This design comes from an exercise in tuning for small area and a short achievable clock period on the open sky130 flow, not from production work.
At most, simulation tests tie the RTL to the original design; equivalence was not proved.
Not every run is shown, and edits may drop behaviour that the tests do not exercise.
Only the layout flow was run in runs 1 to 4; the RTL was not checked for function there.
Power figures rest on the tool's default switching activity, not on a simulated workload.

==> run_1/m3.png <==
Scale: 1 px per um.
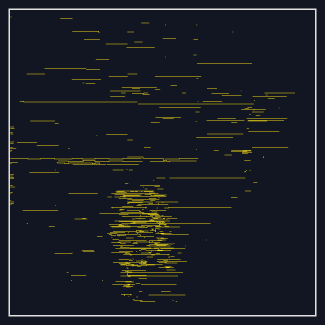
==> run_1/cts.png <==
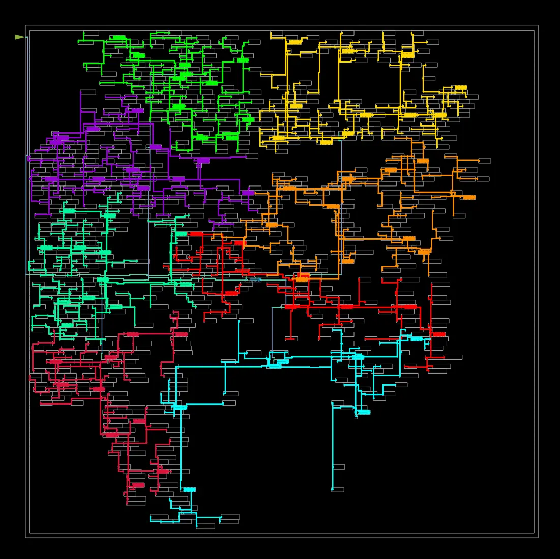
==> run_1/m1.png <==
Scale: 2 px per um. Supply wires on this layer in grey.
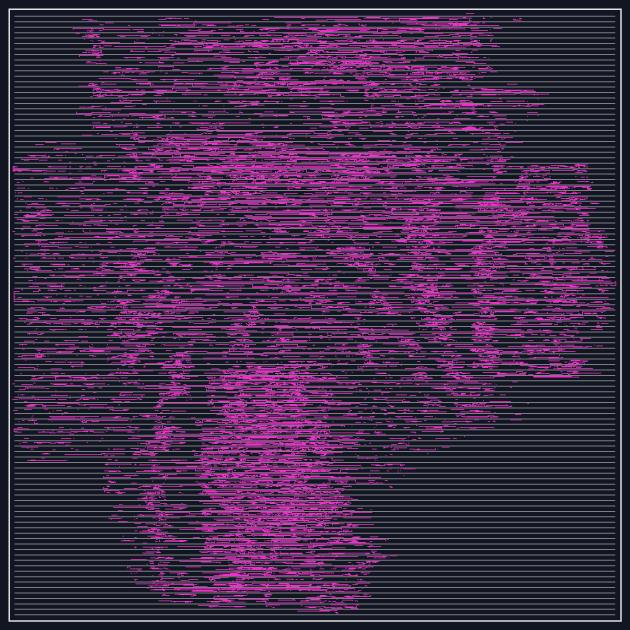
==> run_1/port_trees.png <==
Scale: 2 px per um.
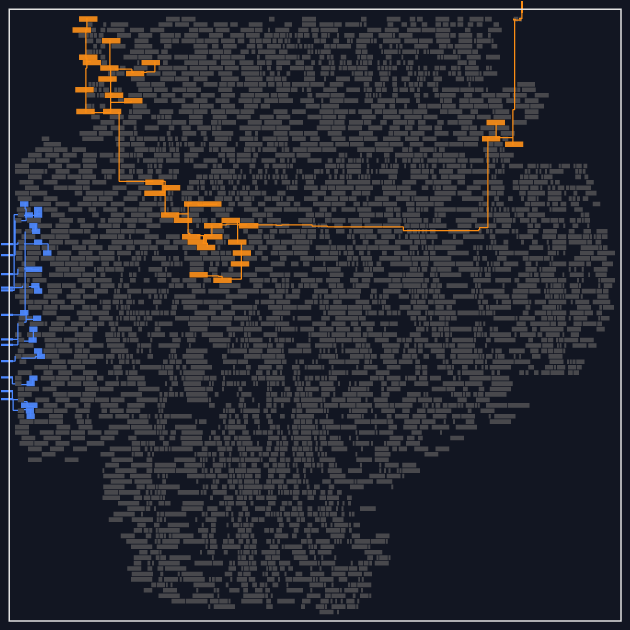
==> flow/design.v, too long to show whole: its modules and the start of the top module <==
// module SDC_fft: 188 lines
// module rotA16: 317 lines
// module rot8b: 221 lines
module SDC_fft #(
    parameter width = 12
) (
    input clk, rst_n,
    input signed [width-1:0] R, I,
    output signed [width-1:0] R_out, I_out,
    output done
);
  // ...
==> flow/flow/run.sh <==
#!/bin/bash
set -o pipefail
export SETUP_SLACK_MARGIN=6.5
bash standard.sh > standard.log 2>&1
==> flow/standard.sh <==
#!/bin/bash
# synth_recipe.tcl (not shown) runs the flow's synth.tcl, then flattens the netlist and writes it again
# the make line also repeats each setting of config.mk as NAME=value (left out here)
make -C /OpenROAD-flow-scripts/flow DESIGN_CONFIG=/design/flow/config.mk WORK_HOME=/design/flow/orfs CLKGATE_MAP_FILE= SYNTH_SCRIPT=/design/flow/synth_recipe.tcl "${@:-finish}"
==> flow/config.mk <==
export PLATFORM = sky130hd
export DESIGN_NAME = SDC_fft
export DESIGN_NICKNAME = SDC_fft
export VERILOG_FILES = /design/flow/design.v
export SDC_FILE = /design/flow/constraint.sdc
export NUM_CORES = 4
export LEC_CHECK = 0
export ABC_CLOCK_PERIOD_IN_PS = 3500
export CAP_MARGIN = 20
export CORE_MARGIN = 2
export CORE_UTILIZATION = 40
export SLEW_MARGIN = 20
==> flow/constraint.sdc <==
create_clock -name core_clock -period 10.0 [get_ports {clk}]
set_input_delay 2.0000 -clock core_clock [delete_from_list [all_inputs] [get_ports {clk}]]
set_output_delay 2.0000 -clock core_clock [all_outputs]
set_load 0.01 [all_outputs]
==> out/qor.csv, run 1 <==
stage;metric;value;unit
timing;clk_skew;0.02594;ns
power_and_ir_drop;PD cells;263.8;nW/um2
timing;endpoints failing setup;0;
floorplanning;area of the core;89870;um2
synth;largest cells by area after synthesis;dfxtp_1 37%, edfxtp_1 11%, ha_1 8.0%, fa_1 7.2%, inv_1 3.8%;
power_and_ir_drop;Pwr top;sequential cells;
synth;Post-Syn Area;36260;um2
power_and_ir_drop;Comb. pwr;3.86;mW
layout;Filler Cell Count;7956;
setup_path;CP peak stage delay;0.53;ns
setup_path;CP required;10.52;ns
setup_path;CP Launch Type;register;
setup_path;r2r setup slk;5.41;ns
timing;Slew headroom;0.3171;
setup_path;delay-heaviest family, CP;adder cells;
floorplanning;Rows;110;
clocking;CTS tree;built;
floorplanning;die width;305.1;um
layout;# diodes;0;
power_and_ir_drop;Net Switching;3.679;mW
setup_path;Cell Chain, Critical Path;mux2i_4 > xnor2_4 > fa_2 > fa_1 > inv_1 > fa_2 > fa_1 > ha_4 > and3_4 > a221o_1 > a21oi_2 > o21ai_1 > a21oi_2 > o31ai_4 > nor4_2 > nor3_2;
placed_design;GP Congestion;0.9215;
power_and_ir_drop;Clk network pwr share;0.287;
setup_path;CP max stage cell;fa_2;
power_and_ir_drop;Comb pwr share;0.329;
grt;initial antenna violation count;1;
floorplanning;Die H;305.1;um
power_and_ir_drop;sequential power share;0.384;
floorplanning;die area;93090;um2
job;max-cap violations;0;
placed_design;post-DP HPWL;58350;um
setup_path;reg2reg path depth;16;
synth;most common cell in the netlist;dfxtp_1;
clocking;clk latency of the worst-skew pair;0.63;ns
timing;Max Clk Rate;0.2178;GHz
synth;commonest cells in the netlist;674 x dfxtp_1, 369 x inv_1, 232 x ha_1;
synth;post-synthesis async set-or-reset flop share;0.04296;
grt;first-pass GRT wire length;126500;um
grt;Overflow after GRT;0;
synth;sequential-to-total area share from yosys stat;0.5029;
layout;Layout Nets;3812;
setup_path;cell count along the critical path;16;
synth;Synth Net Count;3631;
synth;Top FF cell, synth;dfxtp_1;
power_and_ir_drop;sequential power;4.50;mW
worst_hold_path;Worst Hold Class;reg -> reg;
timing;Fin. Hold Viols;0;
synth;post-synth top area share;0.3721;
timing;slew at the pin with the worst max-slew slack;1.023;ns
timing;Fin Hold WS;0.3151;ns
worst_hold_path;Min-Delay Path Depth;0;
power_and_ir_drop;VDD IR max;164.4;uV
floorplanning;Initial Utilization;0.4035;
clocking;CTS max path bufs;3;
clocking;CTS Hold Buffers Added;0;
synth;post-synth cell types;92;
setup_path;CP Max Fanout;8;
drt;routed len/inst;17.48;um
grt;pin count of the biggest net entering global routing;76;
drt;Pre-Repair DR Iteration Count;6;
drt;Antenna Violating Nets Remaining;0;
setup_path;critical path class;reg -> reg;
timing;Tcrit/Tclk final;0.4592;
outcome;outcome;finished clean;
About m3.png:
The longest straight run is 116 um. 230 nets have wire on it.
WL final: 81610 um
vias post-DR: 23480
met3 Use GR: 0.03171

About cts.png:
CTS H-tree lvls: 3
CTS Sinks: 838
total CTS buffers: 83

About m1.png:
The longest straight run is 62.8 um. The wires run mostly horizontal. The layer carries 37.3 mm of wire.

About port_trees.png:
Key: orange = `rst_n` [bits 1, direction input, end cells 36, wire 585 um]; blue = `R` [bits 12, direction input, end cells 24, wire 291 um]
port bufs: 50
# IOs: 51

-- run 1: stage by stage --
| stage | cell area, um2 | cells | power (mW) |
|---|---|---|---|
| 4_1_cts | 43090 | 4604 | 11.43 |
| 3_5_place_dp | 38240 | 4354 | 7.603 |
| 5_1_grt | 44430 | 4669 | 12.42 |
| 3_3_place_gp | 38240 | 4354 | 7.567 |
| 6_report | 44430 | 4669 | 11.72 |
| 2_1_floorplan | 36850 | 3242 | 6.765 |
-- run 1: timing repair --
| action | 4_1_cts | 5_1_grt |
|---|---|---|
| buffers inserted | 90 | 63 |
| gates resized for setup | 251 | 170 |
| pin swaps | 101 | 97 |
| endpoints found under the setup margin | 81 | 58 |
| cloned | 5 | 2 |
-- run 1: placed cells by master, fill, tap and decap left out, types with 20 or more instances in the layout --
master	Yosys	final
a21o_1	24	24
a21oi_1	165	138
a21oi_2	0	25
a221o_1	20	20
buf_4	1	132
clkbuf_16	0	99
clkdlybuf4s50_1	0	25
dfrtp_1	36	32
dfxtp_1	674	663
dlygate4sd2_1	0	23
edfxtp_1	128	128
fa_1	131	97
fa_2	0	34
ha_1	232	200
ha_4	0	29
inv_1	369	334
inv_2	1	30
mux2_2	103	95
mux2i_1	89	71
nand2_1	126	119
nand2b_1	22	21
nand3_1	35	31
nor2_1	176	163
nor2b_1	39	35
nor3_1	66	50
o211ai_1	21	21
o21ai_0	122	92
o21bai_1	34	32
xnor2_1	151	123
xnor2_2	1	23
xor2_1	40	39
-- run 1: cell families after synthesis --
logic type      synth area share
compound gates            0.1111
xor+xnor                 0.04723
mux                      0.06255
simple gates             0.07083
fa+ha+maj                 0.1526
buf+inv                  0.05272
flops                     0.5029
-- run 1: cell type report --
type | count | area (um2) | area share
flip-flops and latches | 838 | 18280 | 0.4114
multi-input cells | 1902 | 17970 | 0.4043
clock buffers | 124 | 2670 | 0.06009
repair buffers | 224 | 2180 | 0.04905
well taps | 1176 | 1471 | 0.03311
inverters | 374 | 1464 | 0.03295
clock inverters | 31 | 404.1 | 0.009095
-- run 1: per-layer routing --
layer  up-vias  routed length [um]  global-route usage
met3       172                4980             0.03171
met4         0                2729             0.06758
met5         -                   0                   0
met1     11200               37350              0.2358
li1      11450                   -                   -
met2       665               36560              0.2684
==> run_1/sizing.png <==
Scale: 2 px per um.
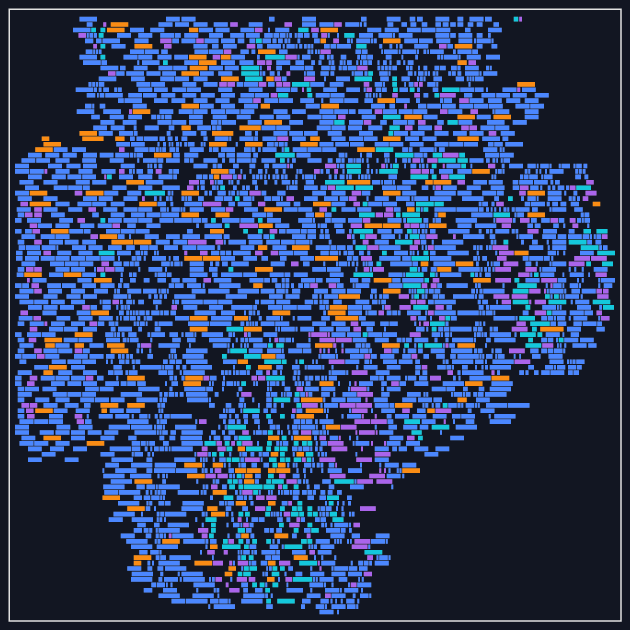

==> run 2: changes to the inputs <==
--- a/flow/design.v
+++ b/flow/design.v
@@ -95,10 +95,8 @@
         if (!sel_1) begin
             e1r <= r1vr; e1i <= f12; e1t <= t1;
         end
-        if (sel_1) begin
-            p1r <= e1r; p1i <= e1i; p1t <= e1t;
-            p1a <= e1r + e1i; p1b <= e1i - e1r;
-        end
+        p1r <= e1r; p1i <= e1i; p1t <= e1t;
+        p1a <= e1r + e1i; p1b <= e1i - e1r;
         q1a <= sel_1 ? o1re : o1im;
         q1b <= sel_1 ? o1re : o1im;
         g1s <= r1s; g1c <= r1c; g1l <= r1l;
==> flow/run.sh (new file) <==
#!/bin/bash
# synth_recipe.tcl (not shown) runs the flow's synth.tcl, then flattens the netlist and writes it again
# the make line also repeats each setting of config.mk as NAME=value (left out here)
make -C /OpenROAD-flow-scripts/flow DESIGN_CONFIG=/design/flow/config.mk WORK_HOME=/design/flow/orfs CLKGATE_MAP_FILE= SYNTH_SCRIPT=/design/flow/synth_recipe.tcl finish
--- a/flow/config.mk
+++ b/flow/config.mk
@@ -5,8 +5,9 @@
 export SDC_FILE = /design/flow/constraint.sdc
 export NUM_CORES = 4
 export LEC_CHECK = 0
-export ABC_CLOCK_PERIOD_IN_PS = 3500
+export ABC_CLOCK_PERIOD_IN_PS = 4000
 export CAP_MARGIN = 20
 export CORE_MARGIN = 2
 export CORE_UTILIZATION = 40
+export SETUP_SLACK_MARGIN = 5
 export SLEW_MARGIN = 20
removed: flow/flow/run.sh
removed: flow/standard.sh
==> run_2/sizing.png <==
Scale: 2 px per um.
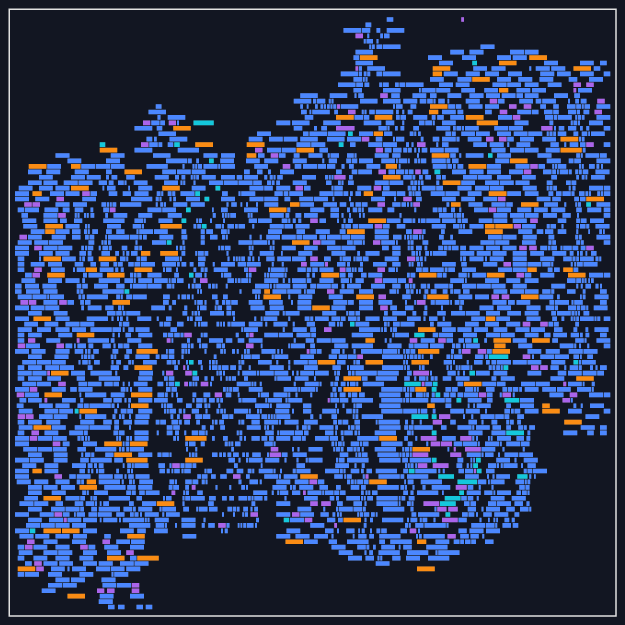
Key: cyan = x3 and x4 [cells 54, share 1.6%, most used buf_4]; blue = x1 and smaller [cells 2972, share 89%, most used dfxtp_1]; purple = x2 [cells 178, share 5.3%, most used mux2_2]; orange = x6 and larger [cells 128, share 3.8%, most used clkbuf_16]

==> run_2/m1.png <==
Scale: 2 px per um. Supply wires on this layer in grey.
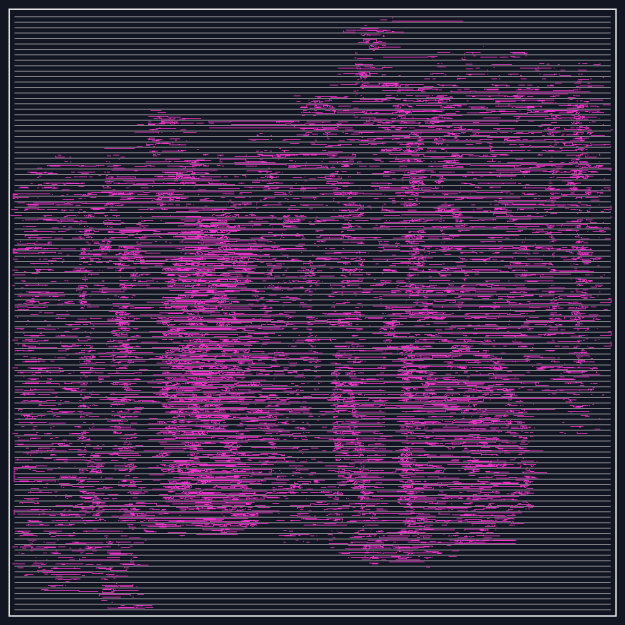
The layer carries 31.7 mm of wire. The longest straight run is 94.3 um. The wires run mostly horizontal. 3434 nets have wire on it. The layer holds 43% of the routed length.

==> run 2 against run 1 <==
Still clean on timing, DRC and antenna. Sequential power shrank 2%. Clock skew is essentially flat. Maximum frequency shrank 5.2%. Highest routed layer unchanged.
==> out/qor.csv, run 2 <==
stage;metric;value;unit
setup_path;CP max stage cell;fa_1;
layout;# diodes;0;
clocking;CTS tree;built;
synth;#FFs+latches synth;838;
power_and_ir_drop;sequential power share;0.414;
clocking;CTS H-tree lvls;3;
worst_hold_path;Worst Hold Class;reg -> reg;
synth;post-synthesis async set-or-reset flop share;0.04296;
grt;initial antenna violation count;2;
drt;routed len/inst;16.51;um
synth;commonest cells in the netlist;726 x dfxtp_1, 361 x inv_1, 232 x ha_1;
synth;Synth Net Count;3603;
floorplanning;area of the core;88370;um2
timing;final period demand of the worst path;4.846;ns
power_and_ir_drop;Pint;7.425;mW
outcome;outcome;finished clean;
layout;most frequent cells in the layout;724 x dfxtp_1, 359 x inv_1, 231 x ha_1;
synth;post-synth top area share;0.4075;
setup_path;CP Launch Type;register;
drt;drt drc;0;
job;max-cap violations;0;
grt;Overflow after GRT;0;
grt;vias in the first global route;22230;
setup_path;Cell Chain, Critical Path;mux2i_4 > xnor2_4 > fa_2 > fa_1 > inv_1 > fa_1 > fa_1 > ha_1 > a21o_1 > a21o_1 > a21o_1 > a31oi_2 > o31ai_4 > o41ai_4 > xor2_1 > mux2i_1;
synth;Post-Syn Area;35660;um2
synth;Post-Syn Instances;3214;
layout;Filler Cell Count;8213;
layout;final core occ;0.4600;
synth;sequential-to-total area share from yosys stat;0.4968;
clocking;CTS max path bufs;3;
timing;slew at the pin with the worst max-slew slack;0.9766;ns
clocking;CTS Sinks;838;
timing;Fin Hold WS;0.3113;ns
synth;post-synth cell types;93;
floorplanning;# IOs;51;
power_and_ir_drop;VDD IR max;181.4;uV
placed_design;post-DP HPWL;55650;um
synth;Yosys top cell by area;dfxtp_1;
timing;Fin. Hold Viols;0;
timing;Tcrit/Tclk final;0.4846;
layout;commonest non-fill, non-tap cell in the layout;dfxtp_1;
synth;Synth Warn #;7;
floorplanning;Initial Utilization;0.4035;
power_and_ir_drop;Leak;17.80;nW
setup_path;critical path arrival;5.34;ns
floorplanning;Die H;302.6;um
grt;first-pass GRT wire length;118200;um
drt;vias post-DR;22100;
synth;syn_area_per_cell;11.10;um2
power_and_ir_drop;Net Switching;3.221;mW
power_and_ir_drop;Net Sw Frac;0.3026;
grt;pin count of the biggest net entering global routing;65;
drt;WL final;74250;um
timing;max-slew violation count;0;
setup_path;r2r setup slk;5.15;ns
setup_path;endpoint class of the critical path;register;
grt;total global-route track usage;0.1640;
setup_path;critical path class;reg -> reg;
synth;largest cells by area after synthesis;dfxtp_1 41%, ha_1 8.1%, fa_1 7.4%, edfxtp_1 6.4%, inv_1 3.8%;
layout;share of cells above drive strength 1;0.1080;
floorplanning;Rows;109;
placed_design;GP Congestion;0.8949;
layout;Layout Nets;3648;
power_and_ir_drop;PD cells;261.9;nW/um2
drt;DR vias/cell;4.913;
synth;number of synthesized flops with an enable pin;76;
drt;initial drt markers;1203;
placed_design;port bufs;50;
timing;Max Clk Rate;0.2064;GHz
timing;RSZ-0062 raised after global routing;true;
timing;Setup TNS;0;ns
drt;Antenna Violating Nets Remaining;0;
power_and_ir_drop;Clk network pwr share;0.319;
setup_path;reg2reg path depth;16;
synth;most common cell in the netlist;dfxtp_1;
setup_path;CP peak stage delay;0.49;ns
worst_hold_path;Min-Delay Path Depth;0;
floorplanning;die area;91560;um2
clocking;Clock transition at path regs;0.07;ns
drt;Pre-Repair DR Iteration Count;5;
setup_path;CP Max Fanout;7;
setup_path;CP required;10.49;ns
floorplanning;die width;302.6;um
timing;endpoints failing setup;0;
layout;Area growth, synth to finish;13.98;%
timing;Slew headroom;0.3481;
clocking;clk latency of the worst-skew pair;0.65;ns
timing;clk_skew;0.02549;ns
synth;Top FF cell, synth;dfxtp_1;
power_and_ir_drop;Comb pwr share;0.267;
==> run_2/cts.png <==
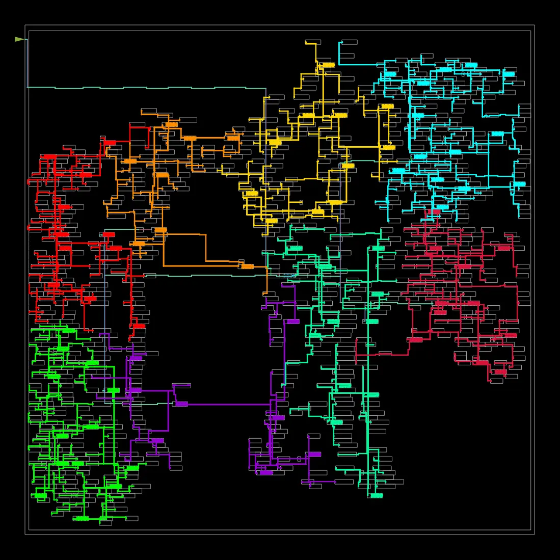
total CTS buffers: 88
CTS Root Cell: clkbuf_16
FF+latch count: 838

==> run 2: cell count changes after synthesis, sizes merged, moves of 9 or more <==
cell,previous run,this run
dfxtp,674,726
or3,13,25
mux2,104,113
a21oi,165,149
nor3,67,56
edfxtp,128,76
nand3,35,25
==> run 2: layout make-up <==
cell class	instances	area, um2	share of cell area
flip-flops and latches	838	17730	0.4361
multi-input cells	1885	16220	0.3990
clock buffers	123	2597	0.06390
well taps	1165	1458	0.03586
inverters	363	1363	0.03352
repair buffers	83	744.5	0.01831
clock inverters	40	540.5	0.01330
==> run 2: kinds of logic after synthesis <==
group / Yosys count / share of synthesized area
multiplexers: 218 / 0.06873
AO/OA/AOI/OAI: 570 / 0.1084
buffers and inverters: 491 / 0.05273
adder cells (fa/ha/maj): 364 / 0.1552
XOR/XNOR: 192 / 0.04736
flip-flops: 838 / 0.4968
AND/OR/NAND/NOR: 541 / 0.07076
==> run 2: per-layer routing <==
layer,vias to the layer above,routed length (um),GRT usage
li1,10980,-,-
met1,10390,31690,0.1973
met2,545,35790,0.2855
met3,189,3633,0.03086
met4,0,3133,0.07213
met5,-,0,0
==> run 2: critical path: cells and delay by family (launching register included) <==
| family | cells | cell delay (ns) |
|---|---|---|
| AO/OA/AOI/OAI | 6 | 1.30 |
| buffers and inverters | 1 | 0.05 |
| adder cells (fa/ha/maj) | 5 | 2.13 |
| flip-flops | 1 | 0.46 |
| XOR/XNOR | 2 | 0.34 |
| multiplexers | 2 | 0.42 |
==> run 2: power by group through the flow <==
stage	Combinational (mW)	Sequential [mW]	Clock (mW)
after global routing	3.21	4.48	3.64
after floorplan	2.15	4.40	0
final	2.84	4.41	3.39
after detailed placement	2.85	4.50	0
after global placement	2.83	4.48	0
after CTS	2.87	4.43	3.50
==> run 2: repair_timing <==
action / in CTS / in global routing
setup buffers: 0 / 15
gates cloned: 0 / 0
endpoints found under the setup margin: 9 / 8
resized for setup: 8 / 20
pin swaps: 0 / 7
hold buffers: 0 / 0
==> run 2: through the flow <==
stage          setup slack, ns  cells  instance area (um2)  total power [mW]
2_1_floorplan            5.027   3214                35670             6.550
3_3_place_gp             4.443   4319                37240             7.308
3_5_place_dp             4.354   4319                37240             7.350
4_1_cts                  5.016   4482                40420             10.80
5_1_grt                  4.935   4497                40650             11.33
6_report                 5.154   4497                40650             10.65
==> run_2/port_trees.png <==
Scale: 2 px per um.
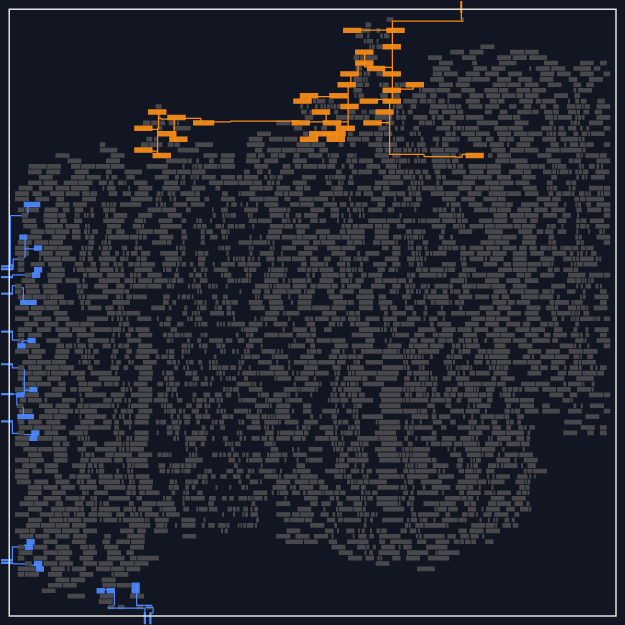

==> run 3: changes to the inputs <==
==> flow/flow/run.sh (new file) <==
#!/bin/bash
set -o pipefail
export SETUP_SLACK_MARGIN=5.7
bash standard.sh > standard.log 2>&1
==> flow/standard.sh (new file) <==
#!/bin/bash
# synth_recipe.tcl (not shown) runs the flow's synth.tcl, then flattens the netlist and writes it again
# the make line also repeats each setting of config.mk as NAME=value (left out here)
make -C /OpenROAD-flow-scripts/flow DESIGN_CONFIG=/design/flow/config.mk WORK_HOME=/design/flow/orfs CLKGATE_MAP_FILE= SYNTH_SCRIPT=/design/flow/synth_recipe.tcl "${@:-finish}"
==> flow/config.mk (replaced) <==
export PLATFORM = sky130hd
export DESIGN_NAME = SDC_fft
export DESIGN_NICKNAME = SDC_fft
export VERILOG_FILES = /design/flow/design.v
export SDC_FILE = /design/flow/constraint.sdc
export NUM_CORES = 4
export LEC_CHECK = 0
export ABC_CLOCK_PERIOD_IN_PS = 4300
export CAP_MARGIN = 20
export CORE_MARGIN = 2
export CORE_UTILIZATION = 40
export SLEW_MARGIN = 20
removed: flow/run.sh
==> run_3/port_trees.png <==
Scale: 2 px per um.
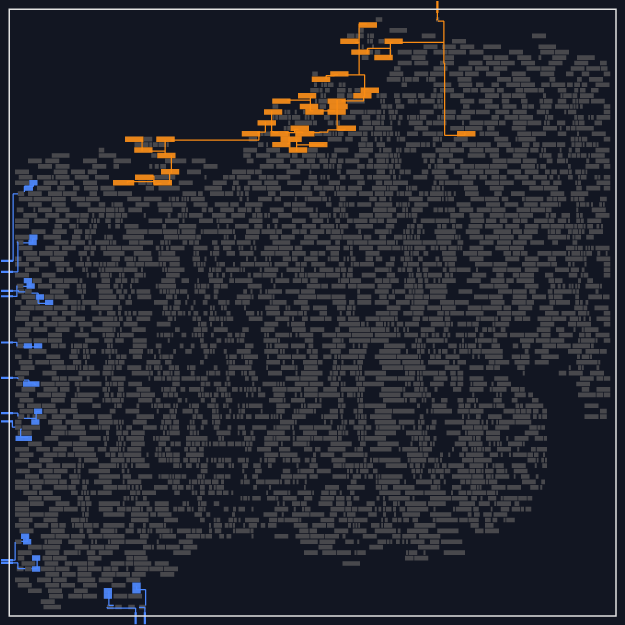
Key: blue = `R` [bits 12, direction input, end cells 24, wire 250 um]; orange = `rst_n` [bits 1, direction input, end cells 36, wire 430 um]

==> run_3/cts.png <==
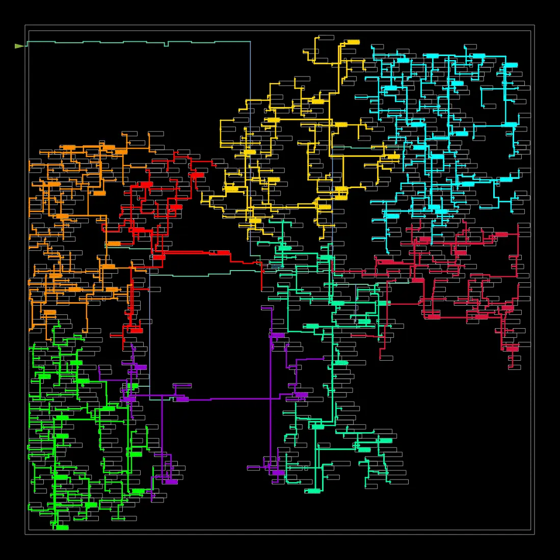
total CTS buffers: 87

==> run 3 against run 2 <==
Highest routed layer is now met5. Critical path depth grew 3. Sequential share of layout area shrank 1.1 points. Largest cell class unchanged. Largest power group unchanged. Combinational power grew 9.5%. Still clean. First-iteration DRC count grew 29%. Core utilization grew 1.2 points. Cell count grew 1.0%. Setup slack gained 0.12 ns. Sequential power is essentially flat.
==> out/qor.csv, run 3 <==
stage;metric;value;unit
outcome;outcome;finished clean;
power_and_ir_drop;Comb pwr share;0.287;
timing;clk_skew;0.05730;ns
clocking;CTS Hold Buffers Added;0;
drt;initial drt markers;1549;
timing;Tcrit/Tclk final;0.4724;
synth;Synth Net Count;3603;
power_and_ir_drop;Net Sw Frac;0.3080;
setup_path;r2r setup slk;5.28;ns
clocking;Clock transition at path regs;0.07;ns
grt;first-pass GRT wire length;120800;um
timing;Max Clk Rate;0.2117;GHz
worst_hold_path;Worst Hold Class;reg -> reg;
power_and_ir_drop;Pint;7.499;mW
grt;total global-route track usage;0.1676;
timing;endpoints failing setup;0;
synth;Top FF cell, synth;dfxtp_1;
clocking;CTS H-tree lvls;3;
synth;Yosys top cell by area;dfxtp_1;
layout;most frequent cells in the layout;721 x dfxtp_1, 353 x inv_1, 216 x ha_1;
floorplanning;die width;302.6;um
power_and_ir_drop;VDD IR max;178.5;uV
clocking;CTS Root Cell;clkbuf_16;
clocking;CTS Sinks;838;
synth;Synth Area in Simple Gates;0.07076;
synth;post-synth cell types;93;
placed_design;Placement Cell Area;37370;um2
setup_path;Cell Chain, Critical Path;mux2i_4 > xnor2_2 > inv_2 > ha_4 > inv_2 > fa_1 > inv_1 > fa_1 > fa_1 > ha_4 > a21o_1 > a21o_1 > a21o_1 > a31oi_2 > o31ai_4 > buf_4 > o21a_1 > o21a_1 > o31ai_2;
layout;# diodes;0;
layout;final core occ;0.4719;
worst_hold_path;Min-Delay Path Depth;0;
setup_path;CP max stage cell;fa_1;
placed_design;GP Congestion;0.9296;
synth;Synth Area in Adders;0.1552;
drt;WL final;76860;um
synth;mux cell area share after synthesis;0.06873;
synth;syn_area_per_cell;11.10;um2
grt;pin count of the biggest net entering global routing;109;
timing;RSZ-0062 raised after global routing;true;
layout;final instance area;41700;um2
timing;Fin Hold WS;0.2745;ns
setup_path;endpoint class of the critical path;register;
setup_path;critical path arrival;5.28;ns
setup_path;CP peak stage delay;0.58;ns
grt;initial antenna violation count;2;
layout;Layout Nets;3691;
floorplanning;Rows;109;
grt;vias in the first global route;22480;
setup_path;CP required;10.55;ns
power_and_ir_drop;Clk network pwr share;0.306;
power_and_ir_drop;Leak;18.16;nW
power_and_ir_drop;sequential power share;0.407;
synth;XOR/XNOR share of the synthesized area;0.04736;
timing;max-slew violation count;0;
synth;#FFs+latches synth;838;
clocking;clk latency of the worst-skew pair;0.66;ns
clocking;CTS max path bufs;3;
floorplanning;Die H;302.6;um
layout;Area growth, synth to finish;16.93;%
synth;post-synthesis compound-gate area fraction;0.1084;
setup_path;CP Max Fanout;8;
drt;DR vias/cell;4.955;
floorplanning;# IOs;51;
synth;Post-Syn Instances;3214;
power_and_ir_drop;Net Switching;3.338;mW
floorplanning;area of the core;88370;um2
synth;Synth Warn #;7;
timing;Setup TNS;0;ns
grt;Overflow after GRT;0;
synth;commonest cells in the netlist;726 x dfxtp_1, 361 x inv_1, 232 x ha_1;
timing;Fin. Hold Viols;0;
placed_design;port bufs;50;
timing;Slew headroom;0.3098;
timing;slew at the pin with the worst max-slew slack;1.034;ns
synth;post-synthesis async set-or-reset flop share;0.04296;
floorplanning;die area;91560;um2
synth;Post-Syn Area;35660;um2
timing;final period demand of the worst path;4.724;ns
layout;share of cells above drive strength 1;0.1442;
timing;Worst Setup Slack, final;5.276;ns
floorplanning;Initial Utilization;0.4035;
power_and_ir_drop;PD cells;259.9;nW/um2
synth;number of synthesized flops with an enable pin;76;
drt;Pre-Repair DR Iteration Count;8;
drt;routed len/inst;16.92;um
setup_path;critical path class;reg -> reg;
synth;post-synth top area share;0.4075;
synth;largest family of logic cells by synthesized area;adder cells;
synth;largest cells by area after synthesis;dfxtp_1 41%, ha_1 8.1%, fa_1 7.4%, edfxtp_1 6.4%, inv_1 3.8%;
synth;most common cell in the netlist;dfxtp_1;
layout;commonest non-fill, non-tap cell in the layout;dfxtp_1;
synth;sequential-to-total area share from yosys stat;0.4968;
drt;Antenna Violating Nets Remaining;0;
setup_path;reg2reg path depth;19;
clocking;CTS tree;built;
placed_design;post-DP HPWL;56040;um
==> run_3/m3.png <==
Scale: 1 px per um.
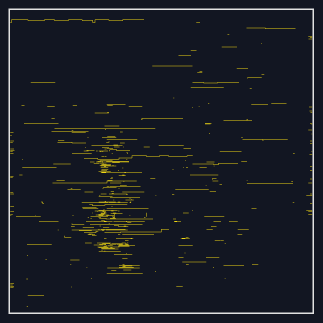
The layer carries 3590 um of wire. The wires run mostly horizontal. The layer holds 4.7% of the routed length.

==> run 3: metal layers <==
metal | wire (um) | track usage | vias to the layer above
met2 | 37600 | 0.2937 | 576
li1 | - | - | 11050
met4 | 2938 | 0.06639 | 2
met5 | 13 | 0 | -
met3 | 3591 | 0.02886 | 173
met1 | 32710 | 0.2047 | 10700
==> run 3: cell type report <==
class,instances,area [um2]
clock buffers,125,2542
clock inverters,39,515.5
fillers,8079,46670
inverters,363,1373
multi-input cells,1885,16830
flip-flops and latches,838,17740
well taps,1165,1458
repair buffers,127,1244
==> run 3: power by group through the flow <==
stage,Sequential [mW],Combinational (mW),Clock (mW)
2_1_floorplan,4.40,2.15,0
5_1_grt,4.49,3.47,3.56
3_5_place_dp,4.49,2.85,0
3_3_place_gp,4.47,2.82,0
4_1_cts,4.42,2.90,3.42
6_report,4.41,3.11,3.32
==> run 3: logic make-up (layout without fill, tap and decap cells) <==
family / Yosys count / count (layout)
flops: 838 / 838
compound gates: 570 / 570
simple gates: 541 / 541
buf+inv: 491 / 654
fa+ha+maj: 364 / 364
mux: 218 / 218
xor+xnor: 192 / 192
==> run 3: repair_timing <==
action,in CTS,in global routing
setup endpoints to repair,37,28
pin swaps,34,40
gates cloned,1,3
buffers inserted,23,29
gates resized for setup,68,88
==> run 3: stage by stage <==
step	power, mW	cells
after floorplan	6.549	3214
after global placement	7.292	4322
after detailed placement	7.338	4322
after CTS	10.74	4510
after global routing	11.52	4542
final	10.84	4542
==> run 3: worst max-delay path: cells and delay by family (launching register included) <==
| kind | cells | cell delay (ns) |
|---|---|---|
| muxes | 1 | 0.33 |
| AOI/OAI and AO/OA | 8 | 1.30 |
| xor gates and xnor gates | 1 | 0.16 |
| adders and majority gates | 5 | 2.05 |
| buffers and inverters | 4 | 0.32 |
| DFF | 1 | 0.48 |
==> run_3/sizing.png <==
Scale: 2 px per um.
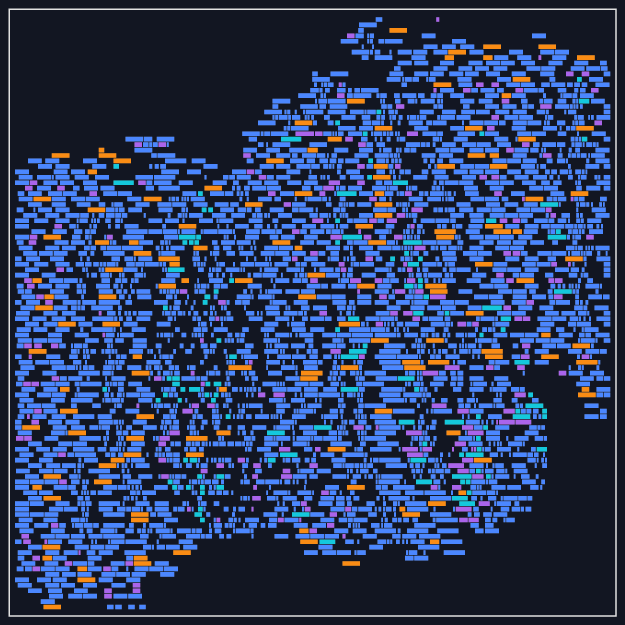

==> run 4: changes to the inputs <==
--- a/flow/design.v
+++ b/flow/design.v
@@ -81,14 +81,15 @@
     reg signed [12:0] p1a, p1b;              
     reg [2:0] p1t;
     reg [15:0] q1a, q1b;                     
-    reg [11:0] g1s, g1c; reg g1l;            
+    reg [21:0] g1s, g1c;                     
     reg signed [11:0] h1;                    
     wire [2:0] t1 = {a1[1:0], a1[2]};        
     wire [15:0] o1re = 16'd1 << e1t;
     wire [15:0] o1im = 16'd256 << p1t;
-    wire [11:0] r1s, r1c; wire r1l;
+    wire [21:0] r1s, r1c;
+    wire [21:0] g1t = g1s + g1c;
     rotA16 u_r1 (.vr(p1r), .vi(p1i), .a(p1a), .b(p1b), .d0(q1a), .d1(q1b),
-                 .os(r1s), .oc(r1c), .ol(r1l));
+                 .os(r1s), .oc(r1c));
     always @(posedge clk) begin
         d11 <= f11;
         r1vr <= f12;
@@ -99,8 +100,8 @@
         p1a <= e1r + e1i; p1b <= e1i - e1r;
         q1a <= sel_1 ? o1re : o1im;
         q1b <= sel_1 ? o1re : o1im;
-        g1s <= r1s; g1c <= r1c; g1l <= r1l;
-        h1 <= g1s + g1c + g1l;
+        g1s <= r1s; g1c <= r1c;
+        h1 <= g1t[21:10];
     end
     wire signed [11:0] s1nr = s1sel ? h1 : d11;
     wire signed [11:0] line2_1 = s1sel ? d11 : h1;
@@ -111,6 +112,15 @@
     end
     wire signed [11:0] line1_1 = b12[3];
     wire signed [11:0] f21 = line1_1 + line2_1, f22 = line1_1 - line2_1;
+    wire ov2 = (line1_1[11] != line2_1[11]) & (f22[11] != line1_1[11]);
+    wire [12:0] x2a = {r2vr[11], r2vr}, x2b = {line1_1[11], line1_1}, x2c = ~{line2_1[11], line2_1};
+    wire [12:0] a2s = x2a ^ x2b ^ x2c;
+    wire [12:0] a2c = (x2a & x2b) | (x2a & x2c) | (x2b & x2c);
+    wire [12:0] a3s = a2s + {a2c[11:0], 1'b1};
+    wire [12:0] y2a = ~{r2vr[11], r2vr};
+    wire [12:0] b2s = y2a ^ x2b ^ x2c;
+    wire [12:0] b2c = (y2a & x2b) | (y2a & x2c) | (x2b & x2c);
+    wire [12:0] b3s = b2s + {b2c[11:0], 1'b1} + 13'd1;
     wire rs2 = ~sel_1;
     reg signed [11:0] d21;
     reg signed [11:0] r2vr;
@@ -131,7 +141,8 @@
         r2vr <= f22;
         if (!rs2) begin
             p2r <= r2vr; p2i <= f22;
-            p2a <= r2vr + f22; p2b <= f22 - r2vr;
+            p2a <= {a3s[12] ^ ov2, a3s[11:0]};
+            p2b <= {b3s[12] ^ ov2, b3s[11:0]};
             p2m <= m2;
         end
         xb <= (!nim & (nm == 2'd3)) | (nim & (nm == 2'd1));
@@ -174,7 +185,12 @@
     wire signed [11:0] line2_3n = sel_4 ? f31 : h3[6];
     wire signed [11:0] l14 = line1_3 + line2_3;
     wire signed [11:0] l24 = line1_3 - line2_3;
-    wire signed [11:0] l14n = line1_3n + line2_3n;
+    wire [13:0] u1 = {{2{line1_2[11]}}, line1_2}, u2 = {{2{line2_2[11]}}, line2_2};
+    wire [13:0] u3 = {line1_3n[11], line1_3n, 1'b0};
+    wire [13:0] us = u1 ^ u2 ^ u3;
+    wire [13:0] uc = (u1 & u2) | (u1 & u3) | (u2 & u3);
+    wire [13:0] ut = us + {uc[12:0], 1'b0};
+    wire signed [11:0] l14n = sel_4 ? ut[12:1] : line1_3n + h3[6];
     reg signed [11:0] l2ro, rreg, ioreg;
     always @(posedge clk) begin
         l2ro <= l24;
@@ -186,7 +202,7 @@
 endmodule
 module rotA16 (input signed [11:0] vr, vi, input signed [12:0] a, b,
     input [15:0] d0, d1,
-    output [11:0] os, oc, output ol);
+    output [21:0] os, oc);
   wire r1 = (d0[0] & vr[0]) | (d0[8] & vi[0]) | (d0[1] & vr[0]) | (d0[9] & vi[0]) | (d0[2] & a[0]) | (d0[10] & b[0]) | (d0[3] & vi[0]) | (d0[11] & ~vr[0]) | (d0[4] & vi[0]) | (d0[12] & ~vr[0]) | (d0[5] & vi[0]) | (d0[13] & ~vr[0]) | (d0[6] & b[0]) | (d0[14] & ~a[0]) | (d0[7] & ~vr[0]) | (d0[15] & ~vi[0]);
   wire r2 = (d0[0] & vr[1]) | (d0[8] & vi[1]) | (d0[1] & vr[1]) | (d0[9] & vi[1]) | (d0[2] & a[1]) | (d0[10] & b[1]) | (d0[3] & vi[1]) | (d0[11] & ~vr[1]) | (d0[4] & vi[1]) | (d0[12] & ~vr[1]) | (d0[5] & vi[1]) | (d0[13] & ~vr[1]) | (d0[6] & b[1]) | (d0[14] & ~a[1]) | (d0[7] & ~vr[1]) | (d0[15] & ~vi[1]);
   wire r3 = (d0[0] & vr[2]) | (d0[8] & vi[2]) | (d0[1] & vr[2]) | (d0[9] & vi[2]) | (d0[2] & a[2]) | (d0[10] & b[2]) | (d0[3] & vi[2]) | (d0[11] & ~vr[2]) | (d0[4] & vi[2]) | (d0[12] & ~vr[2]) | (d0[5] & vi[2]) | (d0[13] & ~vr[2]) | (d0[6] & b[2]) | (d0[14] & ~a[2]) | (d0[7] & ~vr[2]) | (d0[15] & ~vi[2]);
@@ -496,10 +512,8 @@
   wire s307 = r12 ^ k124;
   wire [21:0] A309 = {c306, c304, c302, c300, c298, c296, c294, c292, c290, c288, c286, c284, c282, c280, c278, c276, c274, c272, c270, c268, c266, s265};
   wire [21:0] B310 = {s307, s305, s303, s301, s299, s297, s295, s293, s291, s289, s287, s285, s283, s281, s279, s277, s275, s273, s271, s269, s267, k108};
-  wire [10:0] L312 = A309[9:0] + B310[9:0];
-  assign os = A309[21:10];
-  assign oc = B310[21:10];
-  assign ol = L312[10];
+  assign os = A309;
+  assign oc = B310;
 endmodule
 module rot8b (input signed [11:0] vr, vi, input signed [12:0] a, b,
     input xb, ng, ny, input [1:0] ysel, input byp, input [1:0] zsel,
--- a/flow/config.mk
+++ b/flow/config.mk
@@ -5,7 +5,7 @@
 export SDC_FILE = /design/flow/constraint.sdc
 export NUM_CORES = 4
 export LEC_CHECK = 0
-export ABC_CLOCK_PERIOD_IN_PS = 4300
+export ABC_CLOCK_PERIOD_IN_PS = 4000
 export CAP_MARGIN = 20
 export CORE_MARGIN = 2
 export CORE_UTILIZATION = 40
==> run_4/sizing.png <==
Scale: 2 px per um.
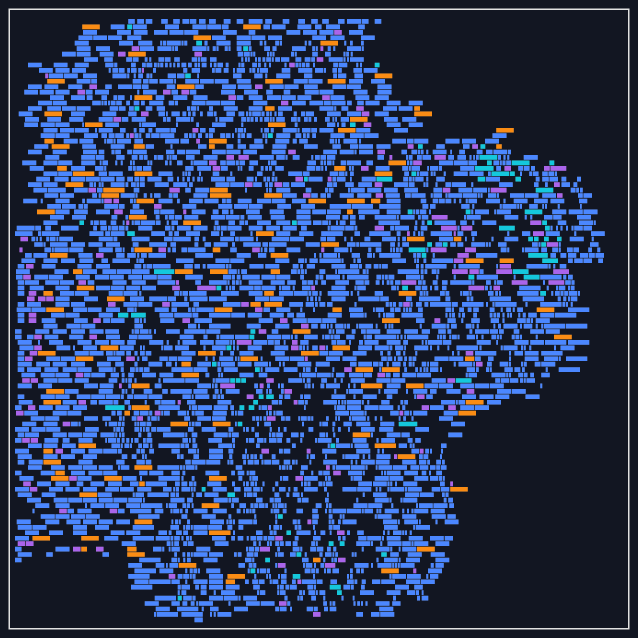
Key: orange = x6 and larger [cells 125, share 3.6%, most used clkbuf_16]; blue = x1 and smaller [cells 3109, share 89%, most used dfxtp_1]; purple = x2 [cells 184, share 5.3%, most used mux2_2]; cyan = x3 and x4 [cells 85, share 2.4%, most used buf_4]

==> run_4/cts.png <==
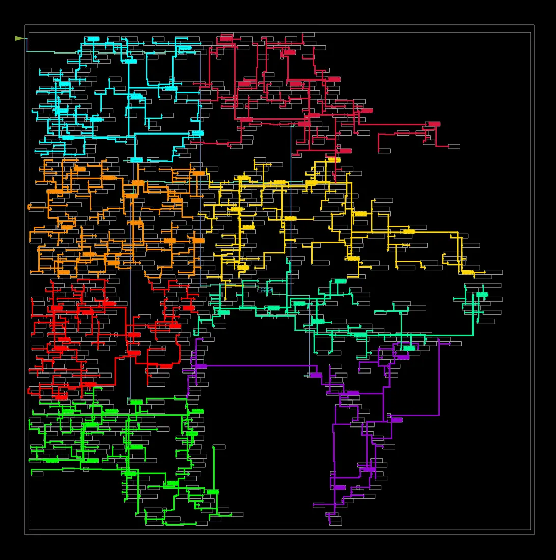
CTS Sinks: 857
FF+latch count: 857
total CTS buffers: 88

==> run_4/m3.png <==
Scale: 1 px per um.
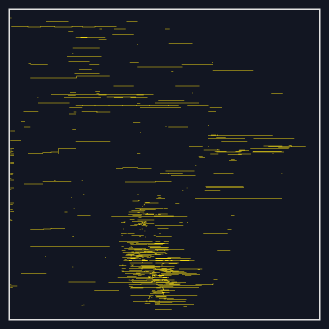
The wires run mostly horizontal. The layer holds 6.4% of the routed length.
vias post-DR: 23560
WL final: 80850 um

==> run 4 against run 3 <==
Still clean. Core utilization decreased by 0.92 points. Synthesized cell count grew 4.4%. Die area increased by 4.3%. Critical path depth down 2. Worst hold slack improved by 0.040 ns. Cell area up 2.0%. Clock skew shrank 0.029 ns. Via count up 4.7%. Setup slack got worse by 0.054 ns. Area after synthesis grew 4.3%. Maximum frequency is 1.1% lower. Critical path type unchanged.
==> out/qor.csv, run 4 <==
stage;metric;value;unit
floorplanning;die width;309.0;um
floorplanning;Rows;111;
synth;Post-Syn Area;37210;um2
grt;Overflow after GRT;0;
synth;syn_area_per_cell;11.09;um2
power_and_ir_drop;Pint;7.770;mW
clocking;CTS tree;built;
drt;drt drc;0;
drt;DR vias/cell;4.963;
grt;pin count of the biggest net entering global routing;69;
synth;Synth Net Count;3792;
timing;Max Clk Rate;0.2093;GHz
timing;clk_skew;0.02787;ns
floorplanning;Initial Utilization;0.4047;
power_and_ir_drop;Clk network pwr share;0.282;
layout;Filler Cell Count;8600;
floorplanning;die area;95480;um2
timing;max-slew violation count;0;
layout;share of cells above drive strength 1;0.1125;
power_and_ir_drop;VDD IR max;169.6;uV
layout;Layout Nets;3865;
synth;Synth Warn #;7;
layout;multi-input logic area;17510;um2
synth;sequential-to-total area share from yosys stat;0.4864;
timing;slew at the pin with the worst max-slew slack;0.9069;ns
setup_path;endpoint class of the critical path;register;
drt;Pre-Repair DR Iteration Count;7;
outcome;outcome;finished clean;
timing;endpoints failing setup;0;
power_and_ir_drop;total power;11.57;mW
synth;Post-Syn Instances;3356;
drt;initial drt markers;1652;
setup_path;critical path class;reg -> reg;
clocking;CTS H-tree lvls;3;
power_and_ir_drop;Leak;18.64;nW
setup_path;CP Launch Type;register;
layout;commonest non-fill, non-tap cell in the layout;dfxtp_1;
job;max-cap violations;0;
synth;number of synthesized flops with an enable pin;76;
setup_path;r2r setup slk;5.22;ns
timing;RSZ-0062 raised after global routing;true;
power_and_ir_drop;PD cells;272.0;nW/um2
power_and_ir_drop;Net Sw Frac;0.3286;
setup_path;CP required;10.53;ns
synth;commonest cells in the netlist;745 x dfxtp_1, 400 x inv_1, 242 x ha_1;
layout;# diodes;0;
clocking;CTS Hold Buffers Added;0;
synth;post-synth top area share;0.4008;
power_and_ir_drop;Comb pwr share;0.323;
synth;#FFs+latches synth;857;
layout;most frequent cells in the layout;741 x dfxtp_1, 396 x inv_1, 237 x ha_1;
placed_design;GP Congestion;0.9322;
timing;Fin. Hold Viols;0;
synth;post-synthesis async set-or-reset flop share;0.04201;
clocking;clk latency of the worst-skew pair;0.64;ns
grt;total global-route track usage;0.1726;
setup_path;CP Max Fanout;5;
synth;Yosys top cell by area;dfxtp_1;
placed_design;post-DP HPWL;60260;um
layout;final core occ;0.4627;
drt;routed len/inst;17.04;um
grt;vias in the first global route;23540;
drt;Antenna Violating Nets Remaining;0;
floorplanning;area of the core;91940;um2
timing;Slew headroom;0.3798;
synth;most common cell in the netlist;dfxtp_1;
clocking;CTS Root Cell;clkbuf_16;
grt;initial antenna violation count;2;
synth;Top FF cell, synth;dfxtp_1;
timing;Setup TNS;0;ns
setup_path;reg2reg path depth;17;
clocking;Clock transition at path regs;0.06;ns
synth;post-synth cell types;87;
setup_path;critical path arrival;5.31;ns
placed_design;port bufs;50;
worst_hold_path;Worst Hold Class;reg -> reg;
timing;Tcrit/Tclk final;0.4778;
power_and_ir_drop;sequential power share;0.395;
layout;Area growth, synth to finish;14.33;%
clocking;CTS max path bufs;3;
grt;first-pass GRT wire length;129600;um
synth;largest cells by area after synthesis;dfxtp_1 40%, fa_1 9.0%, ha_1 8.1%, edfxtp_1 6.1%, inv_1 4.0%;
worst_hold_path;Min-Delay Path Depth;0;
timing;final period demand of the worst path;4.778;ns
layout;Reg area;18110;um2
power_and_ir_drop;Net Switching;3.802;mW
floorplanning;Die H;309.0;um
floorplanning;# IOs;51;
[run 4: power groups by stage]
stage | Sequential [mW] | Clock [mW] | Combinational (mW)
floorplan | 4.51 | 0 | 2.82
global placement | 4.63 | 0 | 3.67
detailed placement | 4.64 | 0 | 3.70
CTS | 4.58 | 3.37 | 3.75
global route | 4.64 | 3.51 | 4.26
finish | 4.57 | 3.27 | 3.74
[run 4: logic make-up (layout without fill, tap and decap cells)]
kind of cell / after synthesis / count (layout) / synth area share
xor+xnor: 197 / 197 / 0.04637
mux: 201 / 201 / 0.06056
compound gates: 576 / 576 / 0.1065
buf+inv: 516 / 663 / 0.05239
flops: 857 / 857 / 0.4864
simple gates: 599 / 599 / 0.07606
fa+ha+maj: 410 / 410 / 0.1718
[run 4: final cells by class]
| type | count | area share |
|---|---|---|
| Multi-Input combinational cell | 1983 | 0.4115 |
| Timing Repair Buffer | 95 | 0.02032 |
| Inverter | 404 | 0.03591 |
| Clock inverter | 44 | 0.01085 |
| Tap cell | 1243 | 0.03656 |
| Sequential cell | 857 | 0.4257 |
| Clock buffer | 120 | 0.05912 |
[run 4: repair_timing]
| action | in CTS | in global routing |
|---|---|---|
| pin swaps | 18 | 6 |
| buffers inserted | 16 | 3 |
| resized for setup | 42 | 21 |
| endpoints found under the setup margin | 30 | 35 |
[run 4: layer usage]
metal  global-route usage  part of all wire  wire [um]
met3              0.02706             0.064       5136
met2               0.2667              0.43      34850
met1               0.2467              0.48      38750
met5                    0                 0          0
met4              0.05701             0.026       2122
[run 4: stage by stage]
stage / instance area (um2) / std cells / hold WS [ns] / setup WS, ns
after CTS: 42430 / 4743 / 0.3182 / 5.103
after detailed placement: 39090 / 4563 / 0.3121 / 4.878
after floorplan: 37270 / 3356 / 0.3096 / 5.411
after global routing: 42540 / 4746 / 0.3169 / 5.024
final: 42540 / 4746 / 0.3142 / 5.222
after global placement: 39090 / 4563 / 0.3096 / 4.899
[run 4: critical path, stage by stage (launching register included)]
cell and delay, ns:
dfxtp_4 0.42, buf_12 0.14, mux2i_4 0.30, xnor2_4 0.17, fa_1 0.46, fa_1 0.49
inv_1 0.05, fa_2 0.52, fa_1 0.45, ha_4 0.30, nand3_2 0.06, or2_1 0.23
o22a_1 0.22, a311oi_4 0.32, a211oi_2 0.13, o21bai_1 0.17, xnor2_1 0.08, o21a_1 0.16
==> run_4/port_trees.png <==
Scale: 2 px per um.
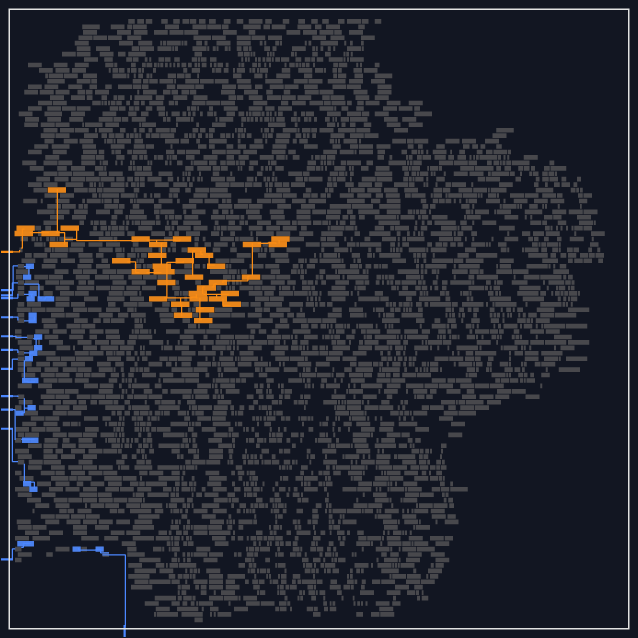

## Run 5: large edit since run 4, in outline
flow/design.v: 738 -> 1198 lines; modules unchanged: 0
  SDC_fft: edited, 202 -> 162 lines
  rot16a: new, 625 lines
  rot8a: new, 411 lines
  removed: rotA16, rot8b
==> module SDC_fft as of run 5 <==
module SDC_fft #(
    parameter width = 12
) (
    input clk, rst_n,
    input signed [width-1:0] R, I,
    output signed [width-1:0] R_out, I_out,
    output done
);
    reg [4:0] count;
    always @(posedge clk or negedge rst_n) begin
        if (!rst_n) count <= 0;
        else if (count != 27) count <= count + 1'b1;
    end
    assign done = count[4] & count[3] & ~count[2] & count[1] & count[0];
    reg [3:0] ph;
    always @(posedge clk or negedge rst_n) begin
        if (!rst_n) ph <= 4'hf;
        else ph <= ph + 1'b1;
    end
    wire [3:0] pn = ph + 1'b1;
    wire [3:0] t1n = pn - 4'd14;        
    wire [3:0] t2n = pn - 4'd11;        
    wire [3:0] e2n = pn - 4'd9, e3n = pn - 4'd14, e4n = pn - 4'd1;
    wire [3:0] e5n = pn - 4'd3, e6n = pn - 4'd5;
    reg [7:0] sel1;
    reg [3:0] sel2;
    reg s1bf, s2bf, s3bf, s4bf, s4j, x1, x2;
    always @(posedge clk) begin
        sel1 <= t1n[3] ? 8'd1 : (8'd1 << t1n[2:0]);
        sel2 <= t2n[2] ? (4'd1 << t2n[1:0]) : 4'd1;
        s1bf <= pn[3];
        s2bf <= e2n[2];
        s3bf <= e3n[1];
        s4bf <= e4n[0];
        s4j <= e4n[1];
        x1 <= e5n[2] & ~e5n[1];
        x2 <= e6n[3] & ~e6n[2];
    end
    reg signed [11:0] xr, xi;
    always @(posedge clk) begin
        xr <= R;
        xi <= I;
    end
    reg signed [11:0] d1r [0:5];
    reg signed [11:0] d1i [0:5];
    reg signed [12:0] d1a, d1b;           
    reg [11:0] d1rs, d1rc, d1is, d1ic;    
    reg d1rl, d1il;
    reg signed [11:0] d1r7, d1i7;
    wire signed [12:0] s1sr = d1r7 + xr, s1dr = d1r7 - xr;
    wire signed [12:0] s1si = d1i7 + xi, s1di = d1i7 - xi;
    wire signed [11:0] s1or = s1bf ? s1sr[12:1] : d1r7;
    wire signed [11:0] s1oi = s1bf ? s1si[12:1] : d1i7;
    wire signed [11:0] d1inr = s1bf ? s1dr[12:1] : xr;
    wire signed [11:0] d1ini = s1bf ? s1di[12:1] : xi;
    wire [11:0] r1rs, r1rc, r1is, r1ic;
    wire r1rl, r1il;
    rot16a u_r1 (.vr(d1r[5]), .vi(d1i[5]), .a(d1a), .b(d1b), .d(sel1),
                 .res(r1rs), .rec(r1rc), .rel(r1rl), .ims(r1is), .imc(r1ic), .iml(r1il));
    integer k;
    always @(posedge clk) begin
        d1r[0] <= d1inr; d1i[0] <= d1ini;
        for (k = 1; k < 6; k = k + 1) begin
            d1r[k] <= d1r[k-1]; d1i[k] <= d1i[k-1];
        end
        d1a <= d1r[4] + d1i[4];
        d1b <= d1i[4] - d1r[4];
        d1rs <= r1rs; d1rc <= r1rc; d1rl <= r1rl;
        d1is <= r1is; d1ic <= r1ic; d1il <= r1il;
        d1r7 <= d1rs + d1rc + d1rl;
        d1i7 <= d1is + d1ic + d1il;
    end
    reg signed [11:0] p1r, p1i;
    always @(posedge clk) begin
        p1r <= s1or; p1i <= s1oi;
    end
    reg signed [11:0] d2r0, d2i0, d2r1, d2i1;
    reg signed [12:0] d2a, d2b;
    reg [11:0] d2rs, d2rc, d2is, d2ic;
    reg d2rl, d2il;
    reg signed [11:0] d2r3, d2i3;
    wire signed [11:0] s2sr = d2r3 + p1r, s2dr = d2r3 - p1r;
    wire signed [11:0] s2si = d2i3 + p1i, s2di = d2i3 - p1i;
    wire signed [11:0] s2or = s2bf ? s2sr : d2r3;
    wire signed [11:0] s2oi = s2bf ? s2si : d2i3;
    wire signed [11:0] d2inr = s2bf ? s2dr : p1r;
    wire signed [11:0] d2ini = s2bf ? s2di : p1i;
    wire [11:0] r2rs, r2rc, r2is, r2ic;
    wire r2rl, r2il;
    rot8a u_r2 (.vr(d2r1), .vi(d2i1), .a(d2a), .b(d2b), .d(sel2),
                .res(r2rs), .rec(r2rc), .rel(r2rl), .ims(r2is), .imc(r2ic), .iml(r2il));
    always @(posedge clk) begin
        d2r0 <= d2inr; d2i0 <= d2ini;
        d2r1 <= d2r0; d2i1 <= d2i0;
        d2a <= d2r0 + d2i0;
        d2b <= d2i0 - d2r0;
        d2rs <= r2rs; d2rc <= r2rc; d2rl <= r2rl;
        d2is <= r2is; d2ic <= r2ic; d2il <= r2il;
        d2r3 <= d2rs + d2rc + d2rl;
        d2i3 <= d2is + d2ic + d2il;
    end
    reg signed [11:0] p2r, p2i;
    always @(posedge clk) begin
        p2r <= s2or; p2i <= s2oi;
    end
    reg signed [11:0] d3r [0:1];
    reg signed [11:0] d3i [0:1];
    wire signed [12:0] s3sr = d3r[1] + p2r, s3dr = d3r[1] - p2r;
    wire signed [12:0] s3si = d3i[1] + p2i, s3di = d3i[1] - p2i;
    wire signed [11:0] s3or = s3bf ? s3sr[12:1] : d3r[1];
    wire signed [11:0] s3oi = s3bf ? s3si[12:1] : d3i[1];
    wire signed [11:0] d3inr = s3bf ? s3dr[12:1] : p2r;
    wire signed [11:0] d3ini = s3bf ? s3di[12:1] : p2i;
    always @(posedge clk) begin
        d3r[0] <= d3inr; d3i[0] <= d3ini;
        d3r[1] <= d3r[0]; d3i[1] <= d3i[0];
    end
    reg signed [11:0] p3r, p3i;
    always @(posedge clk) begin
        p3r <= s3or; p3i <= s3oi;
    end
    reg signed [11:0] d4r, d4i;
    wire signed [11:0] br = s4j ? p3i : p3r;
    wire signed [11:0] bi = s4j ? p3r : p3i;
    wire signed [11:0] s4sr = d4r + br;
    wire signed [11:0] s4dr = d4r - br;
    wire signed [11:0] s4si = s4j ? d4i - bi : d4i + bi;
    wire signed [11:0] s4di = s4j ? d4i + bi : d4i - bi;
    wire signed [11:0] s4or = s4bf ? s4sr : d4r;
    wire signed [11:0] s4oi = s4bf ? s4si : d4i;
    always @(posedge clk) begin
        d4r <= s4bf ? s4dr : p3r;
        d4i <= s4bf ? s4di : p3i;
    end
    reg signed [11:0] p4r, p4i;
    always @(posedge clk) begin
        p4r <= s4or; p4i <= s4oi;
    end
    reg signed [11:0] b1r [0:1];
    reg signed [11:0] b1i [0:1];
    wire signed [11:0] w1r = x1 ? p4r : b1r[1];
    wire signed [11:0] w1i = x1 ? p4i : b1i[1];
    always @(posedge clk) begin
        b1r[0] <= x1 ? b1r[1] : p4r;
        b1i[0] <= x1 ? b1i[1] : p4i;
        b1r[1] <= b1r[0]; b1i[1] <= b1i[0];
    end
    reg signed [11:0] b2r [0:3];
    reg signed [11:0] b2i [0:3];
    reg signed [11:0] outr, outi;
    always @(posedge clk) begin
        b2r[0] <= x2 ? b2r[3] : w1r;
        b2i[0] <= x2 ? b2i[3] : w1i;
        for (k = 1; k < 4; k = k + 1) begin
            b2r[k] <= b2r[k-1]; b2i[k] <= b2i[k-1];
        end
        outr <= x2 ? w1r : b2r[3];
        outi <= x2 ? w1i : b2i[3];
    end
    assign R_out = outr;
    assign I_out = outi;
endmodule
==> flow/run.sh (new file) <==
#!/bin/bash
# synth_recipe.tcl (not shown) runs the flow's synth.tcl, then flattens the netlist and writes it again
# the make line also repeats each setting of config.mk as NAME=value (left out here)
make -C /OpenROAD-flow-scripts/flow DESIGN_CONFIG=/design/flow/config.mk WORK_HOME=/design/flow/orfs CLKGATE_MAP_FILE= SYNTH_SCRIPT=/design/flow/synth_recipe.tcl finish
--- a/flow/config.mk
+++ b/flow/config.mk
@@ -6,5 +6,4 @@
 export NUM_CORES = 4
 export LEC_CHECK = 0
-export ABC_CLOCK_PERIOD_IN_PS = 4000
 export CAP_MARGIN = 20
 export CORE_MARGIN = 2
removed: flow/flow/run.sh
removed: flow/standard.sh
==> run_5/port_trees.png <==
Scale: 1.5 px per um.
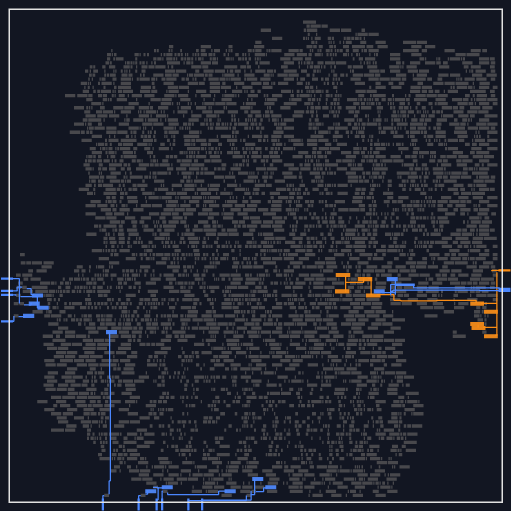
Key: orange = `rst_n` [bits 1, direction input, end cells 9, wire 183 um]; blue = `R` [bits 12, direction input, end cells 12, wire 561 um]

==> run_5/sizing.png <==
Scale: 1.5 px per um.
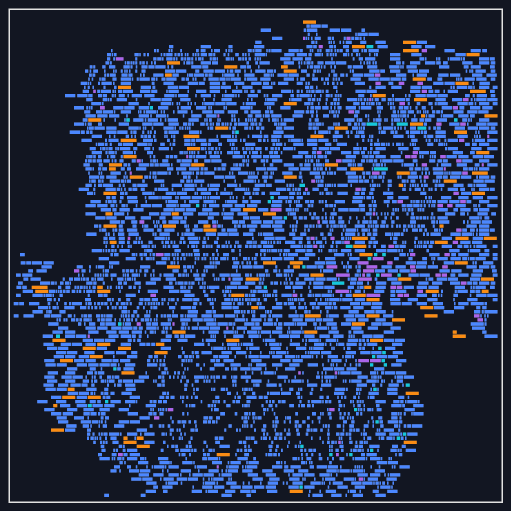
Key: orange = x6 and larger [cells 113, share 2.5%, most used clkbuf_16]; cyan = x3 and x4 [cells 45, share 1.0%, most used buf_4]; blue = x1 and smaller [cells 4168, share 94%, most used dfxtp_1]; purple = x2 [cells 107, share 2.4%, most used mux2_2]
final instance area: 46330 um2
Worst Setup Slack, final: 3.872 ns
Non-CTS buffers: 80

==> run_5/cts.png <==
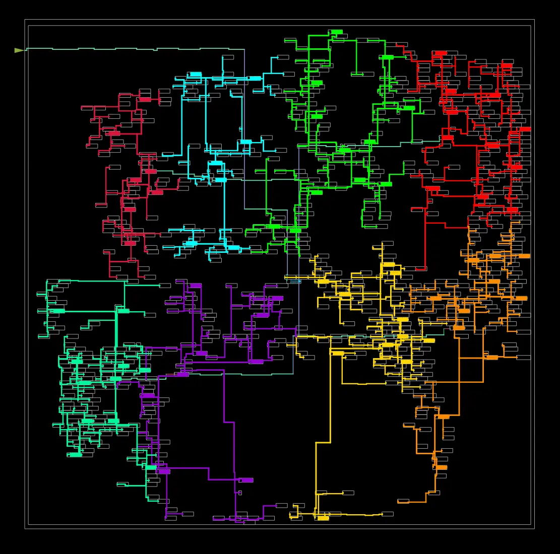
CTS Sinks: 753
total CTS buffers: 81
FF+latch count: 753

==> run 5 against run 4 <==
Sequential power is 19% higher. Core utilization decreased by 1.6 points. Still clean on timing, DRC and antenna. Cell area increased by 8.9%. Area after synthesis grew 13%. Largest power group is now combinational logic.
==> out/qor.csv, run 5 <==
stage;metric;value;unit
outcome;outcome;finished clean;
synth;post-synthesis async set-or-reset flop share;0.01195;
clocking;CTS Hold Buffers Added;0;
drt;drt drc;0;
setup_path;reg2reg path depth;13;
setup_path;CP Launch Type;register;
synth;syn_area_per_cell;9.489;um2
timing;endpoints failing setup;0;
grt;total global-route track usage;0.2121;
drt;initial drt markers;2581;
synth;Post-Syn Instances;4416;
clocking;CTS H-tree lvls;3;
layout;Non-Filler Instances;5814;
synth;#FFs+latches synth;753;
power_and_ir_drop;PD cells;377.6;nW/um2
synth;sequential-to-total area share from yosys stat;0.3610;
grt;initial antenna violation count;4;
synth;post-synth cell types;91;
timing;final period demand of the worst path;6.128;ns
synth;most common cell in the netlist;dfxtp_1;
placed_design;Placement Cell Area;43560;um2
setup_path;Cell Chain, Critical Path;buf_4 > clkinv_1 > nand2_1 > nand2_1 > o211ai_1 > nor2_1 > fa_1 > fa_1 > inv_1 > fa_1 > fa_1 > fa_1 > fa_1;
power_and_ir_drop;Leak;20.49;nW
timing;RSZ-0062 raised after global routing;false;
clocking;CTS resizes;0;
clocking;Setup Fix Bufs, Post-CTS;0;
drt;Antenna Violating Nets Remaining;0;
clocking;clk latency of the worst-skew pair;0.66;ns
timing;Tcrit/Tclk final;0.6128;
setup_path;most frequent CP cell;fa_1;
floorplanning;Die H;327.7;um
timing;Fin. Hold Viols;0;
grt;Overflow after GRT;0;
power_and_ir_drop;Comb pwr share;0.514;
power_and_ir_drop;Pint;10.13;mW
layout;commonest non-fill, non-tap cell in the layout;dfxtp_1;
floorplanning;die width;327.7;um
synth;Post-Syn Area;41900;um2
synth;Yosys top cell by area;dfxtp_1;
layout;most frequent cells in the layout;734 x dfxtp_1, 627 x inv_1, 344 x nor2_1;
grt;vias in the first global route;30350;
layout;Filler Cell Count;9858;
drt;wl on met1;52390;um
synth;number of synthesized flops with an enable pin;0;
power_and_ir_drop;VDD IR max;224.8;uV
drt;WL final;112700;um
floorplanning;Rows;118;
floorplanning;# IOs;51;
grt;pin count of the biggest net entering global routing;79;
setup_path;r2r setup slk;3.87;ns
drt;Pre-Repair DR Iteration Count;6;
drt;routed len/inst;19.38;um
timing;max-slew violation count;0;
drt;met3 WL;8414;um
worst_hold_path;Min-Delay Path Depth;0;
job;max-cap violations;0;
floorplanning;area of the core;103600;um2
layout;Layout Nets;4978;
grt;first-pass GRT wire length;177500;um
setup_path;endpoint class of the critical path;register;
timing;Max Clk Rate;0.1632;GHz
power_and_ir_drop;Net Switching;7.367;mW
synth;Synth Warn #;17;
synth;largest cells by area after synthesis;dfxtp_1 36%, fa_1 15%, ha_1 8.1%, inv_1 5.6%, a21oi_1 3.7%;
drt;met2 routed WL;46930;um
clocking;CTS Root Cell;clkbuf_16;
synth;commonest cells in the netlist;744 x dfxtp_1, 627 x inv_1, 346 x nor2_1;
layout;Area growth, synth to finish;10.56;%
placed_design;post-DP HPWL;85720;um
setup_path;CP peak stage delay;1.06;ns
power_and_ir_drop;sequential power share;0.311;
layout;final core occ;0.4470;
power_and_ir_drop;Net Sw Frac;0.4211;
clocking;CTS max path bufs;3;
clocking;Clock transition at path regs;0.08;ns
power_and_ir_drop;Clk network pwr share;0.176;
synth;post-synth top area share;0.3555;
setup_path;critical path class;reg -> reg;
placed_design;GP Congestion;0.9700;
clocking;CTS tree;built;
timing;clk_skew;0.03901;ns
setup_path;CP Max Fanout;55;
floorplanning;die area;107400;um2
setup_path;CP required;10.53;ns
drt;Top Layer Used;met5;
synth;Synth Net Count;5022;
placed_design;placed cell count;5669;
worst_hold_path;Worst Hold Class;reg -> reg;
setup_path;CP max stage cell;clkinv_1;
setup_path;critical path arrival;6.66;ns
placed_design;port bufs;50;
layout;share of cells above drive strength 1;0.05978;
-- run 5: cell types whose count changed in the layout (fill, tap and decap cells not counted), sizes merged, moves of 76 or more --
cell	previous run	this run
inv	408	634
a21oi	164	312
fa	168	308
nor2	217	346
nand2	112	211
edfxtp	76	0
-- run 5: cell families after synthesis --
group / share of synthesized area
mux: 0.03559
xor+xnor: 0.04139
flops: 0.3610
simple gates: 0.09836
buf+inv: 0.07582
compound gates: 0.1590
fa+ha+maj: 0.2289
-- run 5: power by group through the flow --
stage                     Clock (mW)  Sequential, mW  Combinational (mW)
after floorplan                    0            4.99                6.88
after global placement             0            5.46                8.79
after detailed placement           0            5.47                8.96
after CTS                       3.17            5.42                9.04
after global routing            3.30            5.57                10.3
final                           3.07            5.43                8.99
-- run 5: per-layer routing --
layer | vias up | track usage
li1 | 14680 | -
met1 | 14700 | 0.2978
met2 | 1033 | 0.3091
met3 | 249 | 0.05344
met4 | 4 | 0.08895
met5 | - | 0
-- run 5: critical path: cells and delay by family (launching register included) --
family	cells	cell delay (ns)
AO/OA/AOI/OAI	1	0.16
buffers and inverters	3	1.63
adder cells (fa/ha/maj)	6	2.83
AND/OR/NAND/NOR	3	1.01
flip-flops	1	0.31
-- run 5: per-stage QoR --
step | power (mW) | setup WS (ns) | hold slack, ns
after floorplan | 11.87 | 5.284 | 0.3096
after global placement | 14.24 | 4.170 | 0.3096
after detailed placement | 14.44 | 4.129 | 0.3121
after CTS | 17.63 | 4.096 | 0.3138
after global routing | 19.19 | 3.724 | 0.3222
final | 17.50 | 3.872 | 0.3107
-- run 5: cell type report --
cell class,count,area [um2],share of cell area
Sequential cell,753,15140,0.3268
Clock buffer,108,2322,0.05013
Timing Repair Buffer,80,725.7,0.01566
Antenna cell,1,2.502,0.00005401
Inverter,630,2365,0.05104
Tap cell,1380,1727,0.03727
Multi-Input combinational cell,2826,23610,0.5095
Clock inverter,36,441.7,0.009534
==> run_5/m1.png <==
Scale: 2 px per um. Supply wires on this layer in grey.
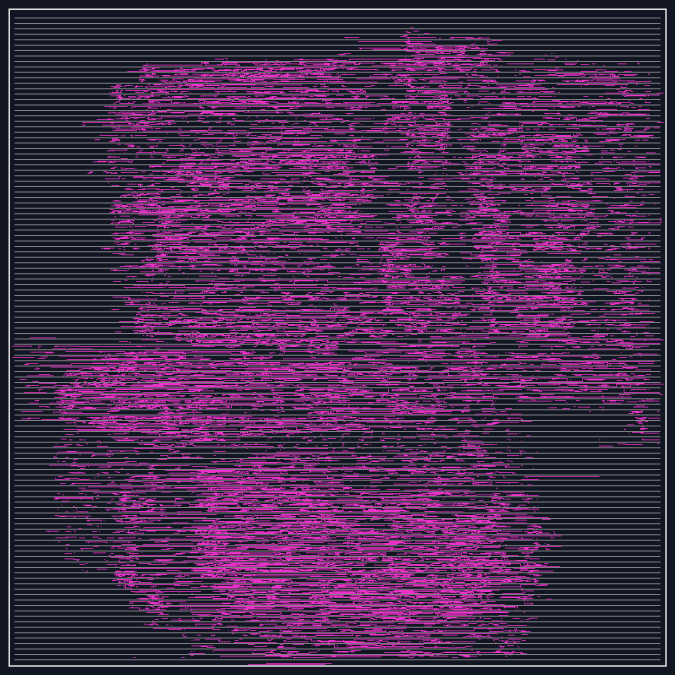

==> run 6: changes to the inputs <==
--- a/flow/config.mk
+++ b/flow/config.mk
@@ -5,7 +5,9 @@
 export SDC_FILE = /design/flow/constraint.sdc
 export NUM_CORES = 4
 export LEC_CHECK = 0
+export ABC_CLOCK_PERIOD_IN_PS = 3500
 export CAP_MARGIN = 20
 export CORE_MARGIN = 2
 export CORE_UTILIZATION = 40
+export SETUP_SLACK_MARGIN = 5
 export SLEW_MARGIN = 20
==> run_6/m1.png <==
Scale: 2 px per um. Supply wires on this layer in grey.
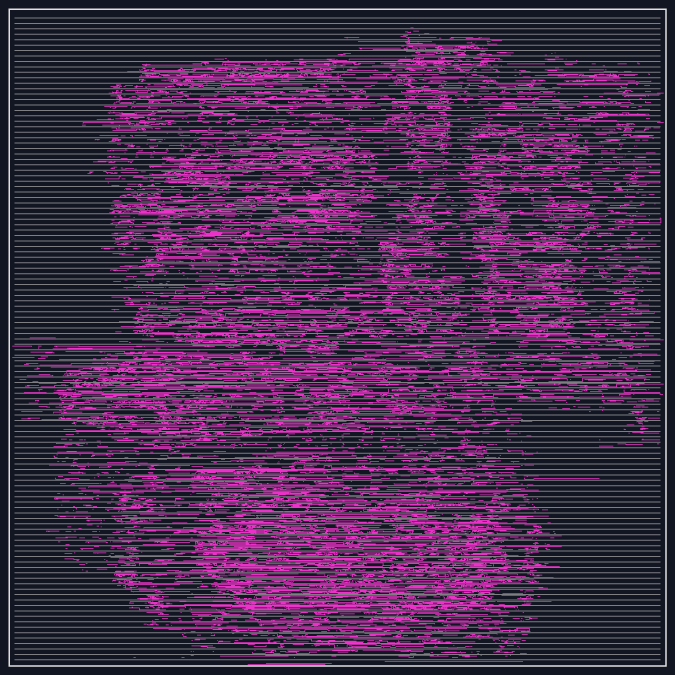
The wires run mostly horizontal. 4656 nets have wire on it.

==> run_6/m3.png <==
Scale: 1 px per um.
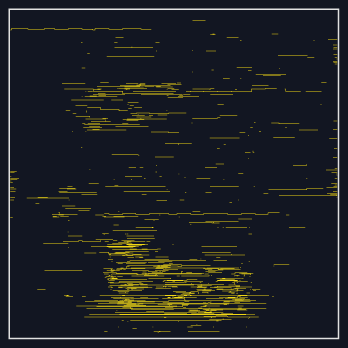
The layer holds 7.8% of the routed length. The layer carries 8830 um of wire. The longest straight run is 179 um.

==> run_6/cts.png <==
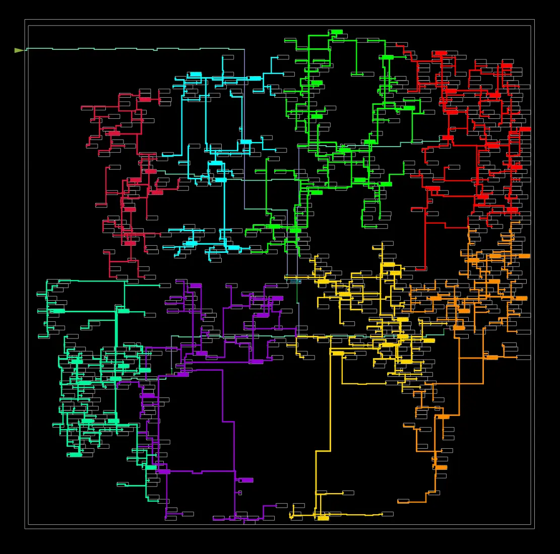

==> run 6 against run 5 <==
Still clean on timing, DRC and antenna. Synthesized cell count is the same. Combinational power is essentially flat. Power is essentially flat. Routed wire length grew 0.62%. Critical endpoint is now d1is[8]. Largest cell class unchanged.
==> out/qor.csv, run 6 <==
stage;metric;value;unit
outcome;outcome;finished clean;
grt;Overflow after GRT;0;
synth;Top FF cell, synth;dfxtp_1;
synth;sequential-to-total area share from yosys stat;0.3610;
synth;post-synthesis async set-or-reset flop share;0.01195;
grt;vias in the first global route;30350;
layout;most frequent cells in the layout;733 x dfxtp_1, 625 x inv_1, 343 x nor2_1;
synth;syn_area_per_cell;9.489;um2
synth;#FFs+latches synth;753;
timing;RSZ-0062 raised after global routing;true;
setup_path;critical path arrival;5.45;ns
synth;largest cells by area after synthesis;dfxtp_1 36%, fa_1 15%, ha_1 8.1%, inv_1 5.6%, a21oi_1 3.7%;
clocking;CTS Sinks;753;
setup_path;r2r setup slk;5.07;ns
drt;WL final;113400;um
job;max-cap violations;0;
floorplanning;die width;327.7;um
timing;Max Clk Rate;0.2030;GHz
drt;initial drt markers;2626;
power_and_ir_drop;Leak;20.60;nW
synth;Post-Syn Instances;4416;
synth;Post-Syn Area;41900;um2
drt;wl on met1;52510;um
synth;post-synth top area share;0.3555;
worst_hold_path;Worst Hold Class;reg -> reg;
synth;most common cell in the netlist;dfxtp_1;
synth;Synth Warn #;17;
drt;drt drc;0;
timing;clk_skew;0.04044;ns
timing;Slew headroom;0.3325;
clocking;total CTS buffers;81;
clocking;CTS Root Cell;clkbuf_16;
synth;post-synth cell types;91;
power_and_ir_drop;Net Sw Frac;0.4210;
setup_path;CP required;10.52;ns
timing;max-slew violation count;0;
worst_hold_path;Min-Delay Path Depth;0;
setup_path;endpoint class of the critical path;register;
synth;Yosys top cell by area;dfxtp_1;
setup_path;reg2reg path depth;12;
timing;Tcrit/Tclk final;0.4925;
drt;vias post-DR;30830;
synth;Synth Net Count;5022;
placed_design;port bufs;50;
setup_path;critical path class;reg -> reg;
timing;Fin. Hold Viols;0;
floorplanning;Die H;327.7;um
power_and_ir_drop;Pint;10.13;mW
drt;Pre-Repair DR Iteration Count;7;
drt;routed len/inst;19.45;um
synth;number of synthesized flops with an enable pin;0;
floorplanning;area of the core;103600;um2
power_and_ir_drop;PD cells;375.1;nW/um2
grt;first-pass GRT wire length;177500;um
floorplanning;# IOs;51;
setup_path;CP Launch Type;register;
power_and_ir_drop;Clk network pwr share;0.176;
timing;slew at the pin with the worst max-slew slack;1.001;ns
clocking;CTS max path bufs;3;
timing;Worst Setup Slack, final;5.075;ns
drt;Top Layer Used;met5;
timing;final period demand of the worst path;4.925;ns
layout;Layout Nets;4992;
placed_design;GP Congestion;0.9700;
layout;Area growth, synth to finish;11.30;%
grt;total global-route track usage;0.2123;
power_and_ir_drop;Net Switching;7.366;mW
clocking;CTS H-tree lvls;3;
placed_design;Setup WS pre-CTS;4.129;ns
clocking;clk latency of the worst-skew pair;0.66;ns
drt;met3 WL;8828;um
drt;Antenna Violating Nets Remaining;0;
power_and_ir_drop;VDD IR max;224.8;uV
setup_path;CP Max Fanout;59;
clocking;Clock transition at path regs;0.08;ns
layout;commonest non-fill, non-tap cell in the layout;dfxtp_1;
power_and_ir_drop;Comb pwr share;0.514;
power_and_ir_drop;total power;17.49;mW
synth;commonest cells in the netlist;744 x dfxtp_1, 627 x inv_1, 346 x nor2_1;
-- run 6: cell counts after synthesis --
Identical to the previous run, type by type.
-- run 6: stage by stage --
stage	hold slack, ns	cells	util	cell area [um2]
3_5_place_dp	0.3121	5669	0.4203	43560
2_1_floorplan	0.3096	4416	-	41900
4_1_cts	0.3138	5817	0.4478	46410
3_3_place_gp	0.3096	5669	0.4203	43560
5_1_grt	0.3222	5827	0.4499	46630
6_report	0.3110	5828	0.4499	46630
-- run 6: repair_timing --
action                                 in CTS  in global routing
pin swaps                                   1                  0
setup endpoints to repair                  27                 12
buffers inserted                            3                  9
hold buffers                                0                  0
resized for setup                          20                 30
endpoints found under the hold margin       0                  0
gates cloned                                1                  1
-- run 6: logic make-up after synthesis --
logic type | Yosys count | share of synthesized area
xor+xnor | 198 | 0.04139
mux | 143 | 0.03559
buf+inv | 837 | 0.07582
fa+ha+maj | 582 | 0.2289
simple gates | 891 | 0.09836
flops | 753 | 0.3610
compound gates | 1012 | 0.1590
-- run 6: area by class of cell --
class / count / area [um2]
Multi-Input combinational cell: 2826 / 23670
Clock buffer: 108 / 2322
Inverter: 630 / 2384
Antenna cell: 1 / 2.502
Tap cell: 1380 / 1727
Sequential cell: 753 / 15140
Clock inverter: 36 / 441.7
Fill cell: 9824 / 57010
Timing Repair Buffer: 93 / 937.1
Timing Repair inverter: 1 / 7.507
-- run 6: power groups by stage --
| stage | registers [mW] | clock network (mW) | logic, mW |
|---|---|---|---|
| 5_1_grt | 5.57 | 3.30 | 10.3 |
| 2_1_floorplan | 4.99 | 0 | 6.88 |
| 6_report | 5.43 | 3.07 | 8.99 |
| 4_1_cts | 5.42 | 3.17 | 9.04 |
| 3_5_place_dp | 5.47 | 0 | 8.96 |
| 3_3_place_gp | 5.46 | 0 | 8.79 |
-- run 6: per-layer routing --
| layer | global-route usage | vias to the layer above |
|---|---|---|
| met5 | 0 | - |
| met4 | 0.09134 | 4 |
| met3 | 0.05308 | 251 |
| met2 | 0.3087 | 1072 |
| met1 | 0.2982 | 14790 |
| li1 | - | 14720 |
-- run 6: critical path, cell delays in order (launching register included) --
cell	delay, ns
dfxtp_2	0.33
buf_8	0.36
clkinvlp_4	0.24
buf_4	0.25
o21ai_0	0.45
nor3_1	0.21
fa_1	0.49
fa_1	0.54
inv_1	0.05
fa_1	0.46
fa_1	0.41
fa_1	0.46
fa_1	0.48
==> run_6/port_trees.png <==
Scale: 1.5 px per um.
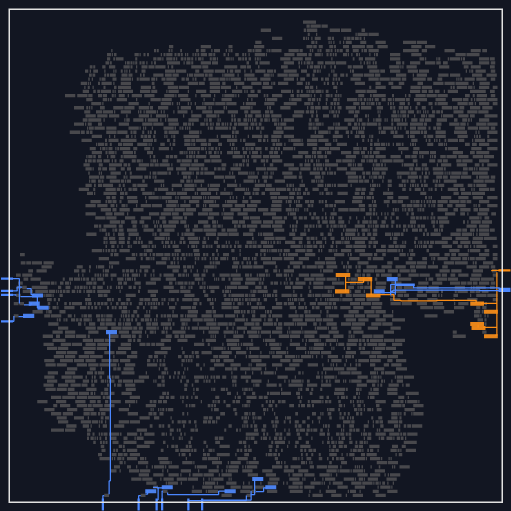

--- run 7: outline of the changes from run 6 ---
flow/design.v: 1198 -> 1210 lines; modules unchanged: 0
  SDC_fft: edited, 162 -> 168 lines
  rot16a: edited, 625 -> 626 lines
  rot8a: edited, 411 -> 416 lines
==> module SDC_fft as of run 7 <==
module SDC_fft #(
    parameter width = 12
) (
    input clk, rst_n,
    input signed [width-1:0] R, I,
    output signed [width-1:0] R_out, I_out,
    output done
);
    reg [4:0] count;
    always @(posedge clk or negedge rst_n) begin
        if (!rst_n) count <= 0;
        else if (count != 27) count <= count + 1'b1;
    end
    assign done = count[4] & count[3] & ~count[2] & count[1] & count[0];
    reg [3:0] ph;
    always @(posedge clk or negedge rst_n) begin
        if (!rst_n) ph <= 4'hf;
        else ph <= ph + 1'b1;
    end
    wire [3:0] pn = ph + 1'b1;
    wire [3:0] t1n = pn - 4'd14;        
    wire [3:0] t2n = pn - 4'd11;        
    wire [3:0] e2n = pn - 4'd9, e3n = pn - 4'd14, e4n = pn - 4'd1;
    wire [3:0] e5n = pn - 4'd3, e6n = pn - 4'd5;
    reg [7:0] sel1a, sel1b, sel1c, sel1d;
    reg [3:0] sel2a, sel2b, sel2c, sel2d;
    reg s1bf, s2bf, s3bf, s4bf, s4j, x1, x2;
    always @(posedge clk) begin
        sel1a <= t1n[3] ? 8'd1 : (8'd1 << t1n[2:0]);
        sel1b <= t1n[3] ? 8'd1 : (8'd1 << t1n[2:0]);
        sel1c <= t1n[3] ? 8'd1 : (8'd1 << t1n[2:0]);
        sel1d <= t1n[3] ? 8'd1 : (8'd1 << t1n[2:0]);
        sel2a <= t2n[2] ? (4'd1 << t2n[1:0]) : 4'd1;
        sel2b <= t2n[2] ? (4'd1 << t2n[1:0]) : 4'd1;
        sel2c <= t2n[2] ? (4'd1 << t2n[1:0]) : 4'd1;
        sel2d <= t2n[2] ? (4'd1 << t2n[1:0]) : 4'd1;
        s1bf <= pn[3];
        s2bf <= e2n[2];
        s3bf <= e3n[1];
        s4bf <= e4n[0];
        s4j <= e4n[1];
        x1 <= e5n[2] & ~e5n[1];
        x2 <= e6n[3] & ~e6n[2];
    end
    reg signed [11:0] xr, xi;
    always @(posedge clk) begin
        xr <= R;
        xi <= I;
    end
    reg signed [11:0] d1r [0:5];
    reg signed [11:0] d1i [0:5];
    reg signed [12:0] d1a, d1b;           
    reg [21:0] d1rs, d1rc, d1is, d1ic;    
    reg signed [11:0] d1r7, d1i7;
    wire signed [12:0] s1sr = d1r7 + xr, s1dr = d1r7 - xr;
    wire signed [12:0] s1si = d1i7 + xi, s1di = d1i7 - xi;
    wire signed [11:0] s1or = s1bf ? s1sr[12:1] : d1r7;
    wire signed [11:0] s1oi = s1bf ? s1si[12:1] : d1i7;
    wire signed [11:0] d1inr = s1bf ? s1dr[12:1] : xr;
    wire signed [11:0] d1ini = s1bf ? s1di[12:1] : xi;
    wire [21:0] r1rs, r1rc, r1is, r1ic;
    rot16a u_r1 (.vr(d1r[5]), .vi(d1i[5]), .a(d1a), .b(d1b),
                 .d0(sel1a), .d1(sel1b), .d2(sel1c), .d3(sel1d),
                 .res(r1rs), .rec(r1rc), .ims(r1is), .imc(r1ic));
    wire [21:0] r1rt = d1rs + d1rc, r1it = d1is + d1ic;
    integer k;
    always @(posedge clk) begin
        d1r[0] <= d1inr; d1i[0] <= d1ini;
        for (k = 1; k < 6; k = k + 1) begin
            d1r[k] <= d1r[k-1]; d1i[k] <= d1i[k-1];
        end
        d1a <= d1r[4] + d1i[4];
        d1b <= d1i[4] - d1r[4];
        d1rs <= r1rs; d1rc <= r1rc;
        d1is <= r1is; d1ic <= r1ic;
        d1r7 <= r1rt[21:10];
        d1i7 <= r1it[21:10];
    end
    reg signed [11:0] p1r, p1i;
    always @(posedge clk) begin
        p1r <= s1or; p1i <= s1oi;
    end
    reg signed [11:0] d2r0, d2i0, d2r1, d2i1;
    reg signed [12:0] d2a, d2b;
    reg [21:0] d2rs, d2rc, d2is, d2ic;
    reg signed [11:0] d2r3, d2i3;
    wire signed [11:0] s2sr = d2r3 + p1r, s2dr = d2r3 - p1r;
    wire signed [11:0] s2si = d2i3 + p1i, s2di = d2i3 - p1i;
    wire signed [11:0] s2or = s2bf ? s2sr : d2r3;
    wire signed [11:0] s2oi = s2bf ? s2si : d2i3;
    wire signed [11:0] d2inr = s2bf ? s2dr : p1r;
    wire signed [11:0] d2ini = s2bf ? s2di : p1i;
    wire [21:0] r2rs, r2rc, r2is, r2ic;
    rot8a u_r2 (.vr(d2r1), .vi(d2i1), .a(d2a), .b(d2b),
                .d0(sel2a), .d1(sel2b), .d2(sel2c), .d3(sel2d),
                .res(r2rs), .rec(r2rc), .ims(r2is), .imc(r2ic));
    wire [21:0] r2rt = d2rs + d2rc, r2it = d2is + d2ic;
    always @(posedge clk) begin
        d2r0 <= d2inr; d2i0 <= d2ini;
        d2r1 <= d2r0; d2i1 <= d2i0;
        d2a <= d2r0 + d2i0;
        d2b <= d2i0 - d2r0;
        d2rs <= r2rs; d2rc <= r2rc;
        d2is <= r2is; d2ic <= r2ic;
        d2r3 <= r2rt[21:10];
        d2i3 <= r2it[21:10];
    end
    reg signed [11:0] p2r, p2i;
    always @(posedge clk) begin
        p2r <= s2or; p2i <= s2oi;
    end
    reg signed [11:0] d3r [0:1];
    reg signed [11:0] d3i [0:1];
    wire signed [12:0] s3sr = d3r[1] + p2r, s3dr = d3r[1] - p2r;
    wire signed [12:0] s3si = d3i[1] + p2i, s3di = d3i[1] - p2i;
    wire signed [11:0] s3or = s3bf ? s3sr[12:1] : d3r[1];
    wire signed [11:0] s3oi = s3bf ? s3si[12:1] : d3i[1];
    wire signed [11:0] d3inr = s3bf ? s3dr[12:1] : p2r;
    wire signed [11:0] d3ini = s3bf ? s3di[12:1] : p2i;
    always @(posedge clk) begin
        d3r[0] <= d3inr; d3i[0] <= d3ini;
        d3r[1] <= d3r[0]; d3i[1] <= d3i[0];
    end
    reg signed [11:0] p3r, p3i;
    always @(posedge clk) begin
        p3r <= s3or; p3i <= s3oi;
    end
    reg signed [11:0] d4r, d4i;
    wire signed [11:0] br = s4j ? p3i : p3r;
    wire signed [11:0] bi = s4j ? p3r : p3i;
    wire signed [11:0] s4sr = d4r + br;
    wire signed [11:0] s4dr = d4r - br;
    wire signed [11:0] s4si = s4j ? d4i - bi : d4i + bi;
    wire signed [11:0] s4di = s4j ? d4i + bi : d4i - bi;
    wire signed [11:0] s4or = s4bf ? s4sr : d4r;
    wire signed [11:0] s4oi = s4bf ? s4si : d4i;
    always @(posedge clk) begin
        d4r <= s4bf ? s4dr : p3r;
        d4i <= s4bf ? s4di : p3i;
    end
    reg signed [11:0] p4r, p4i;
    always @(posedge clk) begin
        p4r <= s4or; p4i <= s4oi;
    end
    reg signed [11:0] b1r [0:1];
    reg signed [11:0] b1i [0:1];
    wire signed [11:0] w1r = x1 ? p4r : b1r[1];
    wire signed [11:0] w1i = x1 ? p4i : b1i[1];
    always @(posedge clk) begin
        b1r[0] <= x1 ? b1r[1] : p4r;
        b1i[0] <= x1 ? b1i[1] : p4i;
        b1r[1] <= b1r[0]; b1i[1] <= b1i[0];
    end
    reg signed [11:0] b2r [0:3];
    reg signed [11:0] b2i [0:3];
    reg signed [11:0] outr, outi;
    always @(posedge clk) begin
        b2r[0] <= x2 ? b2r[3] : w1r;
        b2i[0] <= x2 ? b2i[3] : w1i;
        for (k = 1; k < 4; k = k + 1) begin
            b2r[k] <= b2r[k-1]; b2i[k] <= b2i[k-1];
        end
        outr <= x2 ? w1r : b2r[3];
        outi <= x2 ? w1i : b2i[3];
    end
    assign R_out = outr;
    assign I_out = outi;
endmodule
==> run_7/port_trees.png <==
Scale: 1.5 px per um.
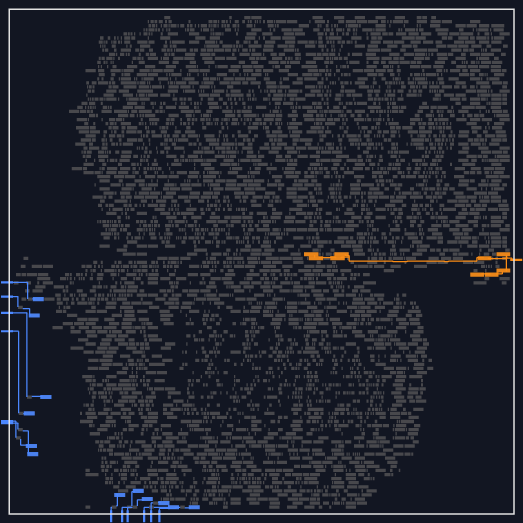
Key: orange = `rst_n` [bits 1, direction input, end cells 9, wire 164 um]; blue = `R` [bits 12, direction input, end cells 12, wire 330 um]

==> run_7/cts.png <==
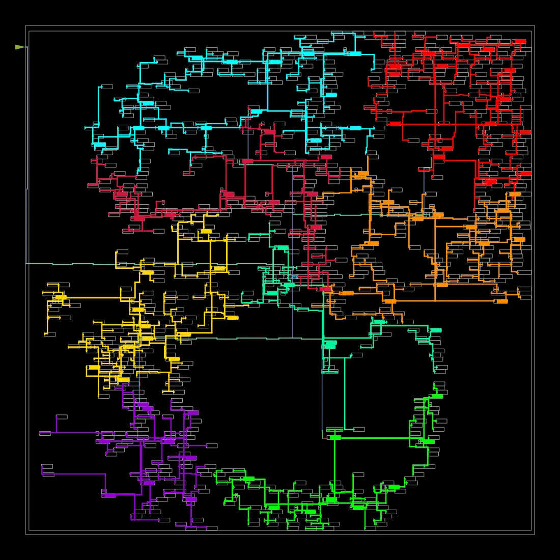
total CTS buffers: 94
CTS Sinks: 849
FF+latch count: 849

==> run_7/m3.png <==
Scale: 1 px per um.
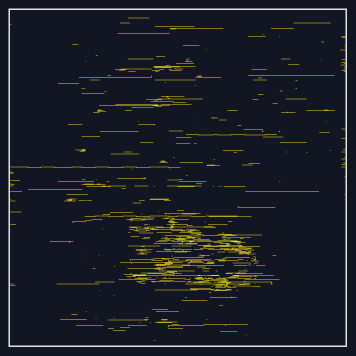
The layer carries 6950 um of wire. The wires run mostly horizontal.

==> run 7 against run 6 <==
Power is 4.8% higher. Clock power is about 10% higher. Clock skew is 0.028 ns higher. Largest power group unchanged. Count of clock-buffer cells in the layout is 18 higher. Non-clock buffer count is 16 lower. Cell area is 4.7% higher. Global-route usage is 0.95 points lower.
==> out/qor.csv, run 7 <==
stage;metric;value;unit
synth;Synth Area in Simple Gates;0.09115;
layout;multi-input gate share of total cell area;0.4893;
placed_design;post-DP HPWL;86930;um
layout;final core occ;0.4480;
drt;drt drc;0;
layout;Layout Nets;5202;
drt;Pre-Repair DR Iteration Count;9;
synth;Top FF cell, synth;dfxtp_1;
floorplanning;Die H;335.5;um
layout;Area growth, synth to finish;11.07;%
synth;syn_area_per_cell;9.633;um2
layout;share of cells above drive strength 1;0.05745;
layout;commonest non-fill, non-tap cell in the layout;dfxtp_1;
synth;post-synthesis async set-or-reset flop share;0.01060;
drt;Antenna Violating Nets Remaining;0;
timing;max-slew violation count;0;
floorplanning;# Taps;1414;
setup_path;CP required;10.56;ns
layout;most frequent cells in the layout;833 x dfxtp_1, 609 x inv_1, 356 x ha_1;
layout;sequential share of cell area;0.3493;
synth;Post-Syn Instances;4564;
layout;Largest cell class;multi-input gates;
synth;largest family of logic cells by synthesized area;adder cells;
layout;multi-input logic cell count;2909;
setup_path;reg2reg path depth;12;
synth;sequential-to-total area share from yosys stat;0.3877;
layout;CLK BUF;126;
layout;Non-CTS buffers;77;
placed_design;GP Congestion;0.9605;
layout;Non-clk invs;622;
power_and_ir_drop;Net Sw Frac;0.4121;
floorplanning;# IOs;51;
outcome;outcome;finished clean;
layout;Clock-cell share;0.06287;
drt;routed len/inst;18.88;um
floorplanning;Initial Utilization;0.4034;
job;max-cap violations;0;
grt;total global-route track usage;0.2028;
synth;XOR/XNOR share of the synthesized area;0.04203;
drt;initial drt markers;2564;
timing;clk_skew;0.06808;ns
synth;largest cells by area after synthesis;dfxtp_1 38%, fa_1 12%, ha_1 10%, inv_1 5.2%, a21oi_1 3.8%;
grt;Overflow after GRT;0;
grt;pin count of the biggest net entering global routing;88;
layout;Filler Cell Count;10350;
placed_design;port bufs;50;
power_and_ir_drop;PD cells;375.4;nW/um2
power_and_ir_drop;Comb pwr share;0.489;
placed_design;placed cell count;5871;
worst_hold_path;Min-Delay Path Depth;0;
synth;post-synth cell types;76;
timing;Max Clk Rate;0.2130;GHz
layout;Non-Filler Instances;6044;
worst_hold_path;Worst Hold Class;reg -> reg;
power_and_ir_drop;Leak;21.91;nW
setup_path;CP Max Fanout;41;
timing;final period demand of the worst path;4.694;ns
power_and_ir_drop;Clk network pwr share;0.184;
floorplanning;area of the core;109000;um2
grt;first-pass GRT wire length;178800;um
drt;vias post-DR;31520;
clocking;CTS tree;built;
synth;Synth Net Count;5213;
setup_path;endpoint class of the critical path;register;
timing;Tcrit/Tclk final;0.4694;
floorplanning;die width;335.5;um
grt;initial antenna violation count;8;
synth;commonest cells in the netlist;840 x dfxtp_1, 610 x inv_1, 356 x ha_1;
layout;multi-input logic area;23900;um2
timing;RSZ-0062 raised after global routing;false;
timing;slew at the pin with the worst max-slew slack;0.9179;ns
setup_path;r2r setup slk;5.31;ns
synth;Yosys top cell by area;dfxtp_1;
layout;Reg area;17060;um2
timing;Slew headroom;0.3881;
power_and_ir_drop;VDD IR max;146.7;uV
power_and_ir_drop;sequential power share;0.327;
timing;endpoints failing setup;0;
layout;buffering overhead;0.01440;
floorplanning;die area;112600;um2
synth;most common cell in the netlist;dfxtp_1;
synth;#FFs+latches synth;849;
synth;post-synth top area share;0.3825;
floorplanning;Rows;121;
synth;Synth Area in Adders;0.2229;
synth;post-synthesis compound-gate area fraction;0.1514;
drt;WL final;114100;um
timing;Fin Hold WS;0.2660;ns
grt;vias in the first global route;31170;
timing;Fin. Hold Viols;0;
clocking;CTS H-tree lvls;3;
setup_path;CP Launch Type;register;
layout;# diodes;0;
setup_path;critical path arrival;5.26;ns
clocking;CTS max path bufs;3;
clocking;Clock transition at path regs;0.06;ns
synth;Post-Syn Area;43970;um2
synth;number of synthesized flops with an enable pin;0;
setup_path;critical path class;reg -> reg;
timing;Setup TNS;0;ns
clocking;clk latency of the worst-skew pair;0.69;ns
synth;Synth Warn #;17;
synth;mux cell area share after synthesis;0.03603;
power_and_ir_drop;Pint;10.78;mW
clocking;CTS Root Cell;clkbuf_16;
power_and_ir_drop;Net Switching;7.554;mW
drt;DR vias/cell;5.215;
==> run 7: cell types whose count changed in the layout (fill, tap and decap cells not counted), moves of 14 or more <==
cell     previous run  this run
and3_1             34        20
ha_1              272       356
inv_1             625       609
dfxtp_1           733       833
nand3_1            60        40
fa_1              308       267
o21ai_1             5        48
a22oi_1            66        32
a21oi_1           309       331
==> run 7: cells by family (layout without fill, tap and decap cells) <==
kind of cell,count (synthesis),after routing
flip-flops,849,849
AO/OA/AOI/OAI,1042,1042
adder cells (fa/ha/maj),623,623
AND/OR/NAND/NOR,881,881
multiplexers,152,152
buffers and inverters,806,872
XOR/XNOR,211,211
==> run 7: worst max-delay path, cell delays in order, from the launching register on <==
cell and delay (ns):
dfxtp_1 0.29, buf_4 0.28, nor2_1 0.16, buf_4 0.28, inv_1 0.29, nor2_1 0.57
nor2_1 0.09, a2111oi_1 0.64, fa_1 0.54, fa_1 0.47, fa_1 0.51, inv_1 0.05
fa_1 0.44
==> run 7: what timing repair did <==
item | 4_1_cts | 5_1_grt
hold buffers | 0 | 0
endpoints found under the hold margin | 0 | 0
setup endpoints to repair | 0 | 7
setup buffers | 0 | 0
gates resized for setup | 0 | 3
==> run 7: metal layers <==
| layer | wire (um) | global-route usage | share of wire | up-vias |
|---|---|---|---|---|
| met5 | 0 | 0 | 0 | - |
| met4 | 3960 | 0.07299 | 0.035 | 0 |
| met3 | 6946 | 0.03332 | 0.061 | 228 |
| met2 | 49340 | 0.3103 | 0.43 | 1001 |
| met1 | 53840 | 0.2877 | 0.47 | 14990 |
| li1 | - | - | - | 15300 |
==> run 7: power by group through the flow <==
stage               sequential, mW  clock [mW]  combinational (mW)
floorplan                     5.59           0                6.86
global placement              6.04           0                8.74
detailed placement            6.05           0                8.89
CTS                           5.99        3.48                8.99
global route                  6.14        3.62                10.2
finish                        5.99        3.38                8.96
==> run 7: through the flow <==
step / area, um2 / power [mW] / worst slack [ns]
2_1_floorplan: 43970 / 12.44 / 6.087
3_3_place_gp: 45760 / 14.78 / 5.226
3_5_place_dp: 45760 / 14.94 / 5.145
4_1_cts: 48830 / 18.46 / 5.206
5_1_grt: 48840 / 19.98 / 5.125
6_report: 48840 / 18.33 / 5.306
==> run_7/sizing.png <==
Scale: 1.5 px per um.
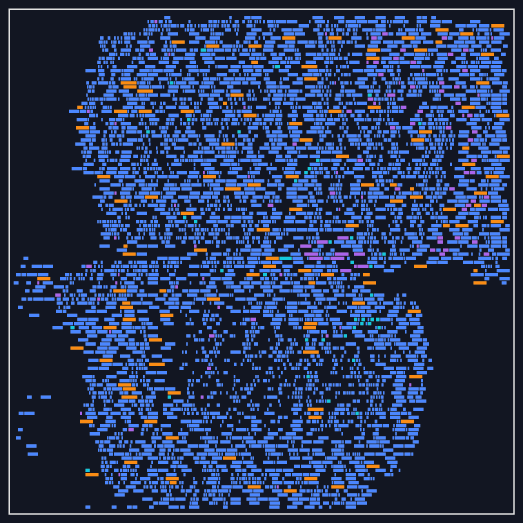

==> run 8: changes to the inputs <==
==> flow/flow/run.sh (new file) <==
#!/bin/bash
set -o pipefail
export SETUP_SLACK_MARGIN=6.6
bash standard.sh > standard.log 2>&1
==> flow/standard.sh (new file) <==
#!/bin/bash
# synth_recipe.tcl (not shown) runs the flow's synth.tcl, then flattens the netlist and writes it again
# the make line also repeats each setting of config.mk as NAME=value (left out here)
make -C /OpenROAD-flow-scripts/flow DESIGN_CONFIG=/design/flow/config.mk WORK_HOME=/design/flow/orfs CLKGATE_MAP_FILE= SYNTH_SCRIPT=/design/flow/synth_recipe.tcl "${@:-finish}"
==> flow/config.mk (replaced) <==
export PLATFORM = sky130hd
export DESIGN_NAME = SDC_fft
export DESIGN_NICKNAME = SDC_fft
export VERILOG_FILES = /design/flow/design.v
export SDC_FILE = /design/flow/constraint.sdc
export NUM_CORES = 4
export LEC_CHECK = 0
export ABC_CLOCK_PERIOD_IN_PS = 3400
export CAP_MARGIN = 20
export CORE_MARGIN = 2
export CORE_UTILIZATION = 40
export SLEW_MARGIN = 20
export TNS_END_PERCENT = 10
removed: flow/run.sh
==> run_8/sizing.png <==
Scale: 1.5 px per um.
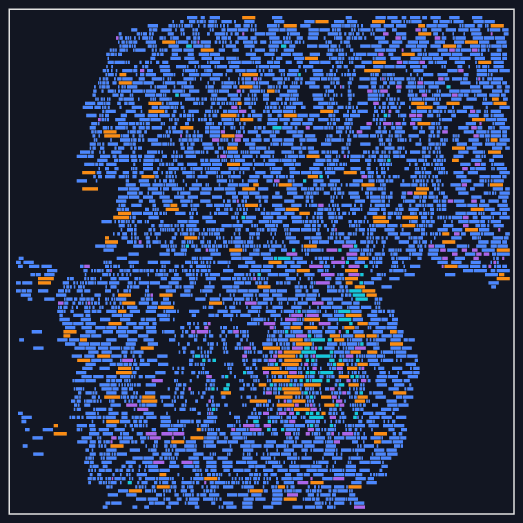
Key: orange = x6 and larger [cells 176, share 3.8%, most used clkbuf_16]; cyan = x3 and x4 [cells 88, share 1.9%, most used buf_4]; blue = x1 and smaller [cells 4242, share 90%, most used dfxtp_1]; purple = x2 [cells 183, share 3.9%, most used mux2_2]
Worst Setup Slack, final: 6.411 ns
final instance area: 50810 um2

==> run_8/cts.png <==
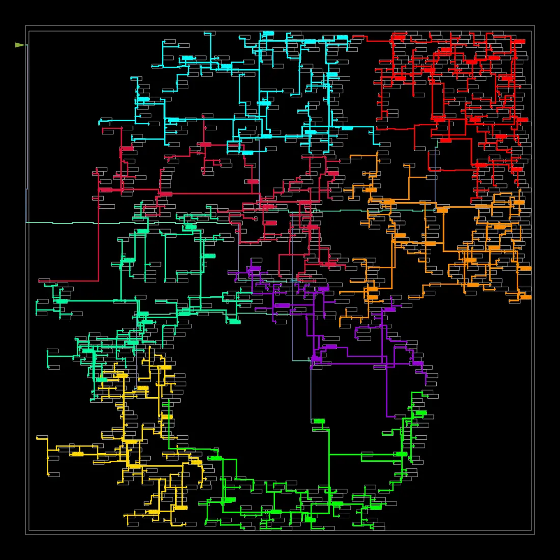
total CTS buffers: 92

==> run_8/port_trees.png <==
Scale: 1.5 px per um.
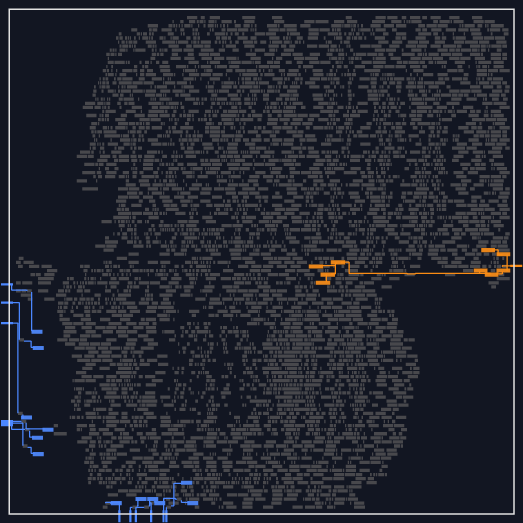
Key: blue = `R` [bits 12, direction input, end cells 12, wire 332 um]; orange = `rst_n` [bits 1, direction input, end cells 9, wire 171 um]

==> run 8 against run 7 <==
Register-to-register slack gained 1.1 ns. Cell area grew 4.0%. Setup slack gained 1.1 ns. First-iteration DRC count grew 13%. Critical path type unchanged.
==> out/qor.csv, run 8 <==
stage;metric;value;unit
synth;commonest cells in the netlist;840 x dfxtp_1, 610 x inv_1, 356 x ha_1;
drt;Pre-Repair DR Iteration Count;12;
placed_design;post-DP HPWL;85580;um
grt;met1 Usage GRT;0.2891;
timing;Tcrit/Tclk final;0.3589;
synth;post-synthesis async set-or-reset flop share;0.01060;
layout;commonest non-fill, non-tap cell in the layout;dfxtp_1;
clocking;CTS Root Cell;clkbuf_16;
synth;number of synthesized flops with an enable pin;0;
power_and_ir_drop;PD cells;368.4;nW/um2
power_and_ir_drop;Leak;22.77;nW
worst_hold_path;Worst Hold Class;reg -> reg;
drt;Antenna Violating Nets Remaining;0;
setup_path;critical path class;reg -> reg;
drt;vias post-DR;32560;
grt;pin count of the biggest net entering global routing;88;
worst_hold_path;Min-Delay Path Depth;0;
setup_path;endpoint class of the critical path;register;
drt;WL final;119200;um
grt;vias in the first global route;31750;
drt;DR vias/cell;5.332;
layout;Layout Nets;5266;
job;max-cap violations;0;
grt;first-pass GRT wire length;184300;um
layout;final core occ;0.4662;
setup_path;most frequent CP cell;fa_1;
drt;initial drt markers;2900;
synth;syn_area_per_cell;9.633;um2
outcome;outcome;finished clean;
timing;Slew headroom;0.3899;
setup_path;reg2reg path depth;9;
layout;most frequent cells in the layout;810 x dfxtp_1, 605 x inv_1, 356 x ha_1;
floorplanning;Die H;335.5;um
synth;Synth Warn #;17;
timing;clk_skew;0.04875;ns
synth;#FFs+latches synth;849;
placed_design;Placement Cell Area;45800;um2
setup_path;CP max stage cell;dfxtp_1;
timing;final period demand of the worst path;3.589;ns
drt;drt drc;0;
floorplanning;# IOs;51;
clocking;Clock transition at path regs;0.06;ns
timing;max-slew violation count;0;
floorplanning;Rows;121;
power_and_ir_drop;VDD IR max;153.6;uV
clocking;CTS tree;built;
setup_path;CP Launch Type;register;
synth;Yosys top cell by area;dfxtp_1;
timing;Setup TNS;0;ns
synth;Synth Net Count;5213;
setup_path;CP peak stage delay;0.77;ns
timing;slew at the pin with the worst max-slew slack;0.9152;ns
setup_path;cell count along the critical path;9;
placed_design;Setup WS pre-CTS;5.225;ns
timing;RSZ-0062 raised after global routing;true;
clocking;CTS Hold Buffers Added;0;
clocking;clk latency of the worst-skew pair;0.67;ns
synth;largest cells by area after synthesis;dfxtp_1 38%, fa_1 12%, ha_1 10%, inv_1 5.2%, a21oi_1 3.8%;
timing;Fin. Hold Viols;0;
synth;post-synth cell types;76;
grt;met3 Use GR;0.05584;
setup_path;CP required;10.54;ns
grt;total global-route track usage;0.2100;
drt;routed len/inst;19.52;um
setup_path;delay-heaviest family, CP;adder cells;
setup_path;critical path arrival;4.13;ns
synth;Post-Syn Area;43970;um2
grt;Overflow after GRT;0;
clocking;CTS Sinks;849;
timing;Max Clk Rate;0.2786;GHz
layout;Area growth, synth to finish;15.57;%
floorplanning;die width;335.5;um
setup_path;r2r setup slk;6.41;ns
synth;most common cell in the netlist;dfxtp_1;
grt;GRT busiest layer;met2;
grt;M2 GR Usage;0.3072;
setup_path;Cell Chain, Critical Path;inv_1 > a21oi_1 > nand3_1 > fa_1 > inv_1 > fa_1 > fa_1 > inv_1 > fa_1;
synth;Top FF cell, synth;dfxtp_1;
timing;Fin Hold WS;0.2841;ns
clocking;CTS max path bufs;3;
synth;Post-Syn Instances;4564;
placed_design;GP Congestion;0.9634;
clocking;CTS H-tree lvls;3;
synth;post-synth top area share;0.3825;
setup_path;CP Max Fanout;12;
grt;initial antenna violation count;7;
synth;sequential-to-total area share from yosys stat;0.3877;
floorplanning;area of the core;109000;um2
floorplanning;Initial Utilization;0.4034;
placed_design;port bufs;50;
setup_path;Crit path buffers/inverters;3;
floorplanning;die area;112600;um2
layout;share of cells above drive strength 1;0.09533;
timing;endpoints failing setup;0;
run 8: cell counts after synthesis:
Identical to the previous run, type by type.
run 8: logic make-up after synthesis:
group | synth area share
AOI/OAI and AO/OA | 0.1514
xor gates and xnor gates | 0.04203
adders and majority gates | 0.2229
buffers and inverters | 0.06884
DFF | 0.3877
muxes | 0.03603
and+or+nand+nor | 0.09115
run 8: cell type report:
cell class,count,area (um2)
inverters,622,2410
diodes,3,7.507
clock inverters,45,738.2
multi-input cells,2909,24370
repair buffers,142,1836
flip-flops and latches,849,17100
repair inverters,1,7.507
well taps,1414,1769
clock buffers,121,2572
fillers,10150,58190
run 8: where the power goes:
group / leakage (nW) / internal, mW / switching [mW]
Clock: 1.62 / 2.22 / 1.44
Combinational: 14.0 / 3.92 / 5.12
Sequential: 7.17 / 4.96 / 1.06
Total: 22.8 / 11.1 / 7.62
run 8: repair_timing:
action	in CTS	in global routing
gates cloned	16	0
buffers inserted	33	18
resized for setup	148	70
endpoints found under the setup margin	154	111
pin swaps	18	16
hold endpoints to repair	0	0
run 8: metrics by stage:
step / instances / power [mW]
after floorplan: 4564 / 12.45
after global placement: 5870 / 14.80
after CTS: 6085 / 18.77
after global routing: 6105 / 20.36
after detailed placement: 5870 / 14.93
final: 6106 / 18.72
run 8: metal layers:
layer  wire length, um  up-vias  part of all wire
li1                  -    15450                 -
met1             53080    15290              0.45
met2             49470     1398              0.42
met3             10870      421             0.091
met4              5731        0             0.048
met5                 0        -                 0
==> run_8/m3.png <==
Scale: 1 px per um.
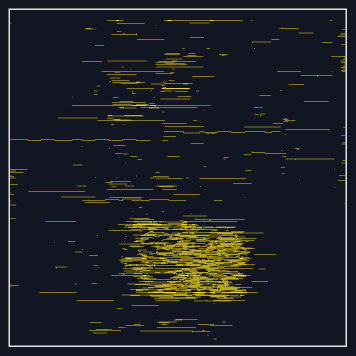

==> run 9: changes to the inputs <==
--- a/flow/config.mk
+++ b/flow/config.mk
@@ -10,4 +10,3 @@
 export CORE_MARGIN = 2
 export CORE_UTILIZATION = 40
 export SLEW_MARGIN = 20
-export TNS_END_PERCENT = 10
==> run_9/m3.png <==
Scale: 1 px per um.
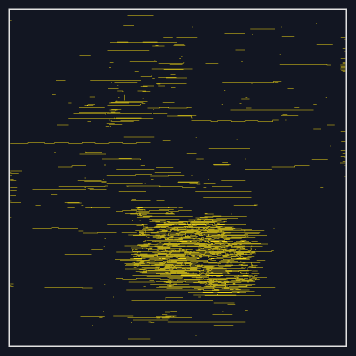
The longest straight run is 84.6 um. The layer carries 11300 um of wire. 404 nets have wire on it. The layer holds 9.3% of the routed length.
vias post-DR: 32760
WL final: 122200 um
met3 Use GR: 0.06329

==> run_9/port_trees.png <==
Scale: 1.5 px per um.
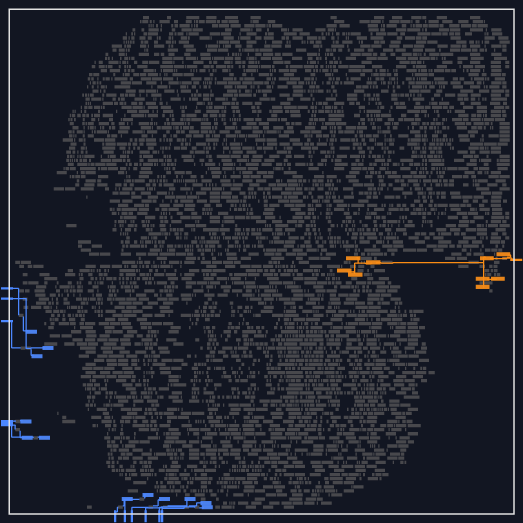
Key: orange = `rst_n` [bits 1, direction input, end cells 9, wire 155 um]; blue = `R` [bits 12, direction input, end cells 12, wire 315 um]

==> run 9 against run 8 <==
Still clean on timing, DRC and antenna. First-iteration DRC count grew 15%. Sequential power is essentially flat. Setup slack worse by 0.016 ns. Clock skew down 0.016 ns. Flip-flop and latch count is the same. Power rose by 1.0%. Core utilization increased by 1.1 points. Area after synthesis unchanged. Combinational power rose by 2%. Critical path type unchanged. Largest cell class unchanged. Highest routed layer is now met5.
==> out/qor.csv, run 9 <==
stage;metric;value;unit
outcome;outcome;finished clean;
setup_path;CP max stage cell;dfxtp_1;
drt;initial drt markers;3327;
synth;Synth Net Count;5213;
floorplanning;area of the core;109000;um2
timing;Tcrit/Tclk final;0.3605;
clocking;CTS max path bufs;3;
grt;pin count of the biggest net entering global routing;88;
setup_path;delay-heaviest family, CP;adder cells;
setup_path;reg2reg path depth;10;
layout;Layout Nets;5308;
synth;Yosys top cell by area;dfxtp_1;
clocking;clk latency of the worst-skew pair;0.70;ns
drt;Antenna Violating Nets Remaining;0;
synth;Post-Syn Area;43970;um2
timing;final period demand of the worst path;3.605;ns
layout;final core occ;0.4768;
timing;max-slew violation count;0;
power_and_ir_drop;total power;18.91;mW
floorplanning;Initial Utilization;0.4034;
timing;Max Clk Rate;0.2774;GHz
setup_path;endpoint class of the critical path;register;
grt;first-pass GRT wire length;188000;um
setup_path;Cell Chain, Critical Path;nor2_4 > a21oi_2 > buf_4 > o211ai_1 > fa_1 > inv_2 > fa_2 > fa_1 > inv_2 > fa_2;
setup_path;r2r setup slk;6.39;ns
timing;endpoints failing setup;0;
synth;number of synthesized flops with an enable pin;0;
setup_path;CP peak stage delay;0.82;ns
timing;RSZ-0062 raised after global routing;true;
synth;largest cells by area after synthesis;dfxtp_1 38%, fa_1 12%, ha_1 10%, inv_1 5.2%, a21oi_1 3.8%;
clocking;CTS Sinks;849;
clocking;CTS tree;built;
layout;Area growth, synth to finish;18.22;%
power_and_ir_drop;Leak;23.11;nW
synth;Post-Syn Instances;4564;
synth;#FFs+latches synth;849;
power_and_ir_drop;VDD IR max;187.9;uV
setup_path;critical path arrival;4.18;ns
setup_path;cell count along the critical path;10;
setup_path;Crit path buffers/inverters;3;
layout;most frequent cells in the layout;804 x dfxtp_1, 584 x inv_1, 354 x ha_1;
timing;clk_skew;0.03252;ns
synth;most common cell in the netlist;dfxtp_1;
synth;sequential-to-total area share from yosys stat;0.3877;
drt;drt drc;0;
power_and_ir_drop;PD cells;363.9;nW/um2
synth;syn_area_per_cell;9.633;um2
grt;Overflow after GRT;0;
synth;post-synth cell types;76;
placed_design;post-DP HPWL;85300;um
placed_design;GP Congestion;0.9858;
grt;total global-route track usage;0.2148;
worst_hold_path;Min-Delay Path Depth;0;
layout;Filler Cell Count;10030;
grt;vias in the first global route;32190;
clocking;CTS Root Cell;clkbuf_16;
placed_design;port bufs;50;
floorplanning;die width;335.5;um
drt;DR vias/cell;5.325;
floorplanning;Rows;121;
timing;Slew headroom;0.3923;
clocking;Clock transition at path regs;0.06;ns
synth;commonest cells in the netlist;840 x dfxtp_1, 610 x inv_1, 356 x ha_1;
placed_design;Placement Cell Area;45800;um2
drt;routed len/inst;19.86;um
timing;Fin. Hold Viols;0;
setup_path;CP Max Fanout;5;
floorplanning;# IOs;51;
synth;Synth Warn #;17;
layout;final instance area;51980;um2
setup_path;critical path class;reg -> reg;
job;max-cap violations;0;
synth;post-synthesis async set-or-reset flop share;0.01060;
setup_path;CP required;10.57;ns
setup_path;CP Launch Type;register;
grt;initial antenna violation count;3;
drt;Pre-Repair DR Iteration Count;11;
clocking;CTS H-tree lvls;3;
layout;multi-input logic area;24980;um2
synth;Top FF cell, synth;dfxtp_1;
layout;commonest non-fill, non-tap cell in the layout;dfxtp_1;
synth;post-synth top area share;0.3825;
layout;share of cells above drive strength 1;0.1305;
layout;Reg area;17110;um2
floorplanning;die area;112600;um2
timing;Setup TNS;0;ns
timing;slew at the pin with the worst max-slew slack;0.9116;ns
==> run_9/cts.png <==
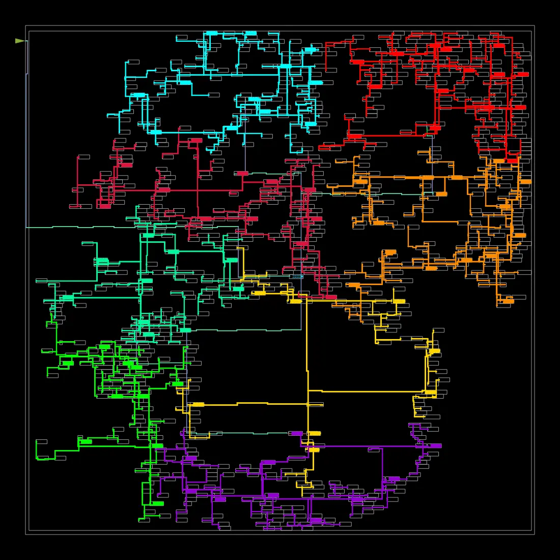
total CTS buffers: 93

==> run 9: what timing repair did <==
action / 4_1_cts / 5_1_grt
pin swaps: 43 / 74
hold buffers: 0 / 0
gates cloned: 21 / 3
setup endpoints to repair: 144 / 76
endpoints found under the hold margin: 0 / 0
gates resized for setup: 258 / 160
buffers inserted: 60 / 26
==> run 9: metrics by stage <==
step	instances	hold WS, ns	setup slack, ns
finish	6153	0.3025	6.395
global route	6150	0.3112	6.372
CTS	6121	0.3040	6.439
detailed placement	5868	0.3121	5.436
global placement	5868	0.3097	5.499
floorplan	4564	0.3096	6.600
==> run 9: kinds of logic after synthesis <==
kind of cell,count (synthesis),synth area share
AOI/OAI and AO/OA,1042,0.1514
and+or+nand+nor,881,0.09115
adders and majority gates,623,0.2229
muxes,152,0.03603
xor gates and xnor gates,211,0.04203
buffers and inverters,806,0.06884
DFF,849,0.3877
==> run 9: area by class of cell <==
type / instances / share of cell area
clock inverters: 59 / 0.01555
flip-flops and latches: 849 / 0.3292
repair inverters: 1 / 0.0001685
multi-input cells: 2910 / 0.4805
well taps: 1414 / 0.03404
clock buffers: 113 / 0.04911
inverters: 622 / 0.04651
diodes: 3 / 0.0001444
repair buffers: 182 / 0.04472
==> run 9: per-layer routing <==
| metal | GRT usage | part of all wire |
|---|---|---|
| met3 | 0.06329 | 0.093 |
| met1 | 0.2931 | 0.44 |
| met4 | 0.08988 | 0.048 |
| met5 | 0 | 0.00081 |
| met2 | 0.3156 | 0.42 |
==> run 9: power by group <==
part | total [mW] | leakage (nW) | switching [mW] | internal, mW
Combinational | 9.18 | 14.3 | 5.20 | 3.98
Clock | 3.68 | 1.63 | 1.50 | 2.18
Sequential | 6.05 | 7.17 | 1.09 | 4.96
Total | 18.9 | 23.1 | 7.79 | 11.1
==> run 9: worst register-to-register path, stage by stage (launching register included) <==
cell      delay [ns]
dfxtp_1         0.82
nor2_4          0.06
a21oi_2         0.21
buf_4           0.17
o211ai_1        0.15
fa_1            0.59
inv_2           0.04
fa_2            0.53
fa_1            0.42
inv_2           0.07
fa_2            0.42

==> notes/layouts.md <==
Pictures saved along the way, in no particular order.

Signal wires on met1.
Scale: 2 px per um. Supply wires on this layer in grey.
Plate I
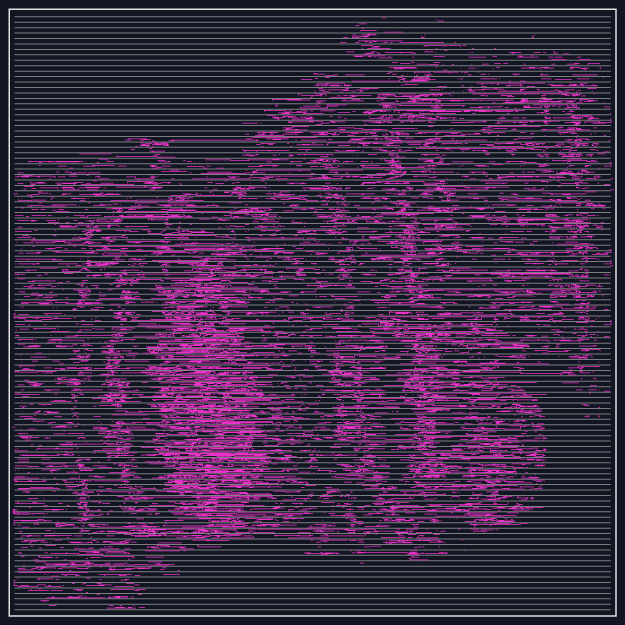
Plate II
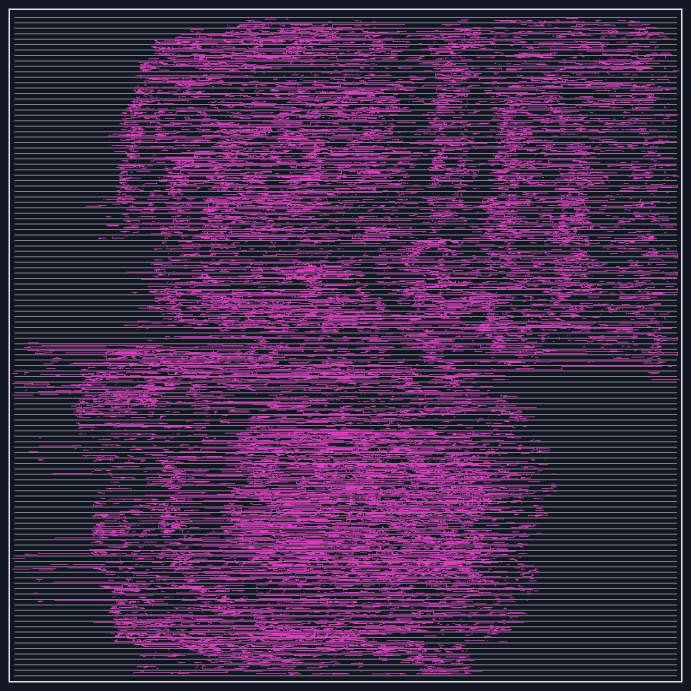
Plate III
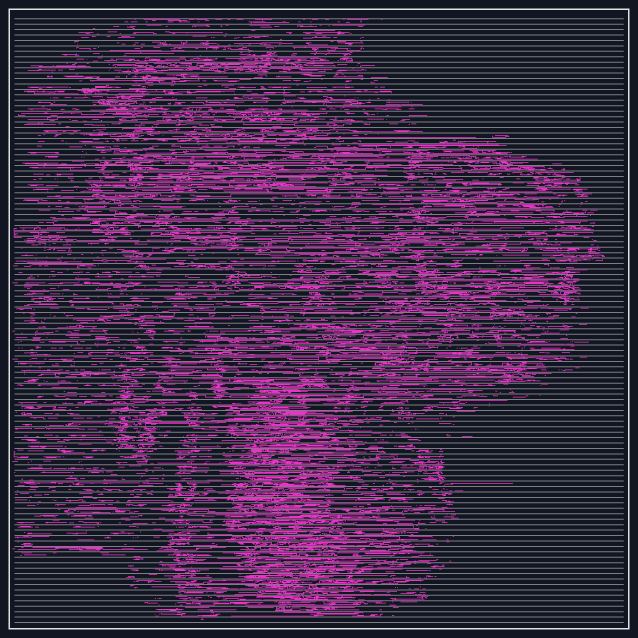
Of these, largest die: Plate II
Plate I comes from run 3.
Plate II comes from run 8.
Plate III comes from run 4.

-- separate check: timing with driven ports --
No port has a modelled driver above. Below, the same layouts with a new extraction and two added sets of constraints.
Step 1: set_driving_cell puts a clkbuf_16 on clk and a buf_2 on each other input, an assumption about the parent block.
Step 2 moves the port delays by t, midway between the first and last clock arrival at a register: inputs arrive t later, outputs are due t later. That takes back most of the time a late clock gives input paths.
Slacks: no drivers / after step 1 / after step 2; pairs: no drivers / after step 1.
| run | shift t [ns] | setup WS [ns] | clock arrival spread, ns | slew at the worst register clock pin (ns) | pins driven straight from the clock port |
|---|---|---|---|---|---|
| run 1 | 0.680 | 5.408 / 5.408 / 5.408 | 0.032 / 0.032 | 0.07 / 0.07 | 1 |
| run 2 | 0.697 | 5.154 / 5.154 / 5.154 | 0.026 / 0.026 | 0.07 / 0.07 | 1 |
| run 3 | 0.695 | 5.276 / 5.276 / 5.276 | 0.059 / 0.060 | 0.07 / 0.07 | 1 |
| run 4 | 0.691 | 5.222 / 5.222 / 5.222 | 0.032 / 0.032 | 0.07 / 0.07 | 1 |
| run 5 | 0.706 | 3.872 / 3.872 / 3.872 | 0.042 / 0.042 | 0.08 / 0.08 | 1 |
| run 6 | 0.707 | 5.075 / 5.075 / 5.075 | 0.043 / 0.044 | 0.08 / 0.08 | 1 |
| run 7 | 0.720 | 5.306 / 5.306 / 5.306 | 0.074 / 0.073 | 0.06 / 0.06 | 1 |
| run 8 | 0.716 | 6.411 / 6.400 / 6.411 | 0.050 / 0.051 | 0.07 / 0.07 | 1 |
| run 9 | 0.747 | 6.395 / 6.395 / 6.395 | 0.036 / 0.036 | 0.06 / 0.06 | 1 |
After both steps setup and hold are still met in every run listed.
